Background: an optimization exercise with open tools, aiming at small area, a short achievable clock period and few clock cycles per item. Do not read the settings as production practice.
Where RTL was checked, it was by simulation tests only, not by an equivalence proof against the original.
The series may have gaps, and a smaller design here may also do less where the tests do not look.
The RTL of runs 2 to 4 was laid out without a check of its function.

**design/flow/constraint.sdc**
```tcl
create_clock -name core_clock -period 8.0 [get_ports {clk}]
set_input_delay 1.6000 -clock core_clock [delete_from_list [all_inputs] [get_ports {clk}]]
set_output_delay 1.6000 -clock core_clock [all_outputs]
set_load 0.01 [all_outputs]
```
**design/flow/run.sh**
```bash
#!/bin/bash
# synth_recipe.tcl (not shown) runs the flow's synth.tcl, then flattens the netlist and writes it again
# the make line also repeats each setting of config.mk as NAME=value (left out here)
make -C /OpenROAD-flow-scripts/flow DESIGN_CONFIG=/design/flow/config.mk WORK_HOME=/design/flow/orfs CLKGATE_MAP_FILE= SYNTH_SCRIPT=/design/flow/synth_recipe.tcl finish
```
**design/flow/design.v**
```verilog
module multiplier(opA, opB, op_en, clk, rst, res, add, sub, done);
    input [31:0] opA, opB;
    input op_en, clk, rst;
    output reg [63:0] res;
    output reg [4:0] add, sub;
    output reg done;
    reg [5:0] index;
    reg signed [63:0] A;
    reg signed [64:0] B;
    always @(posedge clk) begin
        if(rst == 1'b1) begin
            done <= 1'b1;
            index <= 6'd0;
            sub <= 5'd0;
            add <= 5'd0;
            res <= 64'd0;
            A <= 64'd0;
            B <= 65'd0;
        end
        else if(op_en == 1) begin
            done <= 1'b0;
            index <= 6'd1;
            add <= 5'd0;
            sub <= 5'd0;
            res <= 64'd0;
            A <= $signed(opA);
            B[64:1] <= $signed(opB);
            B[0] <= 1'b0;
        end
        else if(done == 1'b0) begin
            if(B[index] != B[index-1]) begin
                if(B[index] == 1'b1) begin
                    res <= res - (A << (index-1));
                    sub <= sub + 5'd1;
                end
                else begin
                    res <= res + (A << (index-1));
                    add <= add + 5'd1;
                end
            end
            if (index == 6'd32 || (B >>> (index)) == 65'sd0 || ~(B >>> (index)) == 65'sd0) begin
                done <= 1'b1;
            end
            index <= index + 5'd1;
        end
    end
endmodule
```
**design/flow/config.mk**
```make
export PLATFORM = sky130hd
export DESIGN_NAME = multiplier
export DESIGN_NICKNAME = multiplier
export VERILOG_FILES = /design/flow/design.v
export SDC_FILE = /design/flow/constraint.sdc
export NUM_CORES = 4
export LEC_CHECK = 0
export CAP_MARGIN = 20
export CORE_MARGIN = 2
export CORE_UTILIZATION = 40
export PLACE_DENSITY = 0.6
export SLEW_MARGIN = 20
```
Run 1, logic cells by family:
Scale bar: 50 µm.
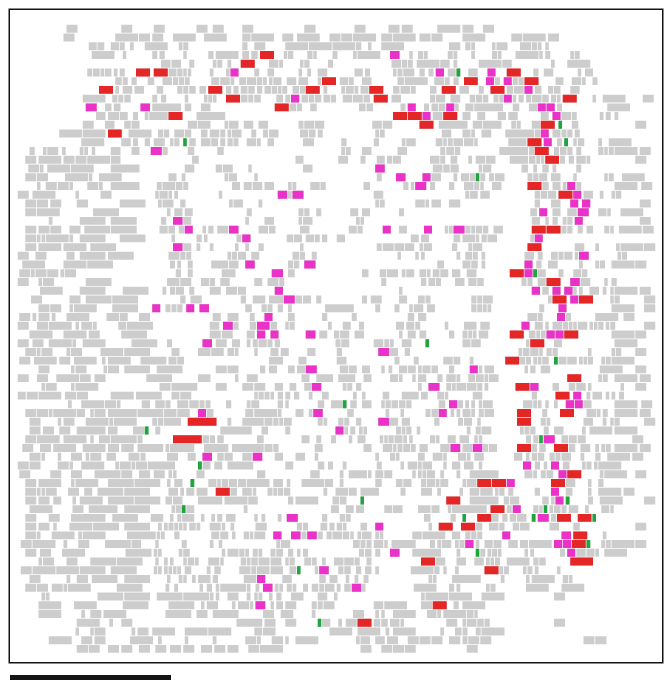
inv cells: shown in green, cells 24, most used inv_1. fa/ha/maj cells: shown in red, cells 70, most used ha_1. non-inverting ao/oa cells: shown in magenta, cells 115, most used a21o_1.

Run 1, placement by cell class:
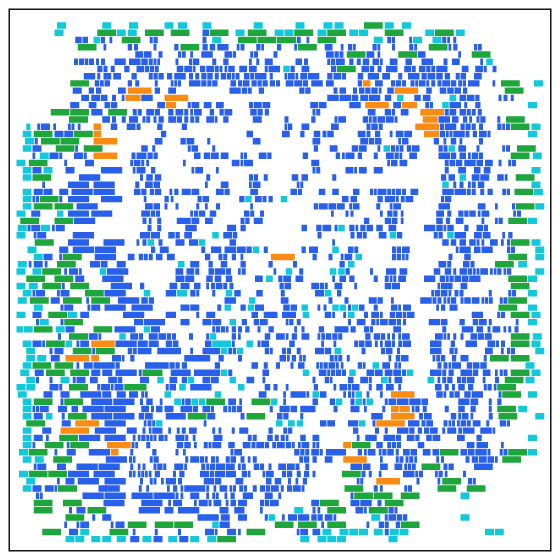
registers: shown in green, cells 145. remaining buffers and delay cells: shown in cyan, cells 224. remaining logic cells: shown in blue, cells 1,790. clock drivers and dummy loads: shown in orange, cells 32.

==> summary.txt, run 1 <==
- Worst r2r src: index[2]$_SDFFE_PP0N_
- Port bufs: ~140
- First-pass DRT Iterations: 6
- Syn nets: 2,211
- Boundary Pins: 142
- Cts bufs inserted: 17
- GR Util met1: 40.99%
- Netlist cell types: a little over 90
- Nets: 2,315
- # Max-Cap Violations: 0
- # fillers: 3,870
- Area delta synth->final: 18.01%
- Commonest non-fill, non-tap cell in the layout: nand2_1
- Status: finished clean
- CP max FO: 16
- Largest net degree at the start of global routing: 69
- Final ANT Viol Nets: 0
- Antenna cell count: 0
- Most frequent cells in the layout: 271 x nand2_1, 221 x nor2_1, 190 x a21oi_1, 143 x dfxtp_1, 139 x clkdlybuf4s50_1
- Startpoint class of the critical path: flop
- FP Rows: 72
- Post-Syn Instances: 2,074
- Clock slew at reported path FFs: 0.07 ns
- Worst Path Arrival: slightly below 8 ns
- DP Wirelength: about 47,000 µm
- Die width: 203.0 µm
- Post-synth EDFFs: 0
- Min-Delay Path Class: reg2reg
- Clk buf depth: 2
- Fin. Hold Viols: 0
- Sequential area share after synthesis: 18.32%
- FF+latch count, synth: 145
- Starting DRT DRC Count: between 1.5k and 2k
- Tcrit/Tclk final: 93.56%
- Worst hold start: res[43]$_SDFFE_PP0P_
- Worst slew margin: 38.23%
- First-pass GRT wire length: 91,380 µm
- Sink Count: between 100 and 150
- Routed WL: 59,340 µm
- Avg Inst Size Synth: 7.641 µm²
- Vias in the first global route: approximately 15k
- CORE AREA: just under 0.04 mm²
- Worst Skew: about 0.015 ns
- Share of post-route cells with drive strength above 1: 11.46%
- Clk root buf: clkbuf_16
- Most Crowded Layer GR: met2
- Post-route setup TNS: 0 ns
- Worst slew pin tran: approximately 0.9 ns
- Met3 Use GR: ~5.0%
- Vias per inst: 6.171
- Async S/R FF share, synth: 0%
- Post-Syn Area: 0.01585 mm²
- Fin cells: 2,709
- H-tree depth: 4
- RSZ-0062 raised after global routing: false
- Initial antenna violation count: 1
- Critical path class: reg2reg
- Clock latency on the worst-skew pair: 0.46 ns
- CP startpoint: index[2]$_SDFFE_PP0N_
- Critical-path top delay cell: dfxtp_1
- Routed wire length per instance: between 20 and 25 µm
- DP Cell Count: around 2.7k
- Gr ovfl total: 0
- Main synth FF type: dfxtp_1
- Max incr delay on CP: 0.85 ns
- DRC errors left: 0
- Die area: 0.04122 mm²
- GPL Wtd Cong: ~1.0
- Post-CTS Hold Fix Bufs: 0
- Fin crit period: 7.484 ns
Testbench counts for the RTL of run 1, summed over its fixed seeds: cycles 30,544, ops 1,600.
Run 1, wiring heat map:
Scale bar: 50 µm. 20 x 20 tiles, from dark blue (low) to red (high), scaled to the fullest tile. Values are wire area over tile area, all layers added.
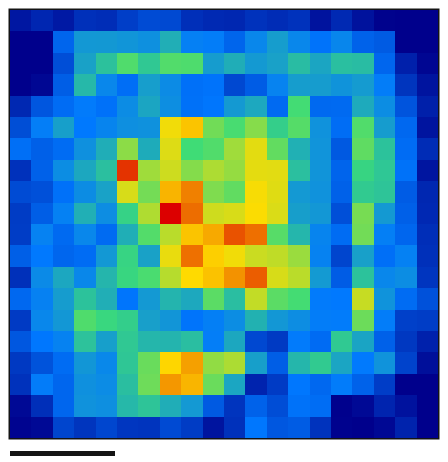
The mean over all tiles is 0.24. The fullest tile reaches 0.72. The densest ninth of the die: center. 6.0% of the tiles are nearly empty. 21% of the tiles are over half the peak.

Run 1, metal 1:
Scale bar: 50 µm. Supply wires on this layer in gray.
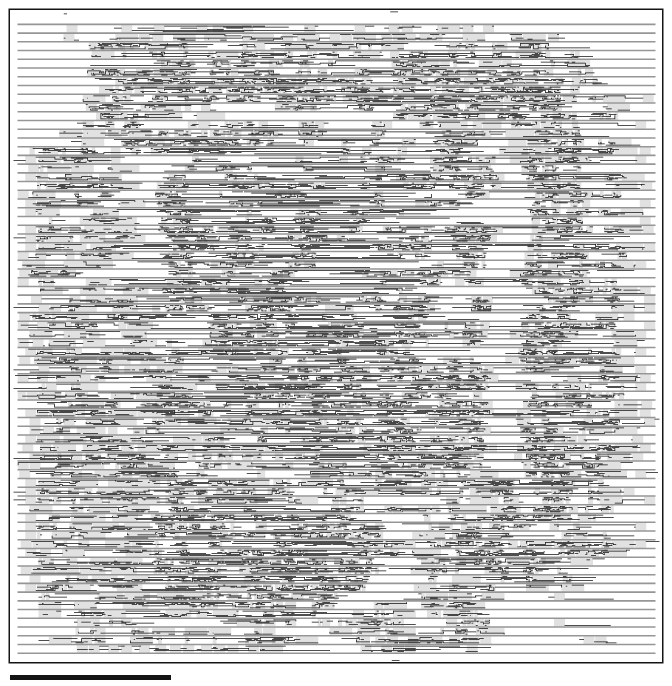
The layer holds 47% of the routed length. The wires run mostly horizontal. 2,154 nets have wire on it.

[run 1: final cells by class]
class	count	area, µm²	share of cell area [%]
repair buffers	224	2043	10.93
inverters	24	90.09	0.4817
clock buffers	17	425.4	2.275
multi-input cells	1766	12380	66.19
flip-flops and latches	145	2908	15.55
well taps	518	648.1	3.466
clock inverters	15	209.0	1.117
[run 1: routing by layer]
| metal | share of wire, % | wire length [µm] |
|---|---|---|
| met1 | 47 | 27780 |
| met2 | 42 | 25020 |
| met3 | 7.7 | 4590 |
| met4 | 3.3 | 1947 |
| met5 | 0 | 0 |
[run 1: flip-flops by register name, summed over array words and instances, names as in the netlist]
signal and cells:
res 64, index 6, A 32, sub 5
add 5, B 32, done 1
[run 1: final timing paths]
| path | end | slack (ns) | depth (start not counted) |
|---|---|---|---|
| setup / recovery | res[63]$_SDFFE_PP0P_ | 0.52 | 26 |
| hold reg to reg | res[43]$_SDFFE_PP0P_ | 0.48 | 2 |
| hold / removal | res[43]$_SDFFE_PP0P_ | 0.48 | 2 |
| setup reg to reg | res[63]$_SDFFE_PP0P_ | 0.52 | 26 |
[run 1: Yosys cell counts, types with 16 or more instances]
cell / count / share of area, %
mux2i_1: 118 / 7.5
a211oi_1: 25 / 1.2
mux4_2: 62 / 8.8
nand3_1: 60 / 1.9
nand2b_1: 22 / 0.87
o21ai_0: 105 / 3.3
inv_1: 23 / 0.54
buf_1: 17 / 0.40
clkbuf_1: 92 / 2.2
o31ai_1: 23 / 1.1
a21oi_1: 190 / 6.0
and2_1: 19 / 0.75
ha_1: 69 / 5.4
o22ai_1: 16 / 0.63
mux2_2: 18 / 1.3
xnor2_1: 78 / 4.3
a31oi_1: 28 / 1.1
nor3_1: 35 / 1.1
nand2_1: 271 / 6.4
or3_1: 17 / 0.67
o211ai_1: 22 / 1.0
nor2b_1: 18 / 0.71
nand4_1: 18 / 0.71
a21o_1: 54 / 2.6
buf_2: 23 / 0.73
dfxtp_1: 145 / 18
nor2_1: 222 / 5.3
xor2_1: 44 / 2.4
[run 1: stage by stage]
| step | worst slack [ns] | utilization, % | area (µm²) | hold slack (ns) |
|---|---|---|---|---|
| detailed placement | 0.3970 | 46.28 | 18010 | 0.4728 |
| finish | 0.5155 | 48.05 | 18700 | 0.4792 |
| CTS | 0.3696 | 47.91 | 18640 | 0.4824 |
| floorplan | 0.5135 | - | 15850 | 0.4787 |
| global route | 0.1055 | 48.05 | 18700 | 0.4962 |
| global placement | 0.4725 | 46.25 | 18000 | 0.4651 |
[run 1: what timing repair did]
action,4_1_cts,5_1_grt
buffers inserted,0,0
gates resized for setup,0,7
setup endpoints to repair,0,6
hold endpoints to repair,0,0
[run 1: cells by family (layout without fill, tap and decap cells)]
family          count (synthesis)  after routing  share of synthesized area (%)
flops                         145            145                          18.32
fa+ha+maj                      70             70                          5.574
xor+xnor                      122            122                          6.743
compound gates                619            619                          25.45
simple gates                  756            756                          21.95
buf+inv                       163            280                          4.327
mux                           199            199                          17.64
[run 1: worst max-delay path, delay by kind of cell (launching register included)]
family,cells,cell delay (ns)
xor gates and xnor gates,1,0.11
AOI/OAI and AO/OA,11,2.89
and+or+nand+nor,8,2.27
adders and majority gates,1,0.37
muxes,1,0.34
DFF,1,0.85
buffers and inverters,4,0.55
==> run 2: changes to the inputs <==
==> design/flow/design.v (replaced) <==
module multiplier(opA, opB, op_en, clk, rst, res, add, sub, done);
    input [31:0] opA, opB;
    input op_en, clk, rst;
    output reg [63:0] res;
    output reg [4:0] add, sub;
    output reg done;
    localparam K  = 4;                
    localparam R  = K / 2;            
    localparam NG = (32 + K - 1) / K;  
    localparam CW = (NG > 1) ? $clog2(NG) : 1;
    reg [31:0] A, B;
    reg [CW-1:0] cnt;
    reg [R-1:0] neg, one, two;        
    function [NG*K:0] ext;
        input [31:0] x;
        integer i;
        begin
            for (i = 0; i <= NG*K; i = i + 1)
                ext[i] = (i == 0) ? 1'b0 : (i - 1 < 32) ? x[i-1] : x[31];
        end
    endfunction
    function [3*R-1:0] enc;
        input [NG*K:0] e;
        input integer g;
        integer r;
        reg b0, b1, b2;
        begin
            for (r = 0; r < R; r = r + 1) begin
                b0 = e[g*K + 2*r];
                b1 = e[g*K + 2*r + 1];
                b2 = e[g*K + 2*r + 2];
                enc[r]       = b2 & ~(b1 & b0);            
                enc[R + r]   = b1 ^ b0;                    
                enc[2*R + r] = (b2 & ~b1 & ~b0) | (~b2 & b1 & b0);  
            end
        end
    endfunction
    wire [NG*K:0] eB = ext(opB);
    reg  [NG:1] fits;                 
    reg  [CW-1:0] start;
    reg  [3*R-1:0] ctl0;
    integer i;
    always @(*) begin
        for (i = 1; i <= NG; i = i + 1)
            fits[i] = (K*i - 1 >= 31) ? 1'b1 :
                      (&($signed(opB) >>> (K*i - 1))) | ~(|($signed(opB) >>> (K*i - 1)));
        start = {CW{1'b0}};
        ctl0 = enc(eB, 0);
        for (i = 1; i < NG; i = i + 1)
            if (!fits[i]) begin
                start = i;
                ctl0 = enc(eB, i);
            end
    end
    wire [NG*K:0] eBr = ext(B);
    reg [3*R-1:0] ctln;
    integer g;
    always @(*) begin
        ctln = enc(eBr, 0);
        for (g = 0; g < NG; g = g + 1)
            if (cnt == g + 1) ctln = enc(eBr, g);
    end
    reg signed [63:0] acc;
    reg [33:0] mag, pp;
    integer r;
    always @(*) begin
        acc = res << K;
        for (r = 0; r < R; r = r + 1) begin
            mag = two[r] ? {A[31], A, 1'b0} : one[r] ? {{2{A[31]}}, A} : 34'd0;
            pp = neg[r] ? ~mag : mag;
            acc = acc + ({{30{pp[33]}}, pp} << (2*r)) + (neg[r] << (2*r));
        end
    end
    wire [31:0] tr = B ^ {B[30:0], 1'b0};
    reg [5:0] nt;
    integer t;
    always @(*) begin
        nt = 6'd0;
        for (t = 0; t < 32; t = t + 1)
            nt = nt + tr[t];
    end
    always @(posedge clk) begin
        add <= nt[5:1];
        sub <= nt[5:1] + nt[0];
        if (rst) begin
            done <= 1'b1;
        end else if (op_en) begin
            done <= 1'b0;
            A <= opA;
            B <= opB;
            cnt <= start;
            {two, one, neg} <= ctl0;
            res <= 64'd0;
        end else if (!done) begin
            res <= acc;
            {two, one, neg} <= ctln;
            cnt <= cnt - 1'b1;
            if (cnt == 0) done <= 1'b1;
        end
    end
endmodule
--- a/design/flow/config.mk
+++ b/design/flow/config.mk
@@ -5,8 +5,10 @@
 export SDC_FILE = /design/flow/constraint.sdc
 export NUM_CORES = 4
 export LEC_CHECK = 0
+export ABC_CLOCK_PERIOD_IN_PS = 2500
 export CAP_MARGIN = 20
 export CORE_MARGIN = 2
 export CORE_UTILIZATION = 40
 export PLACE_DENSITY = 0.6
+export SETUP_SLACK_MARGIN = 5
 export SLEW_MARGIN = 20
Run 2, metal 1:
Scale bar: 50 µm. Supply wires on this layer in gray.
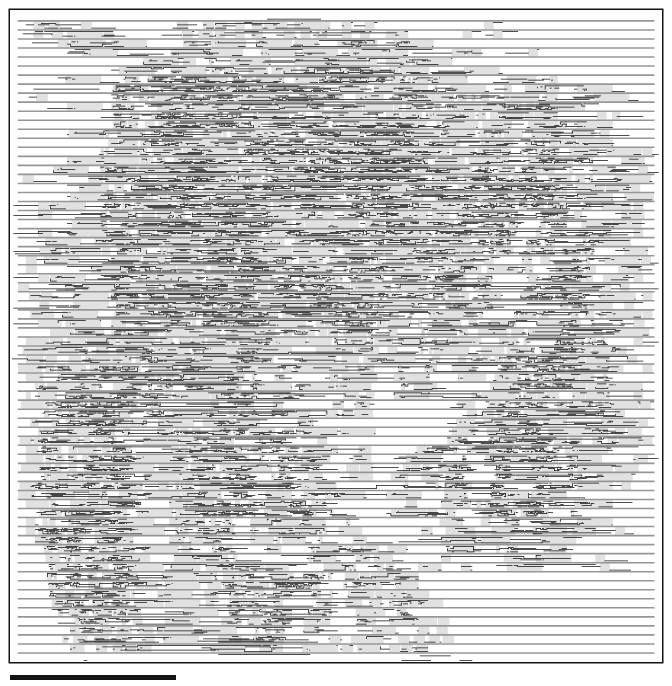
routed vias: 13.57k
GR Util met1: 32.82%
Routed WL: 50,120 µm

Run 2, wiring heat map:
Scale bar: 50 µm. 39 x 39 tiles, from dark blue (low) to red (high), scaled to the fullest tile. Values are wire area over tile area, all layers added.
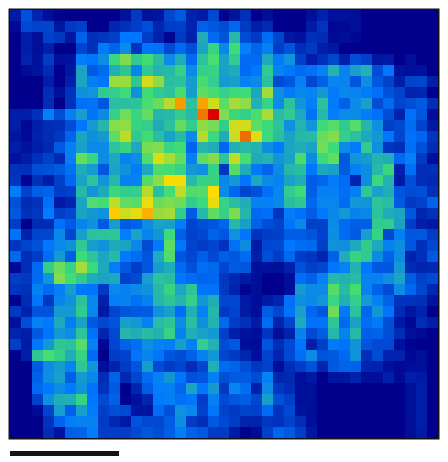
7.1% of the tiles are over half the peak. The densest ninth of the die: north. 11% of the tiles are nearly empty.

==> summary.txt, run 2 <==
- Avg Inst Size Synth: ~9.4 µm²
- Vias in the first global route: approximately 13k
- First-pass GRT wire length: 73,990 µm
- Sink Count: 148
- Worst hold margin: 0.6944 ns
- Tcrit/Tclk final: approximately 66%
- CP endpoint kind: flop
- Share of post-route cells with drive strength above 1: between 30% and 40%
- Fin crit period: between 5 and 6 ns
- Clock latency on the worst-skew pair: 0.46 ns
- Biggest registers after layout: res (64), A (32), B (32)
- Main synth FF type: edfxtp_1
- Post-synth EDFFs: 137
- Final setup fails: 0
- Largest Register: res
- Worst Skew: 0.01846 ns
- Max reg flops: 64
- CP startpoint: B[17]$_DFFE_PP_
- Initial core utilization: 40.54%
- Status: finished clean
- First-pass DRT Iterations: 5
- Placement Cell Area: approximately 0.017 mm²
- Async S/R FF share, synth: 0%
- F_max: 0.1903 GHz
- CORE AREA: 0.03652 mm²
- # Max-Cap Violations: 0
- Synth Warn #: 1
- Area delta synth->final: 54.35%
- Non-Filler Cell Area, Final: 0.02286 mm²
- Starting DRT DRC Count: 918
- Clock slew at reported path FFs: approximately 0.07 ns
- DRC errors left: 0
- Core Util, Final: 62.58%
- # fillers: approximately 2.8k
- CTS tree: built
- Syn nets: between 1.5k and 2k
- Commonest cells post-synth: 201 x inv_1, 147 x ha_1, 137 x edfxtp_1
- Synth area leader: edfxtp_1
- Clk root buf: clkbuf_16
- Min-Delay Path Class: reg2reg
- Vias per inst: 5.594
- Port bufs: 141
- Post-Syn Instances: 1,577
- Cts bufs inserted: 17
- Synth area leaders: edfxtp_1 28%, ha_1 12%, fa_1 11%
- Gr ovfl total: 0
- DP Wirelength: 31,640 µm
- FF-to-FF End: sub[4]$_DFF_P_
- Top cell type's share of synthesized area: 27.78%
- Largest net degree at the start of global routing: 66
- Die height: 196.4 µm
- Post-CTS Hold Fix Bufs: 0
- Die area: 0.03857 mm²
- Most frequent cell after synthesis: inv_1
- FP Rows: 70
- Worst Path Arrival: roughly 5.6 ns
- Critical path class: reg2reg
- Most frequent cells in the layout: 168 x buf_4, 160 x inv_1, 137 x edfxtp_1, 105 x nor2_1, 82 x nand2_1
- Clk buf depth: 2
- GPL Wtd Cong: 0.9105
- Startpoint class of the critical path: flop
- Worst r2r path cells: 18
- RSZ-0062 raised after global routing: true
- Die width: 196.4 µm
- Worst slew pin tran: 0.9727 ns
- Netlist cell types: 87
- Final Max Slew Viols: 0
- Crit path to: sub[4]$_DFF_P_
- Reg2reg setup slack: 2.74 ns
- Boundary Pins: between 100 and 150
- Total GRT Usage: 24.72%
- Commonest non-fill, non-tap cell in the layout: buf_4
- Fin. Hold Viols: 0
- Routed wire length per instance: 20.66 µm
- CP required: ~8.4 ns
- Post-Syn Area: 0.01481 mm²
- Initial antenna violation count: 0
- CP max FO: 3
- Sequential area share after synthesis: 29.27%
- Worst r2r src: B[17]$_DFFE_PP_
- FF+latch count, synth: 148
- H-tree depth: 4
- Final ANT Viol Nets: 0
- Worst hold start: cnt[0]$_DFFE_PP_
- Nets: between 2k and 2.5k
- Antenna cell count: 0
- Worst slew margin: 34.92%
- Post-route setup TNS: 0 ns
-- run 2: metal layers --
metal / GRT usage (%) / routed length [µm] / vias to the layer above
li1: - / - / 6289
met1: 32.82 / 21380 / 6690
met2: 41.73 / 24670 / 482
met3: 3.080 / 2429 / 110
met4: 8.558 / 1641 / 0
met5: 0 / 0 / -
-- run 2: worst max-delay path, stage by stage, from the launching register on --
cell and delay, ns:
edfxtp_1 0.44, ha_4 0.30, inv_2 0.03, fa_1 0.55, inv_2 0.04, fa_1 0.52, inv_1 0.05, fa_2 0.53
fa_1 0.41, inv_1 0.08, fa_1 0.42, fa_1 0.49, inv_1 0.04, ha_2 0.19, fa_2 0.37, a21o_1 0.17
a21oi_2 0.17, xnor2_2 0.11, a31o_2 0.24
-- run 2: cell type report --
cell class / count / area (µm²) / share of cell area [%]
inverters: 201 / 883.3 / 3.865
clock buffers: 17 / 425.4 / 1.861
repair buffers: 417 / 4309 / 18.85
well taps: 468 / 585.6 / 2.562
multi-input cells: 1160 / 12160 / 53.19
clock inverters: 15 / 160.2 / 0.7007
flip-flops and latches: 148 / 4335 / 18.97
-- run 2: how the worst min path moves through the flow --
stage	to	slack, ns	cells past startpoint
after CTS	cnt[0]$_DFFE_PP_	0.70	1
after global placement	cnt[0]$_DFFE_PP_	0.64	1
after detailed placement	cnt[0]$_DFFE_PP_	0.69	1
after global routing	cnt[0]$_DFFE_PP_	0.76	1
after floorplan	cnt[0]$_DFFE_PP_	0.61	1
final	cnt[0]$_DFFE_PP_	0.69	1
-- run 2: what timing repair did --
action,CTS,global route
setup endpoints to repair,267,208
gates cloned,11,1
gates resized for setup,490,223
buffers inserted,151,102
pin swaps,117,137
endpoints found under the hold margin,0,0
-- run 2: stage by stage --
stage / worst slack [ns] / cells
detailed placement: 2.647 / 2129
global placement: 2.731 / 2129
finish: 2.745 / 2426
global route: 2.602 / 2426
floorplan: 2.868 / 1577
CTS: 2.757 / 2323
-- run 2: kinds of logic (layout without fill, tap and decap cells) --
logic type,Yosys count,in the layout,share of synthesized area [%]
AOI/OAI and AO/OA,406,406,18.23
adders and majority gates,229,229,23.51
xor gates and xnor gates,131,131,7.799
buffers and inverters,270,650,6.903
DFF,148,148,29.27
and+or+nand+nor,365,366,12.07
muxes,28,28,2.222
==> run 3: changes to the inputs <==
==> design/flow/design.v (replaced) <==
module multiplier(opA, opB, op_en, clk, rst, res, add, sub, done);
    input [31:0] opA, opB;
    input op_en, clk, rst;
    output reg [63:0] res;
    output reg [4:0] add, sub;
    output reg done;
    localparam K  = 4;                 
    localparam R  = K / 2;             
    localparam NG = (32 + K - 1) / K;  
    localparam CW = (NG > 1) ? $clog2(NG) : 1;
    localparam W  = 32 + K;            
    localparam [W-1:0] CLOW = (1 << W) - ((((1 << (2*R)) - 1) / 3) << 33);
    reg [31:0] A, B;
    reg swap;                          
    reg [CW-1:0] cnt;
    reg [R-1:0] neg, one, two;         
    function [K:0] win;
        input [31:0] x;
        input integer g;
        integer i, p;
        begin
            for (i = 0; i <= K; i = i + 1) begin
                p = K*g + i - 1;
                win[i] = (p < 0) ? 1'b0 : (p > 31) ? x[31] : x[p];
            end
        end
    endfunction
    function [3*R-1:0] enc;
        input [K:0] w;
        integer r;
        reg b0, b1, b2;
        begin
            for (r = 0; r < R; r = r + 1) begin
                b0 = w[2*r];
                b1 = w[2*r + 1];
                b2 = w[2*r + 2];
                enc[r]       = b2 & ~(b1 & b0);
                enc[R + r]   = b1 ^ b0;
                enc[2*R + r] = (b2 & ~b1 & ~b0) | (~b2 & b1 & b0);
            end
        end
    endfunction
    function [NG:1] fit;
        input [31:0] x;
        integer i;
        begin
            for (i = 1; i <= NG; i = i + 1)
                fit[i] = (K*i - 1 >= 31) ? 1'b1 :
                         (&($signed(x) >>> (K*i - 1))) | ~(|($signed(x) >>> (K*i - 1)));
        end
    endfunction
    wire [NG:1] fA = fit(opA), fB = fit(opB);
    wire sw = |(fA & ~fB);             
    wire [NG:1] fM = fA | fB;
    reg  [CW-1:0] start;
    reg  [K:0] wA, wB;
    integer i;
    always @(*) begin
        start = {CW{1'b0}};
        wA = win(opA, 0);
        wB = win(opB, 0);
        for (i = 1; i < NG; i = i + 1)
            if (!fM[i]) begin
                start = i;
                wA = win(opA, i);
                wB = win(opB, i);
            end
    end
    reg [K:0] nA, nB;
    integer g;
    always @(*) begin
        nA = win(A, 0);
        nB = win(B, 0);
        for (g = 1; g < NG - 1; g = g + 1)
            if (cnt == g + 1) begin
                nA = win(A, g);
                nB = win(B, g);
            end
    end
    wire [K:0] nY = swap ? nA : nB;
    wire [31:0] X = swap ? B : A;      
    reg [W+1:0] low;                   
    reg [33:0] mag, pp;
    integer r;
    always @(*) begin
        low = {res[31:0], {K{1'b0}}} + CLOW;
        for (r = 0; r < R; r = r + 1) begin
            mag = two[r] ? {X[31], X, 1'b0} : one[r] ? {{2{X[31]}}, X} : 34'd0;
            pp = neg[r] ? ~mag : mag;
            low = low + ({~pp[33], pp[32:0]} << (2*r)) + (neg[r] << (2*r));
        end
    end
    wire [63-W:0] hi  = res[63-K:32];
    wire [63-W:0] hin = (low[W+1:W] == 2'd0) ? hi - 1'b1 :
                        (low[W+1:W] == 2'd1) ? hi : hi + 1'b1;
    wire [31:0] tr = B ^ {B[30:0], 1'b0};
    reg [2:0] c4 [0:7];
    reg [5:0] nt;
    integer t;
    always @(*) begin
        for (t = 0; t < 8; t = t + 1)
            c4[t] = tr[4*t] + tr[4*t+1] + tr[4*t+2] + tr[4*t+3];
        nt = ((c4[0] + c4[1]) + (c4[2] + c4[3])) + ((c4[4] + c4[5]) + (c4[6] + c4[7]));
    end
    always @(posedge clk) begin
        add <= nt[5:1];
        sub <= nt[5:1] + nt[0];
        if (rst) begin
            done <= 1'b1;
        end else if (op_en) begin
            done <= 1'b0;
            A <= opA;
            B <= opB;
            swap <= sw;
            cnt <= start;
            {two, one, neg} <= enc(sw ? wA : wB);
            res <= 64'd0;
        end else if (!done) begin
            res <= {hin, low[W-1:0]};
            {two, one, neg} <= enc(nY);
            cnt <= cnt - 1'b1;
            if (cnt == 0) done <= 1'b1;
        end
    end
endmodule
Run 3, placement by cell class:
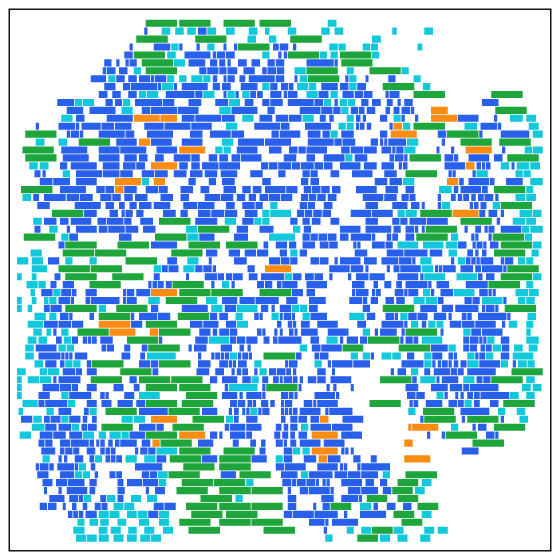
FP Rows: 66
Non-Filler Cell Area, Final: 0.01940 mm²
CORE AREA: 0.03245 mm²
Core Util, Final: 59.77%
Seq area share: 22.50%

==> summary.txt, run 3 <==
- Worst-path cell chain: xor2_1 -> fa_1 -> inv_1 -> fa_1 -> fa_1 -> inv_2 -> fa_1 -> inv_1 -> fa_1 -> fa_1 -> inv_1 -> ha_2 -> inv_2 -> fa_2 -> inv_2 -> ha_4 -> ha_4 -> a31o_2
- Worst Skew: around 0.012 ns
- Antenna cell count: 0
- First-pass GRT wire length: 66,850 µm
- F_max: about 0.19 GHz
- Most frequent cells in the layout: 147 x buf_4, 138 x edfxtp_1, 102 x nor2_1, 91 x xnor2_1
- Worst r2r src: B[20]$_DFFE_PP_
- DRC errors left: 0
- # Max-Cap Violations: 0
- Max reg flops: 64
- Routed vias: 11.89k
- FF-to-FF End: sub[4]$_DFF_P_
- First-pass DRT Iterations: 5
- Tcrit/Tclk final: about 65%
- Most frequent cell after synthesis: edfxtp_1
- Startpoint class of the critical path: flop
- Clk buf depth: 2
- Met2 usage: 43.69%
- Share of post-route cells with drive strength above 1: 35.48%
- Routed wire length per instance: 20.90 µm
- CP endpoint kind: flop
- Synth Warn #: 2
- Avg Inst Size Synth: 10.01 µm²
- Clock slew at reported path FFs: 0.07 ns
- Fin. Hold Viols: 0
- Sink Count: 149
- RSZ-0062 raised after global routing: true
- Port bufs: 141
- CTS tree: built
- Biggest registers after layout: res (64), A (32), B (32)
- GPL Wtd Cong: 0.9258
- GR Util met1: 32.86%
- Cell family with the largest share of critical-path delay: adder cells
- FF+latch count, synth: 149
- Clock latency on the worst-skew pair: roughly 0.46 ns
- Post-synth EDFFs: 138
- Worst Path Arrival: around 5.6 ns
- Nets: 1,833
- Async S/R FF share, synth: 0%
- CP required: 8.34 ns
- Status: finished clean
- Worst r2r path cells: 18
- CP max FO: 2
- Most Crowded Layer GR: met2
- DP Wirelength: 29,760 µm
- Placement Cell Area: 0.01581 mm²
- Synth area leaders: edfxtp_1 31%, ha_1 8.8%, fa_1 8.2%
- Area delta synth->final: 47.31%
- Synth area leader: edfxtp_1
- Syn nets: 1,529
- Commonest cells post-synth: 138 x edfxtp_1, 119 x xnor2_1, 109 x nor2_1
- Min-Delay Path Class: reg2reg
- Worst hold stages: 2
- Met3 Use GR: 4.208%
- Fin crit period: 5.237 ns
- Vias in the first global route: about 12k
- Worst slew margin: 36.31%
- Die width: 185.4 µm
- Clk root buf: clkbuf_16
- Post-Syn Instances: 1,315
- Largest Register: res
- Total GRT Usage: between 20% and 30%
- Final setup fails: 0
- Post-CTS Hold Fix Bufs: 0
- Post-route setup TNS: 0 ns
- Hold EP: res[44]$_SDFFCE_PP0P_
- Worst hold start: res[40]$_SDFFCE_PP0P_
- WP buf/inv: 6
Run 3, full-chip view from the flow's report step:
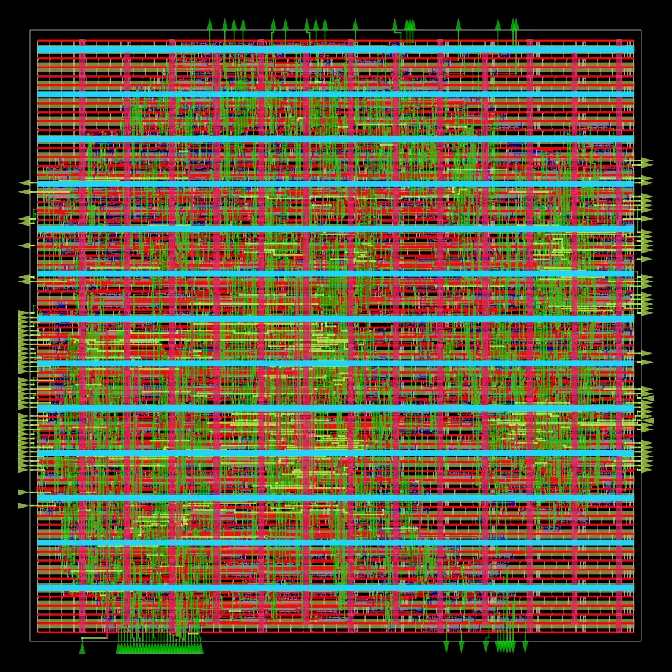
die area: 0.03439 mm²
Routed WL: 43,340 µm
Boundary Pins: 142
fin cells: 2,074
die height: 185.4 µm

-- run 3: changes by cell type after synthesis, moves of 34 or more --
| cell | previous run | this run |
|---|---|---|
| nand2_1 | 99 | 61 |
| xor2_1 | 80 | 41 |
| xnor2_1 | 50 | 119 |
| mux2_2 | 6 | 40 |
| ha_1 | 147 | 93 |
| a21oi_1 | 110 | 55 |
| inv_1 | 201 | 67 |
-- run 3: how the worst max path moves through the flow --
stage	startpoint	slack, ns	cells after the start	to
floorplan	B[20]$_DFFE_PP_	2.98	19	sub[4]$_DFF_P_
finish	B[20]$_DFFE_PP_	2.76	18	sub[4]$_DFF_P_
global placement	two[1]$_DFFE_PP_	1.78	18	res[49]$_SDFFCE_PP0P_
detailed placement	two[0]$_DFFE_PP_	1.68	19	res[58]$_SDFFCE_PP0P_
global route	B[20]$_DFFE_PP_	2.59	18	sub[4]$_DFF_P_
CTS	B[26]$_DFFE_PP_	2.74	17	sub[4]$_DFF_P_
-- run 3: metal layers --
metal	vias up	wire, µm
met1	5861	18260
li1	5469	-
met2	483	21330
met4	0	1194
met3	79	2564
met5	-	0
-- run 3: stage by stage --
step | hold slack (ns) | instances | setup slack, ns
5_1_grt | 0.6996 | 2074 | 2.594
6_report | 0.6544 | 2074 | 2.763
3_3_place_gp | 0.6183 | 1841 | 1.778
4_1_cts | 0.6606 | 2034 | 2.736
3_5_place_dp | 0.6373 | 1842 | 1.675
2_1_floorplan | 0.6400 | 1315 | 2.980
-- run 3: final cells by class --
| class | instances | area [µm²] |
|---|---|---|
| Timing Repair Buffer | 351 | 3292 |
| Tap cell | 442 | 553.0 |
| Clock buffer | 17 | 425.4 |
| Fill cell | 2690 | 13060 |
| Clock inverter | 15 | 168.9 |
| Inverter | 68 | 259.0 |
| Sequential cell | 149 | 4364 |
| Multi-Input combinational cell | 1032 | 10330 |
-- run 3: logic make-up (layout without fill, tap and decap cells) --
| group | Yosys count | after routing | share of synthesized area, % |
|---|---|---|---|
| muxes | 64 | 65 | 5.578 |
| and+or+nand+nor | 348 | 349 | 13.35 |
| AOI/OAI and AO/OA | 311 | 311 | 16.22 |
| DFF | 149 | 149 | 33.14 |
| xor gates and xnor gates | 160 | 160 | 10.64 |
| buffers and inverters | 136 | 451 | 4.019 |
| adders and majority gates | 147 | 147 | 17.05 |
-- run 3: worst min-delay path: cells and delay by family, from the launching register on --
| kind | cells | cell delay (ns) |
|---|---|---|
| xor+xnor | 1 | 0.08 |
| flops | 1 | 0.41 |
| simple gates | 1 | 0.07 |
-- run 3: what timing repair did --
item	in CTS	in global routing
gates resized for setup	345	118
setup endpoints to repair	277	158
pin swaps	105	90
endpoints found under the hold margin	0	0
setup buffers	156	39
cloned	4	1
Run 3, wiring heat map:
Scale bar: 50 µm. 37 x 37 tiles, from dark blue (low) to red (high), scaled to the fullest tile. Values are wire area over tile area, all layers added.
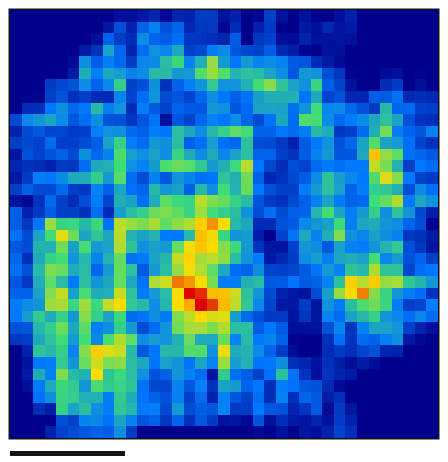

==> run 4: changes to the inputs <==
--- a/design/flow/config.mk
+++ b/design/flow/config.mk
@@ -10,5 +10,5 @@
 export CORE_MARGIN = 2
 export CORE_UTILIZATION = 40
 export PLACE_DENSITY = 0.6
-export SETUP_SLACK_MARGIN = 5
+export SETUP_SLACK_MARGIN = 3
 export SLEW_MARGIN = 20
Run 4, wiring heat map:
Scale bar: 50 µm. 37 x 37 tiles, from dark blue (low) to red (high), scaled to the fullest tile. Values are wire area over tile area, all layers added.
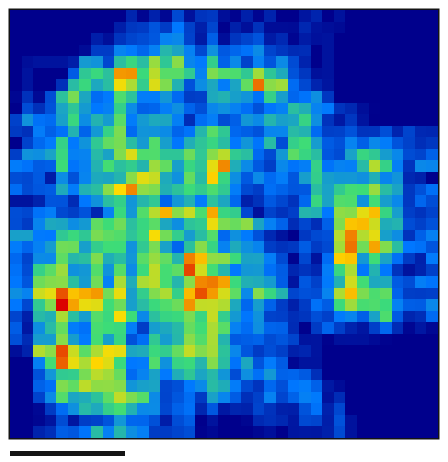
17% of the tiles are over half the peak. 18% of the tiles are nearly empty. The fullest tile reaches 0.71. The emptiest ninth of the die: north-east. The mean over all tiles is 0.19.

Run 4, metal 1:
Scale bar: 50 µm. Supply wires on this layer in gray.
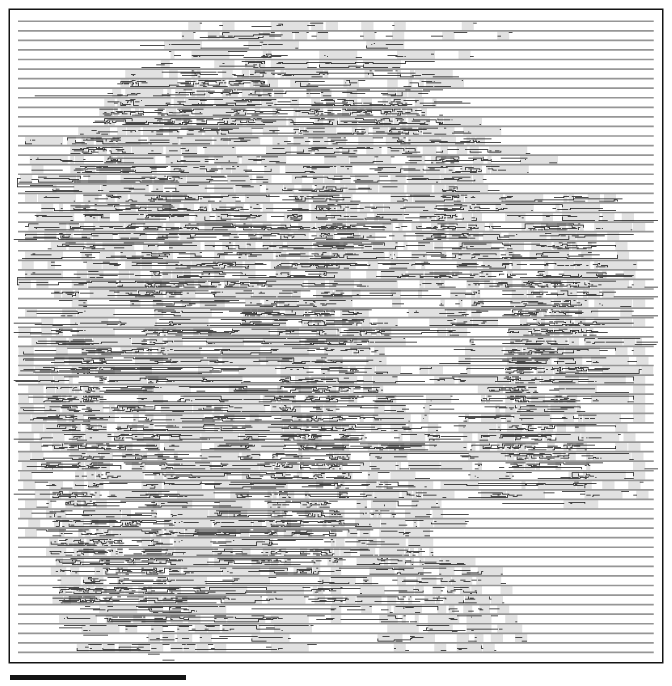
The layer carries 17,500 µm of wire. The wires run mostly horizontal. The layer holds 43% of the routed length. 1,572 nets have wire on it. The longest straight run is 52.9 µm.

==> summary.txt, run 4 <==
- Most frequent cells in the layout: 138 x edfxtp_1, 119 x clkdlybuf4s50_1, 104 x nor2_1, 101 x xnor2_1, 82 x buf_4
- Min-Delay Path Class: reg2reg
- # Max-Cap Violations: 0
- Largest net degree at the start of global routing: 67
- Fin crit period: about 5.2 ns
- First-pass GRT wire length: 63,250 µm
- Routed WL: 41,010 µm
- Most frequent cell after synthesis: edfxtp_1
- Max incr delay on CP: 0.46 ns
- Syn nets: 1,529
- Worst-path cell chain: buf_6 -> buf_16 -> buf_4 -> mux2_2 -> a22oi_2 -> xnor2_1 -> fa_1 -> ha_1 -> ha_4 -> a21o_1 -> a21oi_2 -> o21bai_2 -> a41oi_4 -> a21oi_4 -> a22o_4 -> a21oi_4 -> mux2i_4 -> buf_6 -> buf_4 -> o22ai_2 -> xnor2_1 -> nor2_1
- Biggest registers after layout: res (64), A (32), B (32)
- Synth area leaders: edfxtp_1 31%, ha_1 8.8%, fa_1 8.2%
- RSZ-0062 raised after global routing: true
- Routed vias: 11.42k
- GPL Wtd Cong: 0.8955
- Startpoint class of the critical path: flop
- Non-Filler Cell Area, Final: 0.01784 mm²
- CP startpoint: swap$_DFFE_PP_
- Worst hold start: res[59]$_SDFFCE_PP0P_
- Gr ovfl total: 0
- Total GRT Usage: 23.96%
- Fin. Hold Viols: 0
- Worst slew margin: about 37%
- Async S/R FF share, synth: 0%
- Die area: 0.03439 mm²
- Nets: roughly 1.7k
- Largest Register: res
- Vias per inst: 5.811
- Area delta synth->final: 35.46%
- Status: finished clean
- Commonest cells post-synth: 138 x edfxtp_1, 119 x xnor2_1, 109 x nor2_1
- Sink Count: 149
- Clock slew at reported path FFs: 0.07 ns
- Post-Syn Area: 0.01317 mm²
- CP required: 8.16 ns
- DP Wirelength: roughly 28,000 µm
- Post-synth EDFFs: approximately 140
- Clk root buf: clkbuf_16
- Initial antenna violation count: 0
- Worst slew pin tran: 0.9410 ns
- F_max: 0.1908 GHz
- First-pass DRT Iterations: 5
- Critical-path top delay cell: fa_1
- Critical path class: reg2reg
- Routed wire length per instance: 20.87 µm
- Worst hold stages: 2
- Port bufs: between 100 and 150
- Worst r2r path cells: 22
- Hold EP: res[63]$_SDFFCE_PP0P_
- Tcrit/Tclk final: 65.52%
- Worst Path Arrival: 5.40 ns
- Cts bufs inserted: 17
- Starting DRT DRC Count: 1,161
- Post-route setup TNS: 0 ns
- DP Cell Count: 1,839
- Share of post-route cells with drive strength above 1: roughly 24%
- Commonest non-fill, non-tap cell in the layout: edfxtp_1
- Antenna cell count: 0
- Post-Syn Instances: 1,315
- FF-to-FF End: res[41]$_SDFFCE_PP0P_
- Worst Skew: 0.01512 ns
- Synth Warn #: 2
- Sequential area share after synthesis: between 30 and 40%
- Reg2reg setup slack: 2.76 ns
- DRC errors left: 0
- Die height: 185.4 µm
- Placement Cell Area: 0.01500 mm²
- Die width: 185.4 µm
- Clk buf depth: 2
- CORE AREA: 0.03245 mm²
- Boundary Pins: 142
- Clock latency on the worst-skew pair: 0.44 ns
- Synth area leader: edfxtp_1
- Final ANT Viol Nets: 0
- Initial core utilization: 40.57%
- Top cell type's share of synthesized area: 31.47%
- Final setup fails: 0
- Worst hold margin: 0.6560 ns
- CP endpoint kind: flop
- CTS tree: built
- Avg Inst Size Synth: 10.01 µm²
- Main synth FF type: edfxtp_1
- FF+latch count, synth: 149
- Max reg flops: between 60 and 70
- CP max FO: 6
- Final Max Slew Viols: 0
- H-tree depth: 4
- Worst r2r src: swap$_DFFE_PP_
- Fin cells: 1,965
- # fillers: around 2.8k
- Netlist cell types: 75
- FP Rows: 66
- Vias in the first global route: 11.22k
run 4: kinds of logic after synthesis:
| family | share of synthesized area [%] |
|---|---|
| AOI/OAI and AO/OA | 16.22 |
| xor gates and xnor gates | 10.64 |
| adders and majority gates | 17.05 |
| buffers and inverters | 4.019 |
| DFF | 33.14 |
| muxes | 5.578 |
| and+or+nand+nor | 13.35 |
run 4: area by class of cell:
cell class	instances	area [µm²]	area share (%)
multi-input combinational	1033	9734	54.57
clock buffer	18	429.2	2.406
tap	442	553.0	3.100
timing repair buffer	241	2347	13.16
clock inverter	14	153.9	0.8628
inverter	68	255.2	1.431
sequential	149	4364	24.47
run 4: routing by layer:
metal  share of wire (%)  global-route usage, %  wire length [µm]
met5                   0                      0                 0
met4                 1.7                  6.254               693
met3                 7.0                  3.087              2865
met2                  49                  40.16             19920
met1                  43                  32.64             17530
run 4: per-stage QoR:
stage	setup WS (ns)	util (%)
2_1_floorplan	2.972	-
3_3_place_gp	1.513	46.21
3_5_place_dp	1.384	46.21
4_1_cts	2.762	53.02
5_1_grt	2.585	54.96
6_report	2.758	54.96
run 4: how the worst max path moves through the flow:
stage | endpoint | cells after the start
after floorplan | sub[4]$_DFF_P_ | 18
after global placement | res[45]$_SDFFCE_PP0P_ | 18
after detailed placement | res[57]$_SDFFCE_PP0P_ | 17
after CTS | sub[4]$_DFF_P_ | 17
after global routing | res[45]$_SDFFCE_PP0P_ | 21
final | res[41]$_SDFFCE_PP0P_ | 22
run 4: critical path, delay by kind of cell, from the launching register on:
family,cells,cell delay [ns]
XOR/XNOR,2,0.30
adder cells (fa/ha/maj),3,1.07
AND/OR/NAND/NOR,1,0.05
buffers and inverters,5,0.77
flip-flops,1,0.45
multiplexers,2,0.74
AO/OA/AOI/OAI,9,1.56
run 4: repair_timing:
item                       4_1_cts  5_1_grt
pin swaps                       90       64
setup buffers                   61       26
gates resized for setup        182       84
setup endpoints to repair       67       46
hold buffers                     0        0
gates cloned                     7        0
hold endpoints to repair         0        0
--- run 5 (changed files replaced; the others as in run 4) ---
==> design/flow/design.v <==
module multiplier(opA, opB, op_en, clk, rst, res, add, sub, done);
    input [31:0] opA, opB;
    input op_en, clk, rst;
    output reg [63:0] res;
    output reg [4:0] add, sub;
    output reg done;
    reg [31:0] X, Y;                  
    reg swap;                         
    reg [2:0] cnt;                    
    reg [1:0] neg, one, two;          
    wire fA1 = (&opA[31:3] | ~|opA[31:3]);
    wire fA2 = (&opA[31:7] | ~|opA[31:7]);
    wire fA3 = (&opA[31:11] | ~|opA[31:11]);
    wire fA4 = (&opA[31:15] | ~|opA[31:15]);
    wire fA5 = (&opA[31:19] | ~|opA[31:19]);
    wire fA6 = (&opA[31:23] | ~|opA[31:23]);
    wire fA7 = (&opA[31:27] | ~|opA[31:27]);
    wire fB1 = (&opB[31:3] | ~|opB[31:3]);
    wire fB2 = (&opB[31:7] | ~|opB[31:7]);
    wire fB3 = (&opB[31:11] | ~|opB[31:11]);
    wire fB4 = (&opB[31:15] | ~|opB[31:15]);
    wire fB5 = (&opB[31:19] | ~|opB[31:19]);
    wire fB6 = (&opB[31:23] | ~|opB[31:23]);
    wire fB7 = (&opB[31:27] | ~|opB[31:27]);
    wire sw = (fA1 & ~fB1) | (fA2 & ~fB2) | (fA3 & ~fB3) | (fA4 & ~fB4) | (fA5 & ~fB5) | (fA6 & ~fB6) | (fA7 & ~fB7);
    wire fM1 = fA1 | fB1;
    wire fM2 = fA2 | fB2;
    wire fM3 = fA3 | fB3;
    wire fM4 = fA4 | fB4;
    wire fM5 = fA5 | fB5;
    wire fM6 = fA6 | fB6;
    wire fM7 = fA7 | fB7;
    reg [2:0] start;
    reg [4:0] wA, wB;
    reg [63:0] rinit;
    always @(*) begin
        start = 3'd0;
        rinit = 64'hffffffff60000000;
        wA = {opA[3], opA[2], opA[1], opA[0], 1'b0};
        wB = {opB[3], opB[2], opB[1], opB[0], 1'b0};
        if (!fM1) begin start = 3'd1; rinit = 64'hffffffff56000000; wA = {opA[7], opA[6], opA[5], opA[4], opA[3]}; wB = {opB[7], opB[6], opB[5], opB[4], opB[3]}; end
        if (!fM2) begin start = 3'd2; rinit = 64'hffffffff55600000; wA = {opA[11], opA[10], opA[9], opA[8], opA[7]}; wB = {opB[11], opB[10], opB[9], opB[8], opB[7]}; end
        if (!fM3) begin start = 3'd3; rinit = 64'hffffffff55560000; wA = {opA[15], opA[14], opA[13], opA[12], opA[11]}; wB = {opB[15], opB[14], opB[13], opB[12], opB[11]}; end
        if (!fM4) begin start = 3'd4; rinit = 64'hffffffff55556000; wA = {opA[19], opA[18], opA[17], opA[16], opA[15]}; wB = {opB[19], opB[18], opB[17], opB[16], opB[15]}; end
        if (!fM5) begin start = 3'd5; rinit = 64'hffffffff55555600; wA = {opA[23], opA[22], opA[21], opA[20], opA[19]}; wB = {opB[23], opB[22], opB[21], opB[20], opB[19]}; end
        if (!fM6) begin start = 3'd6; rinit = 64'hffffffff55555560; wA = {opA[27], opA[26], opA[25], opA[24], opA[23]}; wB = {opB[27], opB[26], opB[25], opB[24], opB[23]}; end
        if (!fM7) begin start = 3'd7; rinit = 64'hffffffff55555556; wA = {opA[31], opA[30], opA[29], opA[28], opA[27]}; wB = {opB[31], opB[30], opB[29], opB[28], opB[27]}; end
    end
    function [5:0] enc;
        input [4:0] w;
        integer r;
        reg b0, b1, b2;
        begin
            for (r = 0; r < 2; r = r + 1) begin
                b0 = w[2*r]; b1 = w[2*r+1]; b2 = w[2*r+2];
                enc[r]       = b2 & ~(b1 & b0);
                enc[2 + r]   = b1 ^ b0;
                enc[4 + r] = (b2 & ~b1 & ~b0) | (~b2 & b1 & b0);
            end
        end
    endfunction
    reg [4:0] wn;
    always @(*) begin
        wn = {Y[3], Y[2], Y[1], Y[0], 1'b0};
        case (cnt)
            3'd2: wn = {Y[7], Y[6], Y[5], Y[4], Y[3]};
            3'd3: wn = {Y[11], Y[10], Y[9], Y[8], Y[7]};
            3'd4: wn = {Y[15], Y[14], Y[13], Y[12], Y[11]};
            3'd5: wn = {Y[19], Y[18], Y[17], Y[16], Y[15]};
            3'd6: wn = {Y[23], Y[22], Y[21], Y[20], Y[19]};
            3'd7: wn = {Y[27], Y[26], Y[25], Y[24], Y[23]};
            default: ;
        endcase
    end
    wire [33:0] m0 = two[0] ? {X[31], X, 1'b0} : one[0] ? {{2{X[31]}}, X} : 34'd0;
    wire [33:0] q0 = m0 ^ {34{neg[0]}};
    wire [33:0] u0 = {~q0[33], q0[32:0]};
    wire [33:0] m1 = two[1] ? {X[31], X, 1'b0} : one[1] ? {{2{X[31]}}, X} : 34'd0;
    wire [33:0] q1 = m1 ^ {34{neg[1]}};
    wire [33:0] u1 = {~q1[33], q1[32:0]};
    wire ts1 = neg[1] ^ u0[2];
    wire tc2 = neg[1] & u0[2];
    wire ts3 = u0[3] ^ u1[1];
    wire tc4 = u0[3] & u1[1];
    wire ts5 = res[0] ^ u0[4] ^ u1[2];
    wire tc6 = (res[0] & u0[4]) | (res[0] & u1[2]) | (u0[4] & u1[2]);
    wire ts7 = res[1] ^ u0[5] ^ u1[3];
    wire tc8 = (res[1] & u0[5]) | (res[1] & u1[3]) | (u0[5] & u1[3]);
    wire ts9 = res[2] ^ u0[6] ^ u1[4];
    wire tc10 = (res[2] & u0[6]) | (res[2] & u1[4]) | (u0[6] & u1[4]);
    wire ts11 = res[3] ^ u0[7] ^ u1[5];
    wire tc12 = (res[3] & u0[7]) | (res[3] & u1[5]) | (u0[7] & u1[5]);
    wire ts13 = res[4] ^ u0[8] ^ u1[6];
    wire tc14 = (res[4] & u0[8]) | (res[4] & u1[6]) | (u0[8] & u1[6]);
    wire ts15 = res[5] ^ u0[9] ^ u1[7];
    wire tc16 = (res[5] & u0[9]) | (res[5] & u1[7]) | (u0[9] & u1[7]);
    wire ts17 = res[6] ^ u0[10] ^ u1[8];
    wire tc18 = (res[6] & u0[10]) | (res[6] & u1[8]) | (u0[10] & u1[8]);
    wire ts19 = res[7] ^ u0[11] ^ u1[9];
    wire tc20 = (res[7] & u0[11]) | (res[7] & u1[9]) | (u0[11] & u1[9]);
    wire ts21 = res[8] ^ u0[12] ^ u1[10];
    wire tc22 = (res[8] & u0[12]) | (res[8] & u1[10]) | (u0[12] & u1[10]);
    wire ts23 = res[9] ^ u0[13] ^ u1[11];
    wire tc24 = (res[9] & u0[13]) | (res[9] & u1[11]) | (u0[13] & u1[11]);
    wire ts25 = res[10] ^ u0[14] ^ u1[12];
    wire tc26 = (res[10] & u0[14]) | (res[10] & u1[12]) | (u0[14] & u1[12]);
    wire ts27 = res[11] ^ u0[15] ^ u1[13];
    wire tc28 = (res[11] & u0[15]) | (res[11] & u1[13]) | (u0[15] & u1[13]);
    wire ts29 = res[12] ^ u0[16] ^ u1[14];
    wire tc30 = (res[12] & u0[16]) | (res[12] & u1[14]) | (u0[16] & u1[14]);
    wire ts31 = res[13] ^ u0[17] ^ u1[15];
    wire tc32 = (res[13] & u0[17]) | (res[13] & u1[15]) | (u0[17] & u1[15]);
    wire ts33 = res[14] ^ u0[18] ^ u1[16];
    wire tc34 = (res[14] & u0[18]) | (res[14] & u1[16]) | (u0[18] & u1[16]);
    wire ts35 = res[15] ^ u0[19] ^ u1[17];
    wire tc36 = (res[15] & u0[19]) | (res[15] & u1[17]) | (u0[19] & u1[17]);
    wire ts37 = res[16] ^ u0[20] ^ u1[18];
    wire tc38 = (res[16] & u0[20]) | (res[16] & u1[18]) | (u0[20] & u1[18]);
    wire ts39 = res[17] ^ u0[21] ^ u1[19];
    wire tc40 = (res[17] & u0[21]) | (res[17] & u1[19]) | (u0[21] & u1[19]);
    wire ts41 = res[18] ^ u0[22] ^ u1[20];
    wire tc42 = (res[18] & u0[22]) | (res[18] & u1[20]) | (u0[22] & u1[20]);
    wire ts43 = res[19] ^ u0[23] ^ u1[21];
    wire tc44 = (res[19] & u0[23]) | (res[19] & u1[21]) | (u0[23] & u1[21]);
    wire ts45 = res[20] ^ u0[24] ^ u1[22];
    wire tc46 = (res[20] & u0[24]) | (res[20] & u1[22]) | (u0[24] & u1[22]);
    wire ts47 = res[21] ^ u0[25] ^ u1[23];
    wire tc48 = (res[21] & u0[25]) | (res[21] & u1[23]) | (u0[25] & u1[23]);
    wire ts49 = res[22] ^ u0[26] ^ u1[24];
    wire tc50 = (res[22] & u0[26]) | (res[22] & u1[24]) | (u0[26] & u1[24]);
    wire ts51 = res[23] ^ u0[27] ^ u1[25];
    wire tc52 = (res[23] & u0[27]) | (res[23] & u1[25]) | (u0[27] & u1[25]);
    wire ts53 = res[24] ^ u0[28] ^ u1[26];
    wire tc54 = (res[24] & u0[28]) | (res[24] & u1[26]) | (u0[28] & u1[26]);
    wire ts55 = res[25] ^ u0[29] ^ u1[27];
    wire tc56 = (res[25] & u0[29]) | (res[25] & u1[27]) | (u0[29] & u1[27]);
    wire ts57 = res[26] ^ u0[30] ^ u1[28];
    wire tc58 = (res[26] & u0[30]) | (res[26] & u1[28]) | (u0[30] & u1[28]);
    wire ts59 = res[27] ^ u0[31] ^ u1[29];
    wire tc60 = (res[27] & u0[31]) | (res[27] & u1[29]) | (u0[31] & u1[29]);
    wire ts61 = res[28] ^ u0[32] ^ u1[30];
    wire tc62 = (res[28] & u0[32]) | (res[28] & u1[30]) | (u0[32] & u1[30]);
    wire ts63 = res[29] ^ u0[33] ^ u1[31];
    wire tc64 = (res[29] & u0[33]) | (res[29] & u1[31]) | (u0[33] & u1[31]);
    wire ts65 = res[30] ^ u1[32];
    wire tc66 = res[30] & u1[32];
    wire ts67 = res[31] ^ u1[33];
    wire tc68 = res[31] & u1[33];
    wire [36:0] rs = {tc68, tc66, tc64, tc62, tc60, tc58, tc56, tc54, tc52, tc50, tc48, tc46, tc44, tc42, tc40, tc38, tc36, tc34, tc32, tc30, tc28, tc26, tc24, tc22, tc20, tc18, tc16, tc14, tc12, tc10, tc8, tc6, tc4, tc2, u1[0], u0[1], neg[0]};
    wire [36:0] rc = {1'b0, ts67, ts65, ts63, ts61, ts59, ts57, ts55, ts53, ts51, ts49, ts47, ts45, ts43, ts41, ts39, ts37, ts35, ts33, ts31, ts29, ts27, ts25, ts23, ts21, ts19, ts17, ts15, ts13, ts11, ts9, ts7, ts5, ts3, ts1, 1'b0, u0[0]};
    wire [36:0] low = rs + rc;
    wire [27:0] hi = res[59:32];
    wire [27:0] hin;
    assign hin[0] = hi[0] ^ low[36];
    assign hin[1] = hi[1] ^ (low[36] & (&hi[0:0]));
    assign hin[2] = hi[2] ^ (low[36] & (&hi[1:0]));
    assign hin[3] = hi[3] ^ (low[36] & (&hi[2:0]));
    assign hin[4] = hi[4] ^ (low[36] & (&hi[3:0]));
    assign hin[5] = hi[5] ^ (low[36] & (&hi[4:0]));
    assign hin[6] = hi[6] ^ (low[36] & (&hi[5:0]));
    assign hin[7] = hi[7] ^ (low[36] & (&hi[6:0]));
    assign hin[8] = hi[8] ^ (low[36] & (&hi[7:0]));
    assign hin[9] = hi[9] ^ (low[36] & (&hi[8:0]));
    assign hin[10] = hi[10] ^ (low[36] & (&hi[9:0]));
    assign hin[11] = hi[11] ^ (low[36] & (&hi[10:0]));
    assign hin[12] = hi[12] ^ (low[36] & (&hi[11:0]));
    assign hin[13] = hi[13] ^ (low[36] & (&hi[12:0]));
    assign hin[14] = hi[14] ^ (low[36] & (&hi[13:0]));
    assign hin[15] = hi[15] ^ (low[36] & (&hi[14:0]));
    assign hin[16] = hi[16] ^ (low[36] & (&hi[15:0]));
    assign hin[17] = hi[17] ^ (low[36] & (&hi[16:0]));
    assign hin[18] = hi[18] ^ (low[36] & (&hi[17:0]));
    assign hin[19] = hi[19] ^ (low[36] & (&hi[18:0]));
    assign hin[20] = hi[20] ^ (low[36] & (&hi[19:0]));
    assign hin[21] = hi[21] ^ (low[36] & (&hi[20:0]));
    assign hin[22] = hi[22] ^ (low[36] & (&hi[21:0]));
    assign hin[23] = hi[23] ^ (low[36] & (&hi[22:0]));
    assign hin[24] = hi[24] ^ (low[36] & (&hi[23:0]));
    assign hin[25] = hi[25] ^ (low[36] & (&hi[24:0]));
    assign hin[26] = hi[26] ^ (low[36] & (&hi[25:0]));
    assign hin[27] = hi[27] ^ (low[36] & (&hi[26:0]));
    wire [31:0] B = swap ? X : Y;
    wire [31:0] rise = B & ~{B[30:0], 1'b0};
    wire [15:0] pr;
    genvar j;
    generate for (j = 0; j < 16; j = j + 1) begin : pair
        assign pr[j] = rise[2*j] | rise[2*j+1];
    end endgenerate
    wire ps69 = pr[0] ^ pr[1] ^ pr[2];
    wire pc70 = (pr[0] & pr[1]) | (pr[0] & pr[2]) | (pr[1] & pr[2]);
    wire ps71 = pr[3] ^ pr[4];
    wire pc72 = pr[3] & pr[4];
    wire ps73 = pr[5] ^ pr[6] ^ pr[7];
    wire pc74 = (pr[5] & pr[6]) | (pr[5] & pr[7]) | (pr[6] & pr[7]);
    wire ps75 = pr[8] ^ pr[9] ^ pr[10];
    wire pc76 = (pr[8] & pr[9]) | (pr[8] & pr[10]) | (pr[9] & pr[10]);
    wire ps77 = pr[11] ^ pr[12] ^ pr[13];
    wire pc78 = (pr[11] & pr[12]) | (pr[11] & pr[13]) | (pr[12] & pr[13]);
    wire ps79 = pr[14] ^ pr[15];
    wire pc80 = pr[14] & pr[15];
    wire ps81 = ps69 ^ ps71 ^ ps73;
    wire pc82 = (ps69 & ps71) | (ps69 & ps73) | (ps71 & ps73);
    wire ps83 = pc70 ^ pc72 ^ pc74;
    wire pc84 = (pc70 & pc72) | (pc70 & pc74) | (pc72 & pc74);
    wire ps85 = pc76 ^ pc78;
    wire pc86 = pc76 & pc78;
    wire ps87 = ps75 ^ ps77;
    wire pc88 = ps75 & ps77;
    wire ps89 = pc80 ^ pc82 ^ ps83;
    wire pc90 = (pc80 & pc82) | (pc80 & ps83) | (pc82 & ps83);
    wire ps91 = ps79 ^ ps81;
    wire pc92 = ps79 & ps81;
    wire ps93 = ps85 ^ pc88 ^ ps89;
    wire pc94 = (ps85 & pc88) | (ps85 & ps89) | (pc88 & ps89);
    wire ps95 = pc84 ^ pc86 ^ pc90;
    wire pc96 = (pc84 & pc86) | (pc84 & pc90) | (pc86 & pc90);
    wire [4:0] ps = {1'b0, pc96, pc94, pc92, ps87};
    wire [4:0] pc = {1'b0, 1'b0, ps95, ps93, ps91};
    wire [4:0] m31 = {5{B[31]}};
    wire [4:0] as = ps ^ pc ^ m31;
    wire [4:0] ac = ((ps & pc) | (ps & m31) | (pc & m31)) << 1;
    always @(posedge clk) begin
        sub <= ps + pc;
        add <= as + ac;
        if (rst) begin
            done <= 1'b1;
        end else if (op_en) begin
            done <= 1'b0;
            X <= sw ? opB : opA;
            Y <= sw ? opA : opB;
            swap <= sw;
            cnt <= start;
            {two, one, neg} <= enc(sw ? wA : wB);
            res <= rinit;
        end else if (!done) begin
            res <= {hin, low[35:0]};
            {two, one, neg} <= enc(wn);
            cnt <= cnt - 1'b1;
            if (cnt == 0) done <= 1'b1;
        end
    end
endmodule
==> design/flow/config.mk <==
export PLATFORM = sky130hd
export DESIGN_NAME = multiplier
export DESIGN_NICKNAME = multiplier
export VERILOG_FILES = /design/flow/design.v
export SDC_FILE = /design/flow/constraint.sdc
export NUM_CORES = 4
export LEC_CHECK = 0
export CAP_MARGIN = 20
export CORE_MARGIN = 2
export CORE_UTILIZATION = 40
export PLACE_DENSITY = 0.6
export SETUP_SLACK_MARGIN = 3
export SLEW_MARGIN = 20
Run 5, placement by cell class:
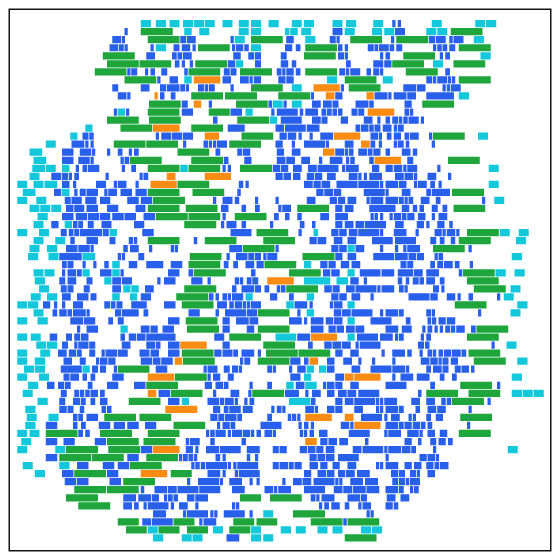
remaining buffers and delay cells: shown in cyan, cells 186. registers: shown in green, cells 149. clock drivers and dummy loads: shown in orange, cells 32. remaining logic cells: shown in blue, cells 1,122.

Run 5, logic cells by family:
Scale bar: 50 µm.
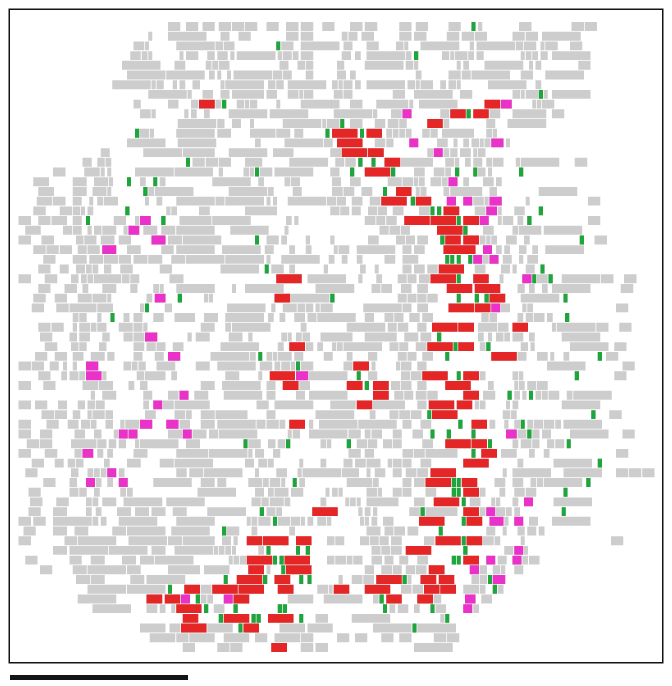
inv cells: shown in green, cells 130, most used inv_1. non-inverting ao/oa cells: shown in magenta, cells 51, most used a21o_1. fa/ha/maj cells: shown in red, cells 106, most used ha_1.

==> summary.txt, run 5 <==
- CP max FO: 38
- Fin. Hold Viols: 0
- Boundary Pins: 142
- Netlist cell types: 78
- Post-Syn Area: around 0.013 mm²
- # fillers: 2,941
- Vias per inst: roughly 5.8
- Avg Inst Size Synth: 9.591 µm²
- Final Max Slew Viols: 0
- Clk root buf: clkbuf_16
- Sequential area share after synthesis: 34.14%
- Dpl ws: 1.887 ns
- CORE AREA: roughly 0.032 mm²
- Max reg flops: 64
- Starting DRT DRC Count: roughly 1.1k
- Final setup fails: 0
- Tcrit/Tclk final: 61.31%
- Largest Register: res
- Most frequent cell after synthesis: edfxtp_1
- Async S/R FF share, synth: 0%
- Routed vias: about 11k
- Initial antenna violation count: 0
- Worst hold margin: 0.6424 ns
- Fin crit period: approximately 5 ns
- Sink Count: ~150
- Syn nets: ~1.5k
- CP endpoint kind: flop
- Vias in the first global route: 10.36k
- GPL Wtd Cong: 0.9761
- Routed wire length per instance: 20.17 µm
- CTS tree: built
- Main synth FF type: edfxtp_1
- Placement Cell Area: 0.01458 mm²
- Initial core utilization: 40.52%
- Startpoint class of the critical path: primary input
- Area delta synth->final: 22.07%
- First-pass DRT Iterations: 6
- Synth area leader: edfxtp_1
- DP Wirelength: 29,060 µm
- F_max: ~0.20 GHz
- Synth area leaders: edfxtp_1 32%, fa_1 6.9%, ha_1 6.1%
- Commonest cells post-synth: 138 x edfxtp_1, 128 x inv_1, 99 x nand2_1
- FF+latch count, synth: 149
- Critical path class: in2reg
- Core Util, Final: 49.46%
- Clk buf depth: 2
- Clock slew at reported path FFs: 0.06 ns
- Post-route setup TNS: 0 ns
- # Max-Cap Violations: 0
- FP Rows: 65
- Cts bufs inserted: 17
- Post-route setup slack: around 3.1 ns
- Worst slew pin tran: roughly 1.0 ns
- Routed WL: 38,170 µm
- First-pass GRT wire length: a little under 60,000 µm
- Fin cells: about 1.9k
- Worst Skew: 0.01248 ns
- Commonest non-fill, non-tap cell in the layout: edfxtp_1
- Status: finished clean
- H-tree depth: 4
- Non-Filler Cell Area, Final: 0.01561 mm²
- Die width: 182.8 µm
- Nets: about 1.6k
- Synth Warn #: 1
- DRC errors left: 0
- Worst slew margin: roughly 31%
- Post-synth EDFFs: about 140
- Port bufs: 141
- RSZ-0062 raised after global routing: false
- Largest net degree at the start of global routing: 85
- Gr ovfl total: 0
- Total GRT Usage: between 20% and 30%
- Min-Delay Path Class: reg2reg
- Clock latency on the worst-skew pair: 0.45 ns
- DP Cell Count: between 1.5k and 2k
- Post-Syn Instances: 1,333
- CP required: 8.18 ns
- Die area: 0.03341 mm²
- Share of post-route cells with drive strength above 1: 12.02%
- Final ANT Viol Nets: 0
- Biggest registers after layout: res (64), X (32), Y (32)
- Top cell type's share of synthesized area: 32.41%
- Worst Path Arrival: between 5 and 6 ns
- Die height: 182.8 µm
- Post-CTS Hold Fix Bufs: 0
- Most frequent cells in the layout: 138 x edfxtp_1, 134 x clkdlybuf4s50_1, 128 x inv_1, 98 x nand2_1, 80 x o21ai_0
Testbench counts for the RTL of run 5, summed over its fixed seeds: cycles 7,138, ops 1,600.
==> run 5: cell count changes after synthesis, sizes merged, moves of 16 or more <==
cell	before	now
inv	68	128
o21ai	45	88
o22ai	19	2
nor2	110	63
nand2	61	99
mux2	42	62
xor2	41	57
ha	93	62
xnor2	119	50
==> run 5: metal layers <==
layer	part of all wire (%)	global-route usage (%)	vias up
met1	48	34.64	5239
li1	-	-	5200
met5	0	0	-
met3	6.3	3.018	70
met2	43	33.03	459
met4	2.9	8.224	0
==> run 5: final cells by class <==
cell class | count | area [µm²] | share of cell area [%]
Inverter | 130 | 488.0 | 3.127
Clock inverter | 13 | 136.4 | 0.8739
Multi-Input combinational cell | 992 | 7863 | 50.38
Sequential cell | 149 | 4364 | 27.96
Antenna cell | 1 | 2.502 | 0.01603
Tap cell | 402 | 503.0 | 3.223
Clock buffer | 19 | 442.9 | 2.838
Timing Repair Buffer | 186 | 1807 | 11.58
==> run 5: worst max-delay path: stages <==
cell,delay [ns]
clkdlybuf4s50_1,0.58
nand4_1,0.19
or4_1,0.58
or3_4,0.44
o22a_2,0.30
nor2_4,0.19
a2111o_2,0.20
buf_4,0.16
buf_4,0.41
mux2_2,0.42
==> run 5: path summary, 6_finish.rpt <==
| path | start | endpoint | slack, ns | cells past startpoint |
|---|---|---|---|---|
| worst max register to register | two[1]$_DFFE_PP_ | res[53]$_SDFFCE_PP1P_ | 3.17 | 17 |
| worst min register to register | res[59]$_SDFFCE_PP1P_ | res[63]$_SDFFCE_PP1P_ | 0.64 | 2 |
| worst min-delay path | res[59]$_SDFFCE_PP1P_ | res[63]$_SDFFCE_PP1P_ | 0.64 | 2 |
| worst max-delay path | opA[26] | X[12]$_DFFE_PP_ | 3.10 | 10 |
==> run 5: cells by family (layout without fill, tap and decap cells) <==
group / after synthesis / count (layout) / share of synthesized area (%)
flops: 149 / 149 / 34.14
other cells: 0 / 1 / 0
xor+xnor: 107 / 107 / 7.330
fa+ha+maj: 106 / 106 / 12.96
compound gates: 346 / 348 / 18.37
buf+inv: 194 / 348 / 5.901
mux: 86 / 86 / 7.369
simple gates: 345 / 345 / 13.94
==> run 5: repair_timing <==
| item | in CTS | in global routing |
|---|---|---|
| setup buffers | 12 | 14 |
| setup endpoints to repair | 76 | 51 |
| pin swaps | 7 | 9 |
| resized for setup | 16 | 27 |
| gates cloned | 2 | 2 |
Run 5, full-chip view from the flow's report step:
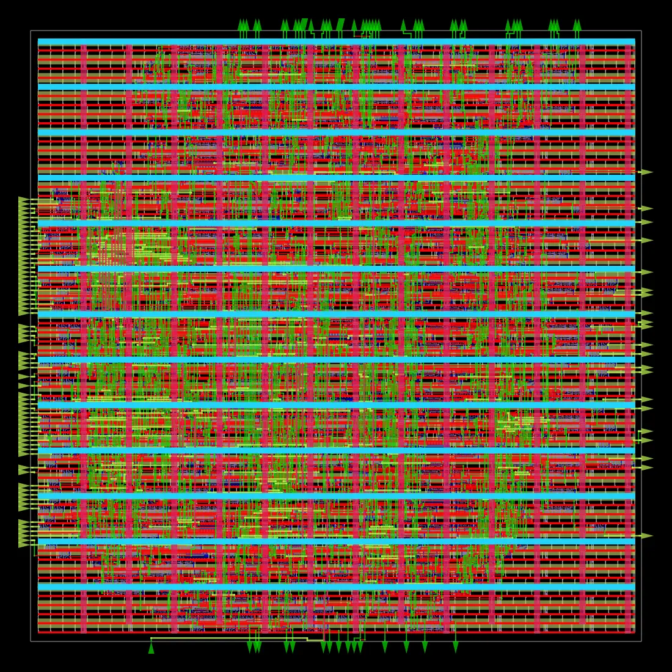

## Run 6: files that changed since run 5, shown whole
==> design/flow/design.v <==
module multiplier(opA, opB, op_en, clk, rst, res, add, sub, done);
    input [31:0] opA, opB;
    input op_en, clk, rst;
    output reg [63:0] res;
    output reg [4:0] add, sub;
    output reg done;
    reg [31:0] X, Y;                  
    reg swap;                         
    reg [1:0] cnt;                    
    reg [3:0] neg, one, two;          
    wire fA1 = (&opA[31:7] | ~|opA[31:7]);
    wire fA2 = (&opA[31:15] | ~|opA[31:15]);
    wire fA3 = (&opA[31:23] | ~|opA[31:23]);
    wire fB1 = (&opB[31:7] | ~|opB[31:7]);
    wire fB2 = (&opB[31:15] | ~|opB[31:15]);
    wire fB3 = (&opB[31:23] | ~|opB[31:23]);
    wire sw = (fA1 & ~fB1) | (fA2 & ~fB2) | (fA3 & ~fB3);
    wire fM1 = fA1 | fB1;
    wire fM2 = fA2 | fB2;
    wire fM3 = fA3 | fB3;
    reg [1:0] start;
    reg [8:0] wA, wB;
    reg [63:0] rinit;
    always @(*) begin
        start = 2'd0;
        rinit = 64'hffffffff56000000;
        wA = {opA[7], opA[6], opA[5], opA[4], opA[3], opA[2], opA[1], opA[0], 1'b0};
        wB = {opB[7], opB[6], opB[5], opB[4], opB[3], opB[2], opB[1], opB[0], 1'b0};
        if (!fM1) begin start = 2'd1; rinit = 64'hffffffff55560000; wA = {opA[15], opA[14], opA[13], opA[12], opA[11], opA[10], opA[9], opA[8], opA[7]}; wB = {opB[15], opB[14], opB[13], opB[12], opB[11], opB[10], opB[9], opB[8], opB[7]}; end
        if (!fM2) begin start = 2'd2; rinit = 64'hffffffff55555600; wA = {opA[23], opA[22], opA[21], opA[20], opA[19], opA[18], opA[17], opA[16], opA[15]}; wB = {opB[23], opB[22], opB[21], opB[20], opB[19], opB[18], opB[17], opB[16], opB[15]}; end
        if (!fM3) begin start = 2'd3; rinit = 64'hffffffff55555556; wA = {opA[31], opA[30], opA[29], opA[28], opA[27], opA[26], opA[25], opA[24], opA[23]}; wB = {opB[31], opB[30], opB[29], opB[28], opB[27], opB[26], opB[25], opB[24], opB[23]}; end
    end
    function [11:0] enc;
        input [8:0] w;
        integer r;
        reg b0, b1, b2;
        begin
            for (r = 0; r < 4; r = r + 1) begin
                b0 = w[2*r]; b1 = w[2*r+1]; b2 = w[2*r+2];
                enc[r]       = b2 & ~(b1 & b0);
                enc[4 + r]   = b1 ^ b0;
                enc[8 + r] = (b2 & ~b1 & ~b0) | (~b2 & b1 & b0);
            end
        end
    endfunction
    reg [8:0] wn;
    always @(*) begin
        wn = {Y[7], Y[6], Y[5], Y[4], Y[3], Y[2], Y[1], Y[0], 1'b0};
        case (cnt)
            2'd2: wn = {Y[15], Y[14], Y[13], Y[12], Y[11], Y[10], Y[9], Y[8], Y[7]};
            2'd3: wn = {Y[23], Y[22], Y[21], Y[20], Y[19], Y[18], Y[17], Y[16], Y[15]};
            default: ;
        endcase
    end
    wire [33:0] m0 = two[0] ? {X[31], X, 1'b0} : one[0] ? {{2{X[31]}}, X} : 34'd0;
    wire [33:0] q0 = m0 ^ {34{neg[0]}};
    wire [33:0] u0 = {~q0[33], q0[32:0]};
    wire [33:0] m1 = two[1] ? {X[31], X, 1'b0} : one[1] ? {{2{X[31]}}, X} : 34'd0;
    wire [33:0] q1 = m1 ^ {34{neg[1]}};
    wire [33:0] u1 = {~q1[33], q1[32:0]};
    wire [33:0] m2 = two[2] ? {X[31], X, 1'b0} : one[2] ? {{2{X[31]}}, X} : 34'd0;
    wire [33:0] q2 = m2 ^ {34{neg[2]}};
    wire [33:0] u2 = {~q2[33], q2[32:0]};
    wire [33:0] m3 = two[3] ? {X[31], X, 1'b0} : one[3] ? {{2{X[31]}}, X} : 34'd0;
    wire [33:0] q3 = m3 ^ {34{neg[3]}};
    wire [33:0] u3 = {~q3[33], q3[32:0]};
    wire ts1 = neg[3] ^ u0[6];
    wire tc2 = neg[3] & u0[6];
    wire ts3 = u0[7] ^ u1[5];
    wire tc4 = u0[7] & u1[5];
    wire ts5 = res[0] ^ u0[8] ^ u1[6];
    wire tc6 = (res[0] & u0[8]) | (res[0] & u1[6]) | (u0[8] & u1[6]);
    wire ts7 = res[1] ^ u0[9] ^ u1[7];
    wire tc8 = (res[1] & u0[9]) | (res[1] & u1[7]) | (u0[9] & u1[7]);
    wire ts9 = res[2] ^ u0[10] ^ u1[8];
    wire tc10 = (res[2] & u0[10]) | (res[2] & u1[8]) | (u0[10] & u1[8]);
    wire ts11 = res[3] ^ u0[11] ^ u1[9];
    wire tc12 = (res[3] & u0[11]) | (res[3] & u1[9]) | (u0[11] & u1[9]);
    wire ts13 = res[4] ^ u0[12] ^ u1[10];
    wire tc14 = (res[4] & u0[12]) | (res[4] & u1[10]) | (u0[12] & u1[10]);
    wire ts15 = res[5] ^ u0[13] ^ u1[11];
    wire tc16 = (res[5] & u0[13]) | (res[5] & u1[11]) | (u0[13] & u1[11]);
    wire ts17 = res[6] ^ u0[14] ^ u1[12];
    wire tc18 = (res[6] & u0[14]) | (res[6] & u1[12]) | (u0[14] & u1[12]);
    wire ts19 = res[7] ^ u0[15] ^ u1[13];
    wire tc20 = (res[7] & u0[15]) | (res[7] & u1[13]) | (u0[15] & u1[13]);
    wire ts21 = res[8] ^ u0[16] ^ u1[14];
    wire tc22 = (res[8] & u0[16]) | (res[8] & u1[14]) | (u0[16] & u1[14]);
    wire ts23 = res[9] ^ u0[17] ^ u1[15];
    wire tc24 = (res[9] & u0[17]) | (res[9] & u1[15]) | (u0[17] & u1[15]);
    wire ts25 = res[10] ^ u0[18] ^ u1[16];
    wire tc26 = (res[10] & u0[18]) | (res[10] & u1[16]) | (u0[18] & u1[16]);
    wire ts27 = res[11] ^ u0[19] ^ u1[17];
    wire tc28 = (res[11] & u0[19]) | (res[11] & u1[17]) | (u0[19] & u1[17]);
    wire ts29 = res[12] ^ u0[20] ^ u1[18];
    wire tc30 = (res[12] & u0[20]) | (res[12] & u1[18]) | (u0[20] & u1[18]);
    wire ts31 = res[13] ^ u0[21] ^ u1[19];
    wire tc32 = (res[13] & u0[21]) | (res[13] & u1[19]) | (u0[21] & u1[19]);
    wire ts33 = res[14] ^ u0[22] ^ u1[20];
    wire tc34 = (res[14] & u0[22]) | (res[14] & u1[20]) | (u0[22] & u1[20]);
    wire ts35 = res[15] ^ u0[23] ^ u1[21];
    wire tc36 = (res[15] & u0[23]) | (res[15] & u1[21]) | (u0[23] & u1[21]);
    wire ts37 = res[16] ^ u0[24] ^ u1[22];
    wire tc38 = (res[16] & u0[24]) | (res[16] & u1[22]) | (u0[24] & u1[22]);
    wire ts39 = res[17] ^ u0[25] ^ u1[23];
    wire tc40 = (res[17] & u0[25]) | (res[17] & u1[23]) | (u0[25] & u1[23]);
    wire ts41 = res[18] ^ u0[26] ^ u1[24];
    wire tc42 = (res[18] & u0[26]) | (res[18] & u1[24]) | (u0[26] & u1[24]);
    wire ts43 = res[19] ^ u0[27] ^ u1[25];
    wire tc44 = (res[19] & u0[27]) | (res[19] & u1[25]) | (u0[27] & u1[25]);
    wire ts45 = res[20] ^ u0[28] ^ u1[26];
    wire tc46 = (res[20] & u0[28]) | (res[20] & u1[26]) | (u0[28] & u1[26]);
    wire ts47 = res[21] ^ u0[29] ^ u1[27];
    wire tc48 = (res[21] & u0[29]) | (res[21] & u1[27]) | (u0[29] & u1[27]);
    wire ts49 = res[22] ^ u0[30] ^ u1[28];
    wire tc50 = (res[22] & u0[30]) | (res[22] & u1[28]) | (u0[30] & u1[28]);
    wire ts51 = res[23] ^ u0[31] ^ u1[29];
    wire tc52 = (res[23] & u0[31]) | (res[23] & u1[29]) | (u0[31] & u1[29]);
    wire ts53 = res[24] ^ u0[32] ^ u1[30];
    wire tc54 = (res[24] & u0[32]) | (res[24] & u1[30]) | (u0[32] & u1[30]);
    wire ts55 = res[25] ^ u0[33] ^ u1[31];
    wire tc56 = (res[25] & u0[33]) | (res[25] & u1[31]) | (u0[33] & u1[31]);
    wire ts57 = res[26] ^ u1[32];
    wire tc58 = res[26] & u1[32];
    wire ts59 = res[27] ^ u1[33];
    wire tc60 = res[27] & u1[33];
    wire ts61 = neg[2] ^ u0[4];
    wire tc62 = neg[2] & u0[4];
    wire ts63 = u0[5] ^ u1[3];
    wire tc64 = u0[5] & u1[3];
    wire ts65 = u1[4] ^ u2[2] ^ u3[0];
    wire tc66 = (u1[4] & u2[2]) | (u1[4] & u3[0]) | (u2[2] & u3[0]);
    wire ts67 = u2[3] ^ u3[1] ^ tc2;
    wire tc68 = (u2[3] & u3[1]) | (u2[3] & tc2) | (u3[1] & tc2);
    wire ts69 = u2[4] ^ u3[2] ^ tc4;
    wire tc70 = (u2[4] & u3[2]) | (u2[4] & tc4) | (u3[2] & tc4);
    wire ts71 = u2[5] ^ u3[3] ^ tc6;
    wire tc72 = (u2[5] & u3[3]) | (u2[5] & tc6) | (u3[3] & tc6);
    wire ts73 = u2[6] ^ u3[4] ^ tc8;
    wire tc74 = (u2[6] & u3[4]) | (u2[6] & tc8) | (u3[4] & tc8);
    wire ts75 = u2[7] ^ u3[5] ^ tc10;
    wire tc76 = (u2[7] & u3[5]) | (u2[7] & tc10) | (u3[5] & tc10);
    wire ts77 = u2[8] ^ u3[6] ^ tc12;
    wire tc78 = (u2[8] & u3[6]) | (u2[8] & tc12) | (u3[6] & tc12);
    wire ts79 = u2[9] ^ u3[7] ^ tc14;
    wire tc80 = (u2[9] & u3[7]) | (u2[9] & tc14) | (u3[7] & tc14);
    wire ts81 = u2[10] ^ u3[8] ^ tc16;
    wire tc82 = (u2[10] & u3[8]) | (u2[10] & tc16) | (u3[8] & tc16);
    wire ts83 = u2[11] ^ u3[9] ^ tc18;
    wire tc84 = (u2[11] & u3[9]) | (u2[11] & tc18) | (u3[9] & tc18);
    wire ts85 = u2[12] ^ u3[10] ^ tc20;
    wire tc86 = (u2[12] & u3[10]) | (u2[12] & tc20) | (u3[10] & tc20);
    wire ts87 = u2[13] ^ u3[11] ^ tc22;
    wire tc88 = (u2[13] & u3[11]) | (u2[13] & tc22) | (u3[11] & tc22);
    wire ts89 = u2[14] ^ u3[12] ^ tc24;
    wire tc90 = (u2[14] & u3[12]) | (u2[14] & tc24) | (u3[12] & tc24);
    wire ts91 = u2[15] ^ u3[13] ^ tc26;
    wire tc92 = (u2[15] & u3[13]) | (u2[15] & tc26) | (u3[13] & tc26);
    wire ts93 = u2[16] ^ u3[14] ^ tc28;
    wire tc94 = (u2[16] & u3[14]) | (u2[16] & tc28) | (u3[14] & tc28);
    wire ts95 = u2[17] ^ u3[15] ^ tc30;
    wire tc96 = (u2[17] & u3[15]) | (u2[17] & tc30) | (u3[15] & tc30);
    wire ts97 = u2[18] ^ u3[16] ^ tc32;
    wire tc98 = (u2[18] & u3[16]) | (u2[18] & tc32) | (u3[16] & tc32);
    wire ts99 = u2[19] ^ u3[17] ^ tc34;
    wire tc100 = (u2[19] & u3[17]) | (u2[19] & tc34) | (u3[17] & tc34);
    wire ts101 = u2[20] ^ u3[18] ^ tc36;
    wire tc102 = (u2[20] & u3[18]) | (u2[20] & tc36) | (u3[18] & tc36);
    wire ts103 = u2[21] ^ u3[19] ^ tc38;
    wire tc104 = (u2[21] & u3[19]) | (u2[21] & tc38) | (u3[19] & tc38);
    wire ts105 = u2[22] ^ u3[20] ^ tc40;
    wire tc106 = (u2[22] & u3[20]) | (u2[22] & tc40) | (u3[20] & tc40);
    wire ts107 = u2[23] ^ u3[21] ^ tc42;
    wire tc108 = (u2[23] & u3[21]) | (u2[23] & tc42) | (u3[21] & tc42);
    wire ts109 = u2[24] ^ u3[22] ^ tc44;
    wire tc110 = (u2[24] & u3[22]) | (u2[24] & tc44) | (u3[22] & tc44);
    wire ts111 = u2[25] ^ u3[23] ^ tc46;
    wire tc112 = (u2[25] & u3[23]) | (u2[25] & tc46) | (u3[23] & tc46);
    wire ts113 = u2[26] ^ u3[24] ^ tc48;
    wire tc114 = (u2[26] & u3[24]) | (u2[26] & tc48) | (u3[24] & tc48);
    wire ts115 = u2[27] ^ u3[25] ^ tc50;
    wire tc116 = (u2[27] & u3[25]) | (u2[27] & tc50) | (u3[25] & tc50);
    wire ts117 = u2[28] ^ u3[26] ^ tc52;
    wire tc118 = (u2[28] & u3[26]) | (u2[28] & tc52) | (u3[26] & tc52);
    wire ts119 = u2[29] ^ u3[27] ^ tc54;
    wire tc120 = (u2[29] & u3[27]) | (u2[29] & tc54) | (u3[27] & tc54);
    wire ts121 = u2[30] ^ u3[28] ^ tc56;
    wire tc122 = (u2[30] & u3[28]) | (u2[30] & tc56) | (u3[28] & tc56);
    wire ts123 = u2[31] ^ u3[29] ^ tc58;
    wire tc124 = (u2[31] & u3[29]) | (u2[31] & tc58) | (u3[29] & tc58);
    wire ts125 = res[28] ^ u2[32] ^ u3[30];
    wire tc126 = (res[28] & u2[32]) | (res[28] & u3[30]) | (u2[32] & u3[30]);
    wire ts127 = res[29] ^ u2[33];
    wire tc128 = res[29] & u2[33];
    wire ts129 = neg[1] ^ u0[2];
    wire tc130 = neg[1] & u0[2];
    wire ts131 = u0[3] ^ u1[1];
    wire tc132 = u0[3] & u1[1];
    wire ts133 = u1[2] ^ u2[0] ^ ts61;
    wire tc134 = (u1[2] & u2[0]) | (u1[2] & ts61) | (u2[0] & ts61);
    wire ts135 = u2[1] ^ tc62 ^ ts63;
    wire tc136 = (u2[1] & tc62) | (u2[1] & ts63) | (tc62 & ts63);
    wire ts137 = ts1 ^ tc64 ^ ts65;
    wire tc138 = (ts1 & tc64) | (ts1 & ts65) | (tc64 & ts65);
    wire ts139 = ts3 ^ tc66 ^ ts67;
    wire tc140 = (ts3 & tc66) | (ts3 & ts67) | (tc66 & ts67);
    wire ts141 = ts5 ^ tc68 ^ ts69;
    wire tc142 = (ts5 & tc68) | (ts5 & ts69) | (tc68 & ts69);
    wire ts143 = ts7 ^ tc70 ^ ts71;
    wire tc144 = (ts7 & tc70) | (ts7 & ts71) | (tc70 & ts71);
    wire ts145 = ts9 ^ tc72 ^ ts73;
    wire tc146 = (ts9 & tc72) | (ts9 & ts73) | (tc72 & ts73);
    wire ts147 = ts11 ^ tc74 ^ ts75;
    wire tc148 = (ts11 & tc74) | (ts11 & ts75) | (tc74 & ts75);
    wire ts149 = ts13 ^ tc76 ^ ts77;
    wire tc150 = (ts13 & tc76) | (ts13 & ts77) | (tc76 & ts77);
    wire ts151 = ts15 ^ tc78 ^ ts79;
    wire tc152 = (ts15 & tc78) | (ts15 & ts79) | (tc78 & ts79);
    wire ts153 = ts17 ^ tc80 ^ ts81;
    wire tc154 = (ts17 & tc80) | (ts17 & ts81) | (tc80 & ts81);
    wire ts155 = ts19 ^ tc82 ^ ts83;
    wire tc156 = (ts19 & tc82) | (ts19 & ts83) | (tc82 & ts83);
    wire ts157 = ts21 ^ tc84 ^ ts85;
    wire tc158 = (ts21 & tc84) | (ts21 & ts85) | (tc84 & ts85);
    wire ts159 = ts23 ^ tc86 ^ ts87;
    wire tc160 = (ts23 & tc86) | (ts23 & ts87) | (tc86 & ts87);
    wire ts161 = ts25 ^ tc88 ^ ts89;
    wire tc162 = (ts25 & tc88) | (ts25 & ts89) | (tc88 & ts89);
    wire ts163 = ts27 ^ tc90 ^ ts91;
    wire tc164 = (ts27 & tc90) | (ts27 & ts91) | (tc90 & ts91);
    wire ts165 = ts29 ^ tc92 ^ ts93;
    wire tc166 = (ts29 & tc92) | (ts29 & ts93) | (tc92 & ts93);
    wire ts167 = ts31 ^ tc94 ^ ts95;
    wire tc168 = (ts31 & tc94) | (ts31 & ts95) | (tc94 & ts95);
    wire ts169 = ts33 ^ tc96 ^ ts97;
    wire tc170 = (ts33 & tc96) | (ts33 & ts97) | (tc96 & ts97);
    wire ts171 = ts35 ^ tc98 ^ ts99;
    wire tc172 = (ts35 & tc98) | (ts35 & ts99) | (tc98 & ts99);
    wire ts173 = ts37 ^ tc100 ^ ts101;
    wire tc174 = (ts37 & tc100) | (ts37 & ts101) | (tc100 & ts101);
    wire ts175 = ts39 ^ tc102 ^ ts103;
    wire tc176 = (ts39 & tc102) | (ts39 & ts103) | (tc102 & ts103);
    wire ts177 = ts41 ^ tc104 ^ ts105;
    wire tc178 = (ts41 & tc104) | (ts41 & ts105) | (tc104 & ts105);
    wire ts179 = ts43 ^ tc106 ^ ts107;
    wire tc180 = (ts43 & tc106) | (ts43 & ts107) | (tc106 & ts107);
    wire ts181 = ts45 ^ tc108 ^ ts109;
    wire tc182 = (ts45 & tc108) | (ts45 & ts109) | (tc108 & ts109);
    wire ts183 = ts47 ^ tc110 ^ ts111;
    wire tc184 = (ts47 & tc110) | (ts47 & ts111) | (tc110 & ts111);
    wire ts185 = ts49 ^ tc112 ^ ts113;
    wire tc186 = (ts49 & tc112) | (ts49 & ts113) | (tc112 & ts113);
    wire ts187 = ts51 ^ tc114 ^ ts115;
    wire tc188 = (ts51 & tc114) | (ts51 & ts115) | (tc114 & ts115);
    wire ts189 = ts53 ^ tc116 ^ ts117;
    wire tc190 = (ts53 & tc116) | (ts53 & ts117) | (tc116 & ts117);
    wire ts191 = ts55 ^ tc118 ^ ts119;
    wire tc192 = (ts55 & tc118) | (ts55 & ts119) | (tc118 & ts119);
    wire ts193 = ts57 ^ tc120 ^ ts121;
    wire tc194 = (ts57 & tc120) | (ts57 & ts121) | (tc120 & ts121);
    wire ts195 = ts59 ^ tc122 ^ ts123;
    wire tc196 = (ts59 & tc122) | (ts59 & ts123) | (tc122 & ts123);
    wire ts197 = tc60 ^ tc124 ^ ts125;
    wire tc198 = (tc60 & tc124) | (tc60 & ts125) | (tc124 & ts125);
    wire ts199 = u3[31] ^ tc126 ^ ts127;
    wire tc200 = (u3[31] & tc126) | (u3[31] & ts127) | (tc126 & ts127);
    wire ts201 = res[30] ^ u3[32] ^ tc128;
    wire tc202 = (res[30] & u3[32]) | (res[30] & tc128) | (u3[32] & tc128);
    wire ts203 = res[31] ^ u3[33];
    wire tc204 = res[31] & u3[33];
    wire [40:0] rs = {tc204, tc202, tc200, tc198, tc196, tc194, tc192, tc190, tc188, tc186, tc184, tc182, tc180, tc178, tc176, tc174, tc172, tc170, tc168, tc166, tc164, tc162, tc160, tc158, tc156, tc154, tc152, tc150, tc148, tc146, tc144, tc142, tc140, tc138, tc136, tc134, tc132, tc130, u1[0], u0[1], neg[0]};
    wire [40:0] rc = {1'b0, ts203, ts201, ts199, ts197, ts195, ts193, ts191, ts189, ts187, ts185, ts183, ts181, ts179, ts177, ts175, ts173, ts171, ts169, ts167, ts165, ts163, ts161, ts159, ts157, ts155, ts153, ts151, ts149, ts147, ts145, ts143, ts141, ts139, ts137, ts135, ts133, ts131, ts129, 1'b0, u0[0]};
    wire [40:0] low = rs + rc;
    wire [23:0] hi = res[55:32];
    wire [23:0] hin;
    assign hin[0] = hi[0] ^ low[40];
    assign hin[1] = hi[1] ^ (low[40] & (&hi[0:0]));
    assign hin[2] = hi[2] ^ (low[40] & (&hi[1:0]));
    assign hin[3] = hi[3] ^ (low[40] & (&hi[2:0]));
    assign hin[4] = hi[4] ^ (low[40] & (&hi[3:0]));
    assign hin[5] = hi[5] ^ (low[40] & (&hi[4:0]));
    assign hin[6] = hi[6] ^ (low[40] & (&hi[5:0]));
    assign hin[7] = hi[7] ^ (low[40] & (&hi[6:0]));
    assign hin[8] = hi[8] ^ (low[40] & (&hi[7:0]));
    assign hin[9] = hi[9] ^ (low[40] & (&hi[8:0]));
    assign hin[10] = hi[10] ^ (low[40] & (&hi[9:0]));
    assign hin[11] = hi[11] ^ (low[40] & (&hi[10:0]));
    assign hin[12] = hi[12] ^ (low[40] & (&hi[11:0]));
    assign hin[13] = hi[13] ^ (low[40] & (&hi[12:0]));
    assign hin[14] = hi[14] ^ (low[40] & (&hi[13:0]));
    assign hin[15] = hi[15] ^ (low[40] & (&hi[14:0]));
    assign hin[16] = hi[16] ^ (low[40] & (&hi[15:0]));
    assign hin[17] = hi[17] ^ (low[40] & (&hi[16:0]));
    assign hin[18] = hi[18] ^ (low[40] & (&hi[17:0]));
    assign hin[19] = hi[19] ^ (low[40] & (&hi[18:0]));
    assign hin[20] = hi[20] ^ (low[40] & (&hi[19:0]));
    assign hin[21] = hi[21] ^ (low[40] & (&hi[20:0]));
    assign hin[22] = hi[22] ^ (low[40] & (&hi[21:0]));
    assign hin[23] = hi[23] ^ (low[40] & (&hi[22:0]));
    wire [31:0] B = swap ? X : Y;
    wire [31:0] rise = B & ~{B[30:0], 1'b0};
    wire [15:0] pr;
    genvar j;
    generate for (j = 0; j < 16; j = j + 1) begin : pair
        assign pr[j] = rise[2*j] | rise[2*j+1];
    end endgenerate
    wire ps205 = pr[0] ^ pr[1] ^ pr[2];
    wire pc206 = (pr[0] & pr[1]) | (pr[0] & pr[2]) | (pr[1] & pr[2]);
    wire ps207 = pr[3] ^ pr[4];
    wire pc208 = pr[3] & pr[4];
    wire ps209 = pr[5] ^ pr[6] ^ pr[7];
    wire pc210 = (pr[5] & pr[6]) | (pr[5] & pr[7]) | (pr[6] & pr[7]);
    wire ps211 = pr[8] ^ pr[9] ^ pr[10];
    wire pc212 = (pr[8] & pr[9]) | (pr[8] & pr[10]) | (pr[9] & pr[10]);
    wire ps213 = pr[11] ^ pr[12] ^ pr[13];
    wire pc214 = (pr[11] & pr[12]) | (pr[11] & pr[13]) | (pr[12] & pr[13]);
    wire ps215 = pr[14] ^ pr[15];
    wire pc216 = pr[14] & pr[15];
    wire ps217 = ps205 ^ ps207 ^ ps209;
    wire pc218 = (ps205 & ps207) | (ps205 & ps209) | (ps207 & ps209);
    wire ps219 = pc206 ^ pc208 ^ pc210;
    wire pc220 = (pc206 & pc208) | (pc206 & pc210) | (pc208 & pc210);
    wire ps221 = pc212 ^ pc214;
    wire pc222 = pc212 & pc214;
    wire ps223 = ps211 ^ ps213;
    wire pc224 = ps211 & ps213;
    wire ps225 = pc216 ^ pc218 ^ ps219;
    wire pc226 = (pc216 & pc218) | (pc216 & ps219) | (pc218 & ps219);
    wire ps227 = ps215 ^ ps217;
    wire pc228 = ps215 & ps217;
    wire ps229 = ps221 ^ pc224 ^ ps225;
    wire pc230 = (ps221 & pc224) | (ps221 & ps225) | (pc224 & ps225);
    wire ps231 = pc220 ^ pc222 ^ pc226;
    wire pc232 = (pc220 & pc222) | (pc220 & pc226) | (pc222 & pc226);
    wire [4:0] ps = {1'b0, pc232, pc230, pc228, ps223};
    wire [4:0] pc = {1'b0, 1'b0, ps231, ps229, ps227};
    wire [4:0] m31 = {5{B[31]}};
    wire [4:0] as = ps ^ pc ^ m31;
    wire [4:0] ac = ((ps & pc) | (ps & m31) | (pc & m31)) << 1;
    always @(posedge clk) begin
        sub <= ps + pc;
        add <= as + ac;
        if (rst) begin
            done <= 1'b1;
        end else if (op_en) begin
            done <= 1'b0;
            X <= sw ? opB : opA;
            Y <= sw ? opA : opB;
            swap <= sw;
            cnt <= start;
            {two, one, neg} <= enc(sw ? wA : wB);
            res <= rinit;
        end else if (!done) begin
            res <= {hin, low[39:0]};
            {two, one, neg} <= enc(wn);
            cnt <= cnt - 1'b1;
            if (cnt == 0) done <= 1'b1;
        end
    end
endmodule
Run 6, full-chip view from the flow's report step:
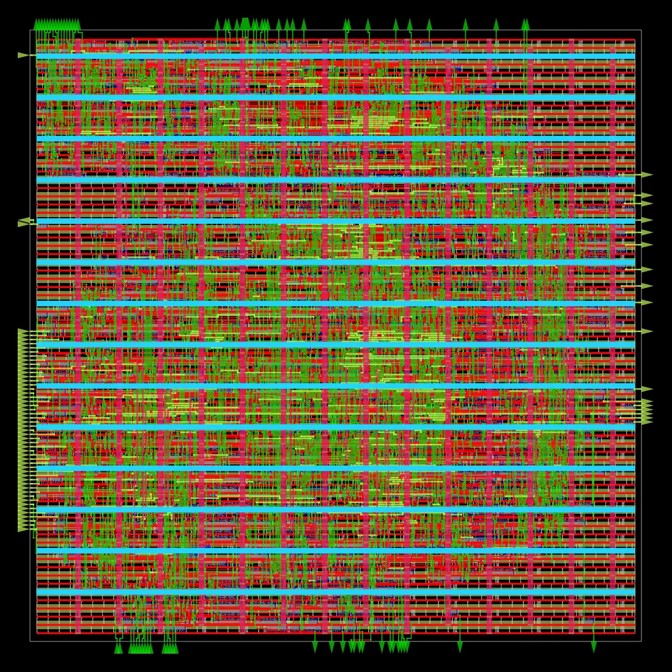
Core Util, Final: 53.32%
Routed WL: 53,030 µm
die area: 0.04072 mm²

==> summary.txt, run 6 <==
- Share of post-route cells with drive strength above 1: a little over a fifth
- Post-Syn Instances: 1,737
- FF+latch count, synth: between 150 and 200
- Avg Inst Size Synth: around 9.0 µm²
- Commonest non-fill, non-tap cell in the layout: nand2_1
- Most frequent cells in the layout: 198 x nand2_1, 181 x inv_1, 143 x edfxtp_1, 140 x clkdlybuf4s50_1, 100 x a22oi_1
- Synth area leaders: edfxtp_1 27%, fa_1 14%, ha_1 5.9%
- Fin crit period: 5.516 ns
- Largest Register: res
- Clock latency on the worst-skew pair: 0.47 ns
- Clk root buf: clkbuf_16
- Clk buf depth: 2
- Reg2reg setup slack: 2.48 ns
- Synth area leader: edfxtp_1
- Biggest registers after layout: res (64), X (32), Y (32)
- Synth Warn #: 1
- First-pass DRT Iterations: 6
- Most frequent cell after synthesis: nand2_1
- CP required: 8.22 ns
- CP endpoint kind: flop
- Commonest cells post-synth: 202 x nand2_1, 201 x inv_1, 143 x edfxtp_1
- Boundary Pins: 142
- Post-route setup TNS: 0 ns
- Post-CTS Hold Fix Bufs: 0
- RSZ-0062 raised after global routing: true
- Cts bufs inserted: 17
- Gr ovfl total: 0
- Antenna cell count: 0
- Worst hold margin: 0.6430 ns
- Status: finished clean
- Port bufs: 141
- Top cell type's share of synthesized area: 27.44%
- Final Max Slew Viols: 0
- Nets: 2,177
- GPL Wtd Cong: between 0.9 and 1
- Netlist cell types: between 70 and 80
- Initial core utilization: about two fifths
- DP Wirelength: 37,540 µm
- Clock slew at reported path FFs: 0.07 ns
- Worst slew pin tran: 0.9792 ns
- Vias in the first global route: 13.80k
- Area delta synth->final: 31.70%
- Largest net degree at the start of global routing: 82
- H-tree depth: 4
- Worst Skew: 0.01350 ns
- Min-Delay Path Class: reg2reg
- Final setup fails: 0
- Async S/R FF share, synth: 0%
- Vias per inst: 5.718
- F_max: roughly 0.18 GHz
- Startpoint class of the critical path: flop
- DRC errors left: 0
- Sequential area share after synthesis: 28.85%
- Post-Syn Area: 0.01565 mm²
- Main synth FF type: edfxtp_1
- Fin. Hold Viols: 0
Testbench counts for the RTL of run 6, summed over its fixed seeds: cycles 4,819, ops 1,600.
Run 6, wiring heat map:
Scale bar: 50 µm. 20 x 20 tiles, from dark blue (low) to red (high), scaled to the fullest tile. Values are wire area over tile area, all layers added.
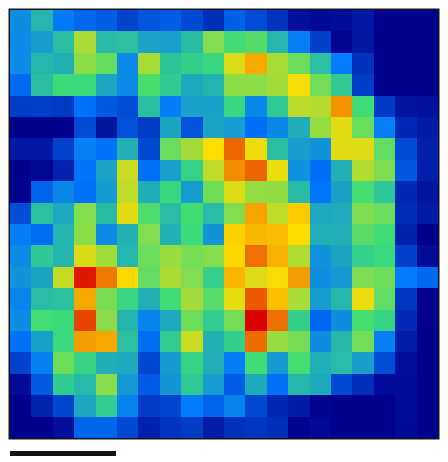
routed vias: 14.07k
routed wire length per instance: 21.55 µm
Total GRT Usage: 26.04%

[run 6: changes by cell type in the layout (fill, tap and decap cells not counted), sizes merged, moves of 35 or more]
cell / delta
nand2: +103
fa: +62
buf: +101
xnor2: +35
a22oi: +51
mux2: -54
inv: +72
[run 6: area by class of cell]
cell class	instances	area, µm²
clock buffer	17	425.4
fill	3415	18040
tap	518	648.1
multi-input combinational	1268	11230
inverter	201	754.5
clock inverter	15	141.4
sequential	154	4514
timing repair buffer	288	2889
[run 6: worst paths after layout]
kind	startpoint	end	cells after the start
worst max-delay path	two[0]$_DFFE_PP_	res[50]$_SDFFCE_PP1P_	23
worst min-delay path	cnt[0]$_DFFE_PP_	cnt[0]$_DFFE_PP_	1
worst max register to register	two[0]$_DFFE_PP_	res[50]$_SDFFCE_PP1P_	23
worst min register to register	cnt[0]$_DFFE_PP_	cnt[0]$_DFFE_PP_	1
[run 6: per-stage QoR]
stage | instance area (µm²) | std cells | util, % | worst slack (ns)
3_3_place_gp | 17600 | 2304 | 45.54 | 1.566
3_5_place_dp | 17600 | 2304 | 45.54 | 1.424
4_1_cts | 20160 | 2434 | 52.15 | 2.624
5_1_grt | 20610 | 2461 | 53.32 | 2.345
2_1_floorplan | 15850 | 1737 | - | 2.904
6_report | 20610 | 2461 | 53.32 | 2.484
[run 6: kinds of logic after synthesis]
group / Yosys count / synth area share, %
simple gates: 450 / 14.03
flops: 154 / 28.85
compound gates: 449 / 19.16
xor+xnor: 161 / 9.012
mux: 26 / 1.751
fa+ha+maj: 180 / 19.48
buf+inv: 317 / 7.724
[run 6: per-layer routing]
metal	wire length, µm	global-route usage, %
met1	23510	36.27
met2	24800	42.32
met3	3228	3.370
met4	1495	7.931
met5	0	0
[run 6: critical path: stages (launching register included)]
cell and delay [ns]:
edfxtp_1 0.47, buf_12 0.18, nor2b_4 0.16, buf_12 0.13, buf_6 0.10, a22oi_2 0.05
xnor2_1 0.16, fa_2 0.36, inv_2 0.07, fa_1 0.44, fa_1 0.61, inv_2 0.06
ha_4 0.23, a21o_1 0.19, a21oi_2 0.19, o21bai_2 0.11, a31oi_4 0.30, a211oi_4 0.10
buf_6 0.16, or4_4 0.58, a21boi_4 0.18, buf_6 0.16, nand4_1 0.11, a21o_1 0.18
[run 6: timing repair]
| action | 4_1_cts | 5_1_grt |
|---|---|---|
| gates cloned | 8 | 1 |
| buffers inserted | 90 | 26 |
| resized for setup | 239 | 64 |
| endpoints found under the setup margin | 67 | 57 |
| hold endpoints to repair | 0 | 0 |
| pin swaps | 101 | 46 |
--- run 7: outline of the changes from run 6 ---
design/flow/design.v: 360 -> 364 lines; modules unchanged: 0
  multiplier: edited, 360 -> 364 lines
==> summary.txt, run 7 <==
- Status: finished clean
- # Max-Cap Violations: 0
- Async S/R FF share, synth: 0%
- Reg2reg setup slack: 2.92 ns
- Largest Register: r
- CP endpoint kind: flop
- Placement Cell Area: around 0.018 mm²
- Syn nets: 2,106
- RSZ-0062 raised after global routing: true
- Initial antenna violation count: 1
- Post-synth EDFFs: ~150
- Initial core utilization: 40.75%
- CORE AREA: 0.03991 mm²
- Synth Warn #: 1
- DP Wirelength: approximately 38,000 µm
- CP max FO: 5
- Largest family of logic cells by synthesized area: adder cells
- Commonest non-fill, non-tap cell in the layout: nand2_1
- Worst-path cell chain: buf_12 -> nor2b_4 -> buf_12 -> buf_8 -> a22oi_2 -> xnor2_2 -> fa_2 -> inv_2 -> fa_1 -> fa_1 -> inv_2 -> ha_4 -> buf_6 -> a21o_1 -> a21o_1 -> a21oi_2 -> o221a_2 -> nand2_4 -> a311o_1 -> a21oi_4 -> mux2i_1 -> a311oi_1
- Fin. Hold Viols: 0
- Post-Syn Instances: 1,856
- DP Cell Count: between 2k and 2.5k
- Main synth FF type: edfxtp_1
- GPL Wtd Cong: 0.9465
- DRC errors left: 0
- Boundary Pins: 142
- WP buf/inv: 6
- Top cell type's share of synthesized area: 26.95%
- Simple-gate portion of the synthesized area: 15.14%
- Clock slew at reported path FFs: 0.08 ns
- Routed WL: approximately 50,000 µm
- Clock latency on the worst-skew pair: 0.47 ns
- Commonest cells post-synth: 283 x nand2_1, 202 x inv_1, 146 x edfxtp_1
- Sequential area share after synthesis: 28.31%
- Dpl ws: between 2 and 2.5 ns
- FP Rows: 73
- Vias in the first global route: 13.34k
- Startpoint class of the critical path: flop
- FF-to-FF End: r[39]$_SDFFCE_PP1P_
- Most frequent cells in the layout: 282 x nand2_1, 190 x inv_1, 146 x edfxtp_1, 133 x clkdlybuf4s50_1, 108 x xnor2_1
- Biggest registers after layout: r (64), X (32), Y (32)
- Largest net degree at the start of global routing: 89
- Worst slew pin tran: 1.056 ns
- Share of post-route cells with drive strength above 1: 13.23%
- F_max: 0.1967 GHz
- Total GRT Usage: 24.01%
- Clk buf depth: 2
- First-pass GRT wire length: 76,840 µm
- Post-Syn Area: 0.01627 mm²
- Worst Skew: 0.01630 ns
- Starting DRT DRC Count: 1,241
- Netlist cell types: 71
- First-pass DRT Iterations: 6
- Routed wire length per instance: 20.63 µm
- Tcrit/Tclk final: 63.55%
- CP required: 8.18 ns
- Fin crit period: 5.084 ns
- Synth area leader: edfxtp_1
- Post-synthesis mux area share: between 1 and 1.5%
- Worst r2r src: two[1]$_DFFE_PP_
- Most frequent cell after synthesis: nand2_1
- Clk root buf: clkbuf_16
- Worst Path Arrival: 5.27 ns
- Adder-cell area share of the yosys netlist: a little under a fifth
- Worst hold start: r[48]$_SDFFCE_PP1P_
- Hold EP: r[56]$_SDFFCE_PP1P_
- CTS tree: built
- Max reg flops: 64
- Post-route setup TNS: 0 ns
- H-tree depth: 4
- FF+latch count, synth: 157
- Worst hold stages: 1
- Critical-path top delay cell: fa_1
- Vias per inst: 5.584
- Max incr delay on CP: 0.53 ns
- Port bufs: 141
- Nets: ~2.2k
- Worst slew margin: 29.47%
- Final setup fails: 0
- Area delta synth->final: 20.09%
- Cell family with the largest share of critical-path delay: adder cells
- Compound-gate portion of the synthesized area: 16.86%
- Post-synthesis xor/xnor area fraction: around a tenth
- Sink Count: 157
- Antenna cell count: 0
- Critical path class: reg2reg
- Post-route setup slack: between 2 and 3 ns
- Routed vias: 13.74k
- Min-Delay Path Class: reg2reg
- Gr ovfl total: 0
- Worst r2r path cells: 22
- Final ANT Viol Nets: 0
- Cts bufs inserted: 17
- Synth area leaders: edfxtp_1 27%, fa_1 13%, nand2_1 6.5%
- # fillers: 3,686
- Avg Inst Size Synth: 8.764 µm²
- Final Max Slew Viols: 0
Testbench counts for the RTL of run 7, summed over its fixed seeds: cycles 4,819, ops 1,600.
-- run 7: cell type report --
type / count / area (µm²) / share of cell area (%)
clock buffer: 17 / 425.4 / 2.178
clock inverter: 15 / 173.9 / 0.8903
inverter: 204 / 768.2 / 3.933
multi-input combinational: 1331 / 10670 / 54.63
sequential: 157 / 4604 / 23.57
tap: 525 / 656.9 / 3.363
timing repair buffer: 211 / 2233 / 11.43
-- run 7: what timing repair did --
item,4_1_cts,5_1_grt
buffers inserted,20,21
hold buffers,0,0
resized for setup,62,98
endpoints found under the setup margin,39,29
pin swaps,17,55
cloned,7,2
-- run 7: worst max-delay path by stage --
stage	end	from	depth (start not counted)	slack (ns)
2_1_floorplan	done$_SDFF_PP1_	op_en	4	3.00
3_3_place_gp	one[3]$_DFFE_PP_	opA[26]	12	2.04
3_5_place_dp	cv[0]$_SDFFCE_PP0P_	two[0]$_DFFE_PP_	20	2.04
4_1_cts	cv[0]$_SDFFCE_PP0P_	two[1]$_DFFE_PP_	20	2.90
5_1_grt	r[39]$_SDFFCE_PP1P_	two[1]$_DFFE_PP_	20	2.68
6_report	r[39]$_SDFFCE_PP1P_	two[1]$_DFFE_PP_	22	2.92
-- run 7: logic make-up after synthesis --
kind of cell	count (synthesis)
buffers and inverters	368
multiplexers	17
XOR/XNOR	188
adder cells (fa/ha/maj)	183
flip-flops	157
AO/OA/AOI/OAI	411
AND/OR/NAND/NOR	532
-- run 7: through the flow --
step | hold WS (ns)
6_report | 0.5522
5_1_grt | 0.5769
4_1_cts | 0.5561
3_5_place_dp | 0.5341
3_3_place_gp | 0.5326
2_1_floorplan | 0.5088
-- run 7: layer usage --
metal  part of all wire [%]  track usage [%]
met5                      0                0
met4                    3.6            9.455
met3                    6.3            3.991
met2                     47            39.50
met1                     43            31.50
Run 7, full-chip view from the flow's report step:
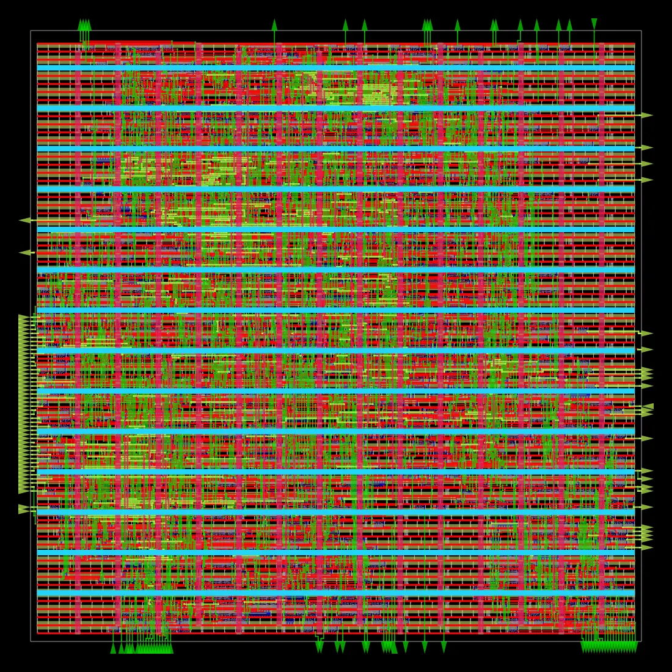
die width: 205.7 µm
Non-Filler Cell Area, Final: 0.01954 mm²
fin cells: 2,460
Core Util, Final: 48.94%
die area: 0.04230 mm²

Run 7, placement by cell class:
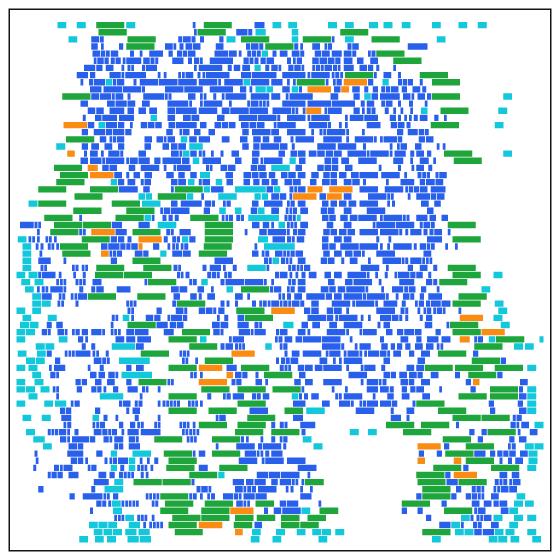
remaining buffers and delay cells: shown in cyan, cells 211. registers: shown in green, cells 157. remaining logic cells: shown in blue, cells 1,535. clock drivers and dummy loads: shown in orange, cells 32.

==> run 8: too many edits to list; what changed since run 7 <==
design/flow/design.v: 364 -> 248 lines; modules unchanged: 0
  multiplier: edited, 364 -> 248 lines
==> summary.txt, run 8 <==
- Status: finished clean
- Synth area leader: edfxtp_1
- Port bufs: roughly 140
- Tcrit/Tclk final: 62.85%
- CP required: 8.20 ns
- CP endpoint kind: flop
- Post-synthesis mux area share: 1.882%
- Clk buf depth: 2
- First-pass DRT Iterations: 6
- Total GRT Usage: 24.77%
- Worst Path Arrival: 5.23 ns
- # Max-Cap Violations: 0
- Largest family of logic cells by synthesized area: adder cells
- Critical-path top delay cell: fa_1
- FP Rows: 71
- Commonest cells post-synth: 196 x nand2_1, 185 x inv_1, 133 x edfxtp_1
- Cts bufs inserted: 17
- Worst slew pin tran: about 0.97 ns
- Nets: 2,012
- Initial antenna violation count: 0
- DP Cell Count: 2,193
- Antenna cell count: 0
- Sink Count: 148
- Sequential area share after synthesis: about 28%
- Die area: 0.03980 mm²
- Clock slew at reported path FFs: ~0.070 ns
- Die height: 199.5 µm
- First-pass GRT wire length: roughly 74,000 µm
- Gr ovfl total: 0
- Max incr delay on CP: between 0.5 and 0.6 ns
- GR Util met1: 33.84%
- Commonest non-fill, non-tap cell in the layout: nand2_1
- Starting DRT DRC Count: 1,329
- Post-route setup TNS: 0 ns
- Final Max Slew Viols: 0
- Multi-input gate area: 0.01020 mm²
- GPL Wtd Cong: 0.9666
- Largest Register: r
- Vias per inst: 5.538
- Avg Inst Size Synth: slightly above 9 µm²
- Simple-gate portion of the synthesized area: 12.78%
- Post-Syn Instances: 1,679
- Clock latency on the worst-skew pair: 0.46 ns
- Synth Warn #: 1
- CP max FO: 6
- Fin cells: about 2.3k
- FF-to-FF End: cv[0]$_SDFFCE_PP0P_
- Most frequent cell after synthesis: nand2_1
- Routed wire length per instance: 21.26 µm
- Worst-path cell chain: buf_12 -> nor2b_4 -> buf_6 -> a22oi_2 -> xnor2_2 -> fa_2 -> inv_2 -> fa_1 -> fa_1 -> inv_2 -> ha_4 -> a21oi_4 -> o21ai_2 -> a211oi_2 -> o21ai_2 -> a221oi_4 -> o21ai_4 -> a31oi_4 -> o31ai_4 -> a41oi_2 -> mux2_4
- Final ANT Viol Nets: 0
- Clk root buf: clkbuf_16
- CORE AREA: 0.03767 mm²
- Worst slew margin: 35.39%
- Core Util, Final: 49.29%
- Netlist cell types: 70
- WP buf/inv: 4
- Area delta synth->final: 21.42%
- Largest net degree at the start of global routing: 89
- Startpoint class of the critical path: flop
- Routed WL: just under 50,000 µm
- Fin. Hold Viols: 0
- Worst r2r path cells: 21
- Routed vias: roughly 13k
- Met2 usage: 38.94%
- Crit. path cell count: 21
- Vias in the first global route: ~12k
- Initial core utilization: 40.59%
- Reg2reg setup slack: between 2 and 3 ns
- FF+latch count, synth: 148
- H-tree depth: 4
- Compound-gate portion of the synthesized area: 16.64%
- Placement Cell Area: 0.01680 mm²
- Register area: around 0.0043 mm²
- Max reg flops: 64
- Post-synth EDFFs: 133
- F_max: 0.1989 GHz
- Cell family with the largest share of critical-path delay: compound AO/OA/AOI/OAI gates
- Met3 Use GR: 4.506%
- Worst r2r src: two[0]$_DFF_P_
- Boundary Pins: 142
- Non-Filler Cell Area, Final: 0.01856 mm²
- CTS tree: built
- DP Wirelength: 36,560 µm
- Syn nets: approximately 1.9k
- Worst Skew: 0.01675 ns
- DRC errors left: 0
- Post-synthesis xor/xnor area fraction: about 11%
- Synth area leaders: edfxtp_1 26%, fa_1 14%, ha_1 6.3%
- Fin crit period: 5.028 ns
- Adder-cell area share of the yosys netlist: between 20 and 25%
- Most Crowded Layer GR: met2
- Async S/R FF share, synth: 0%
- Critical path class: reg2reg
- CP startpoint: two[0]$_DFF_P_
- Main synth FF type: edfxtp_1
- Most frequent cells in the layout: 195 x nand2_1, 175 x inv_1, 133 x edfxtp_1, 115 x a22oi_1, 114 x clkdlybuf4s50_1
- Min-Delay Path Class: reg2reg
- Final setup fails: 0
- RSZ-0062 raised after global routing: true
- # fillers: between 3k and 4k
- Top cell type's share of synthesized area: 26.12%
- Die width: 199.5 µm
Testbench counts for the RTL of run 8, summed over its fixed seeds: cycles 4,819, ops 1,600.
[run 8: layer usage]
layer | routed length (µm) | up-vias | part of all wire (%)
met5 | 0 | - | 0
met4 | 1597 | 0 | 3.3
met3 | 3317 | 72 | 6.8
met2 | 22270 | 565 | 46
met1 | 21380 | 6138 | 44
li1 | - | 5880 | -
[run 8: stage by stage]
stage / worst slack (ns) / hold WS, ns
5_1_grt: 2.799 / 0.5415
2_1_floorplan: 2.679 / 0.4623
3_3_place_gp: 1.719 / 0.4969
6_report: 2.972 / 0.5120
3_5_place_dp: 1.576 / 0.5087
4_1_cts: 2.873 / 0.5216
[run 8: worst min path at each step]
| stage | from | end | slack, ns | depth (start not counted) |
|---|---|---|---|---|
| after detailed placement | cnt[0]$_DFF_P_ | cnt[0]$_DFF_P_ | 0.51 | 1 |
| after global placement | cnt[0]$_DFF_P_ | cnt[0]$_DFF_P_ | 0.50 | 1 |
| after CTS | cnt[0]$_DFF_P_ | cnt[0]$_DFF_P_ | 0.52 | 1 |
| after floorplan | cnt[0]$_DFF_P_ | cnt[0]$_DFF_P_ | 0.46 | 1 |
| after global routing | cnt[0]$_DFF_P_ | cnt[0]$_DFF_P_ | 0.54 | 1 |
| final | cnt[0]$_DFF_P_ | cnt[0]$_DFF_P_ | 0.51 | 1 |
[run 8: logic make-up after synthesis]
group,after synthesis
and+or+nand+nor,414
DFF,148
muxes,27
xor gates and xnor gates,191
AOI/OAI and AO/OA,373
adders and majority gates,183
buffers and inverters,343
[run 8: cell type report]
| type | instances | share of cell area (%) |
|---|---|---|
| clock buffer | 19 | 2.332 |
| clock inverter | 12 | 0.6740 |
| inverter | 186 | 3.774 |
| multi-input combinational | 1189 | 54.95 |
| sequential | 148 | 23.23 |
| tap | 511 | 3.444 |
| timing repair buffer | 220 | 11.60 |
[run 8: what timing repair did]
| item | 4_1_cts | 5_1_grt |
|---|---|---|
| gates resized for setup | 131 | 125 |
| pin swaps | 31 | 57 |
| buffers inserted | 27 | 30 |
| setup endpoints to repair | 44 | 27 |
| gates cloned | 3 | 1 |
Run 8, placement by cell class:
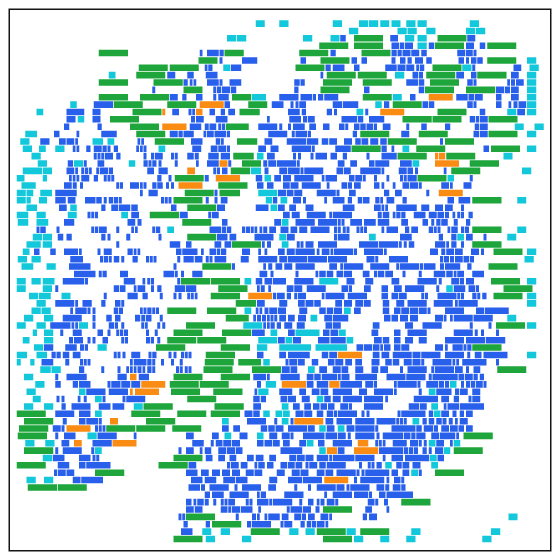
remaining logic cells: shown in blue, cells 1,375. remaining buffers and delay cells: shown in cyan, cells 220. registers: shown in green, cells 148. clock drivers and dummy loads: shown in orange, cells 31.

Run 8, wiring heat map:
Scale bar: 50 µm. 40 x 40 tiles, from dark blue (low) to red (high), scaled to the fullest tile. Values are wire area over tile area, all layers added.
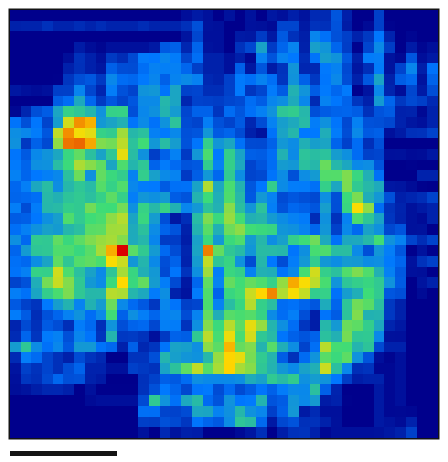
The mean over all tiles is 0.20. The fullest tile reaches 0.83. 14% of the tiles are nearly empty. 11% of the tiles are over half the peak. The emptiest ninth of the die: south-west.

Run 8, logic cells by family:
Scale bar: 50 µm.
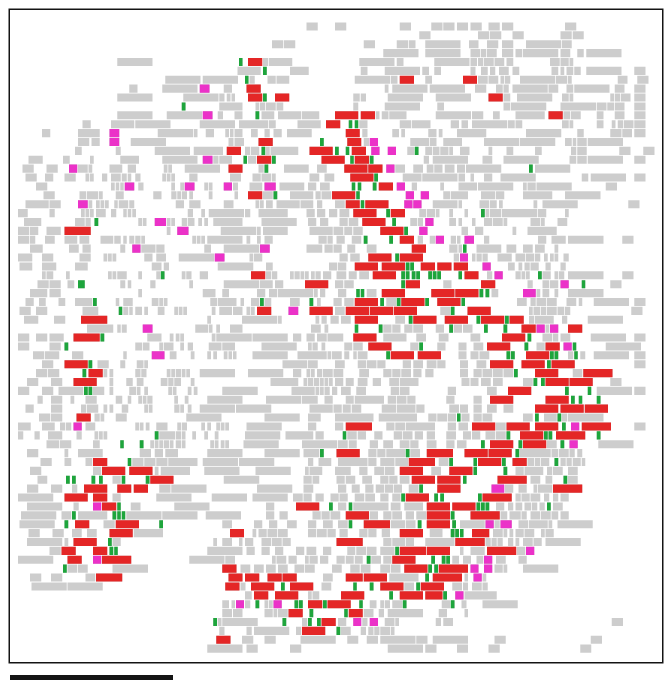

==> run 9: changes to the inputs <==
--- a/design/flow/design.v
+++ b/design/flow/design.v
@@ -53,16 +53,16 @@
             default: ;
         endcase
     end
-    wire [33:0] m0 = two[0] ? {X[31], X, 1'b0} : one[0] ? {{2{X[31]}}, X} : 34'd0;
+    wire [33:0] m0 = ({34{two[0]}} & {X[31], X, 1'b0}) | ({34{one[0]}} & {{2{X[31]}}, X});
     wire [33:0] q0 = m0 ^ {34{neg[0]}};
     wire [33:0] u0 = {~q0[33], q0[32:0]};
-    wire [33:0] m1 = two[1] ? {X[31], X, 1'b0} : one[1] ? {{2{X[31]}}, X} : 34'd0;
+    wire [33:0] m1 = ({34{two[1]}} & {X[31], X, 1'b0}) | ({34{one[1]}} & {{2{X[31]}}, X});
     wire [33:0] q1 = m1 ^ {34{neg[1]}};
     wire [33:0] u1 = {~q1[33], q1[32:0]};
-    wire [33:0] m2 = two[2] ? {X[31], X, 1'b0} : one[2] ? {{2{X[31]}}, X} : 34'd0;
+    wire [33:0] m2 = ({34{two[2]}} & {X[31], X, 1'b0}) | ({34{one[2]}} & {{2{X[31]}}, X});
     wire [33:0] q2 = m2 ^ {34{neg[2]}};
     wire [33:0] u2 = {~q2[33], q2[32:0]};
-    wire [33:0] m3 = two[3] ? {X[31], X, 1'b0} : one[3] ? {{2{X[31]}}, X} : 34'd0;
+    wire [33:0] m3 = ({34{two[3]}} & {X[31], X, 1'b0}) | ({34{one[3]}} & {{2{X[31]}}, X});
     wire [33:0] q3 = m3 ^ {34{neg[3]}};
     wire [33:0] u3 = {~q3[33], q3[32:0]};
     wire ts1, tc2; assign {tc2, ts1} = neg[3] + u0[6];
@@ -170,32 +170,10 @@
     wire [40:0] rs = {tc204, tc202, tc200, tc198, tc196, tc194, tc192, tc190, tc188, tc186, tc184, tc182, tc180, tc178, tc176, tc174, tc172, tc170, tc168, tc166, tc164, tc162, tc160, tc158, tc156, tc154, tc152, tc150, tc148, tc146, tc144, tc142, tc140, tc138, tc136, tc134, tc132, tc130, u1[0], u0[1], neg[0]};
     wire [40:0] rc = {1'b0, ts203, ts201, ts199, ts197, ts195, ts193, ts191, ts189, ts187, ts185, ts183, ts181, ts179, ts177, ts175, ts173, ts171, ts169, ts167, ts165, ts163, ts161, ts159, ts157, ts155, ts153, ts151, ts149, ts147, ts145, ts143, ts141, ts139, ts137, ts135, ts133, ts131, ts129, 1'b0, u0[0]};
     wire [40:0] low = rs + rc;
-    wire [23:0] cvx;
-    assign cvx[0] = cv[0];
-    assign cvx[1] = 1'b0;
-    assign cvx[2] = 1'b0;
-    assign cvx[3] = 1'b0;
-    assign cvx[4] = 1'b0;
-    assign cvx[5] = 1'b0;
-    assign cvx[6] = 1'b0;
-    assign cvx[7] = 1'b0;
-    assign cvx[8] = cv[1];
-    assign cvx[9] = 1'b0;
-    assign cvx[10] = 1'b0;
-    assign cvx[11] = 1'b0;
-    assign cvx[12] = 1'b0;
-    assign cvx[13] = 1'b0;
-    assign cvx[14] = 1'b0;
-    assign cvx[15] = 1'b0;
-    assign cvx[16] = cv[2];
-    assign cvx[17] = 1'b0;
-    assign cvx[18] = 1'b0;
-    assign cvx[19] = 1'b0;
-    assign cvx[20] = 1'b0;
-    assign cvx[21] = 1'b0;
-    assign cvx[22] = 1'b0;
-    assign cvx[23] = 1'b0;
-    assign res = {r[63:40] + cvx, r[39:0]};
+    wire [8:0] o0 = r[47:40] + cv[0] + 1'b0;
+    wire [8:0] o1 = r[55:48] + cv[1] + o0[8];
+    wire [8:0] o2 = r[63:56] + cv[2] + o1[8];
+    assign res = {o2[7:0], o1[7:0], o0[7:0], r[39:0]};
     wire [31:0] B = opB;
     wire [31:0] rise = B & ~{B[30:0], 1'b0};
     wire [15:0] pr;
--- a/design/flow/config.mk
+++ b/design/flow/config.mk
@@ -7,7 +7,8 @@
 export LEC_CHECK = 0
 export CAP_MARGIN = 20
 export CORE_MARGIN = 2
-export CORE_UTILIZATION = 40
-export PLACE_DENSITY = 0.6
-export SETUP_SLACK_MARGIN = 3
+export CORE_UTILIZATION = 50
+export PLACE_DENSITY = 0.65
+export SETUP_SLACK_MARGIN = 5
 export SLEW_MARGIN = 20
+export TNS_END_PERCENT = 0
Run 9, logic cells by family:
Scale bar: 50 µm.
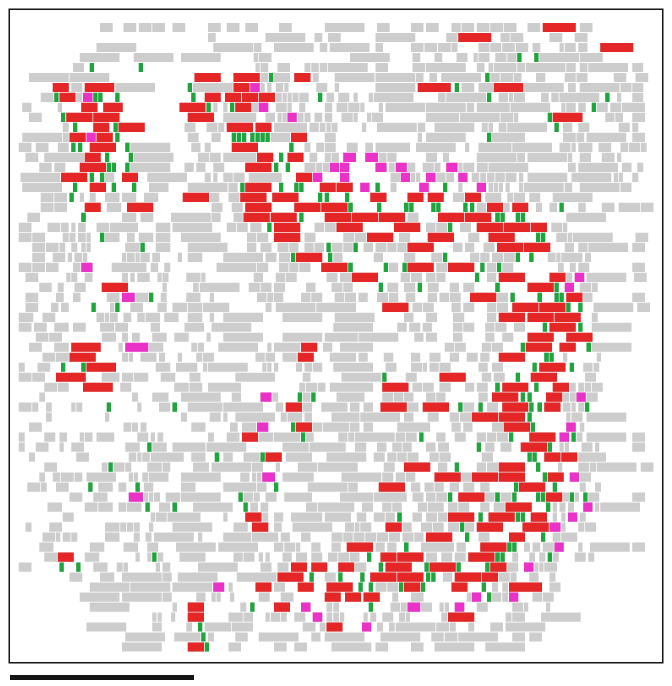
fa/ha/maj cells: shown in red, cells 185, most used fa_1, where all over the die. non-inverting ao/oa cells: shown in magenta, cells 46, most used a21o_1, where all over the die. inv cells: shown in green, cells 204, most used inv_1, where all over the die.

Run 9, placement by cell class:
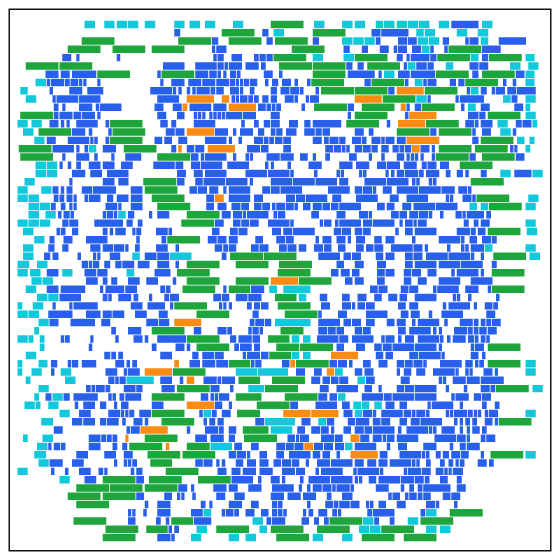
clock drivers and dummy loads: shown in orange, cells 32. registers: shown in green, cells 148. remaining logic cells: shown in blue, cells 1,258. remaining buffers and delay cells: shown in cyan, cells 188.

==> summary.txt, run 9 <==
- Netlist cell types: 72
- Final ANT Viol Nets: 0
- Post-CTS Hold Fix Bufs: 0
- Most Crowded Layer GR: met2
- Clock buffers: 19
- Status: finished clean
- Reg2reg setup slack: 2.93 ns
- F_max: between 0.15 and 0.2 GHz
- Initial antenna violation count: 1
- Antenna cell count: 0
- Fin crit period: 5.099 ns
- Area delta synth->final: 16.48%
- Gr ovfl total: 0
- RSZ-0062 raised after global routing: true
- Commonest non-fill, non-tap cell in the layout: inv_1
- Top Metal Used: met4
- First-pass DRT Iterations: 5
- Final Max Slew Viols: 0
- GPL Wtd Cong: 0.9270
- Register area: 0.004307 mm²
- FF-to-FF End: r[35]$_SDFFCE_PP1P_
- Avg Inst Size Synth: 9.722 µm²
- Port bufs: 141
- Routed wire length per instance: between 20 and 25 µm
Testbench counts for the RTL of run 9, summed over its fixed seeds: cycles 4,819, ops 1,600.
-- run 9: cell types whose count changed after synthesis, sizes merged, moves of 12 or more --
cell    change
nand2     -115
mux2       +38
a21oi      -18
inv        +18
a22oi      +14
clkbuf     -14
o21ai      -12
-- run 9: kinds of logic after synthesis --
kind of cell	share of synthesized area [%]
and+or+nand+nor	9.154
buffers and inverters	9.952
adders and majority gates	20.77
AOI/OAI and AO/OA	15.80
xor gates and xnor gates	10.94
DFF	28.53
muxes	4.847

==> port drivers added, routing unchanged <==
How much do the figures lean on ideal ports? The routed layouts below were timed once more, with nothing changed but the port constraints. Step 1 assumes that a clkbuf_16 drives the clock port and a buf_2 every other input. Step 2 also shifts input and output timing later by t, the mid clock arrival at the registers, as if the neighbouring blocks saw the same clock. a / b / c = ideal / step 1 / step 2; a / b = the first two.
run | t, ns | setup WS [ns] | worst hold slack (ns) | worst register clock-pin slew, ns | worst data-port slew with drivers (ns)
run 1 | 0.514 | 0.516 / 0.516 / 0.516 | 0.479 / 0.479 / 0.479 | 0.08 / 0.08 | 0.04
run 2 | 0.506 | 2.745 / 2.745 / 2.745 | 0.694 / 0.694 / 0.694 | 0.08 / 0.08 | 0.07
run 3 | 0.507 | 2.763 / 2.763 / 2.763 | 0.654 / 0.654 / 0.654 | 0.07 / 0.07 | 0.08
run 4 | 0.484 | 2.758 / 2.758 / 2.555 | 0.656 / 0.656 / 0.656 | 0.08 / 0.08 | 0.07
run 5 | 0.486 | 3.096 / 3.114 / 2.628 | 0.642 / 0.642 / 0.642 | 0.07 / 0.07 | 0.04
run 6 | 0.515 | 2.484 / 2.484 / 2.484 | 0.643 / 0.643 / 0.643 | 0.07 / 0.07 | 0.05
run 7 | 0.518 | 2.916 / 2.916 / 2.616 | 0.552 / 0.552 / 0.552 | 0.08 / 0.08 | 0.05
run 8 | 0.504 | 2.972 / 2.972 / 2.509 | 0.512 / 0.512 / 0.512 | 0.08 / 0.08 | 0.06
run 9 | 0.485 | 2.901 / 2.898 / 2.447 | 0.519 / 0.519 / 0.519 | 0.07 / 0.07 | 0.04
After both steps setup and hold are still met in every run listed. For run 5, which loses most, drivers alone change the setup slack by +0.018 ns; drivers and shift together by -0.468 ns.
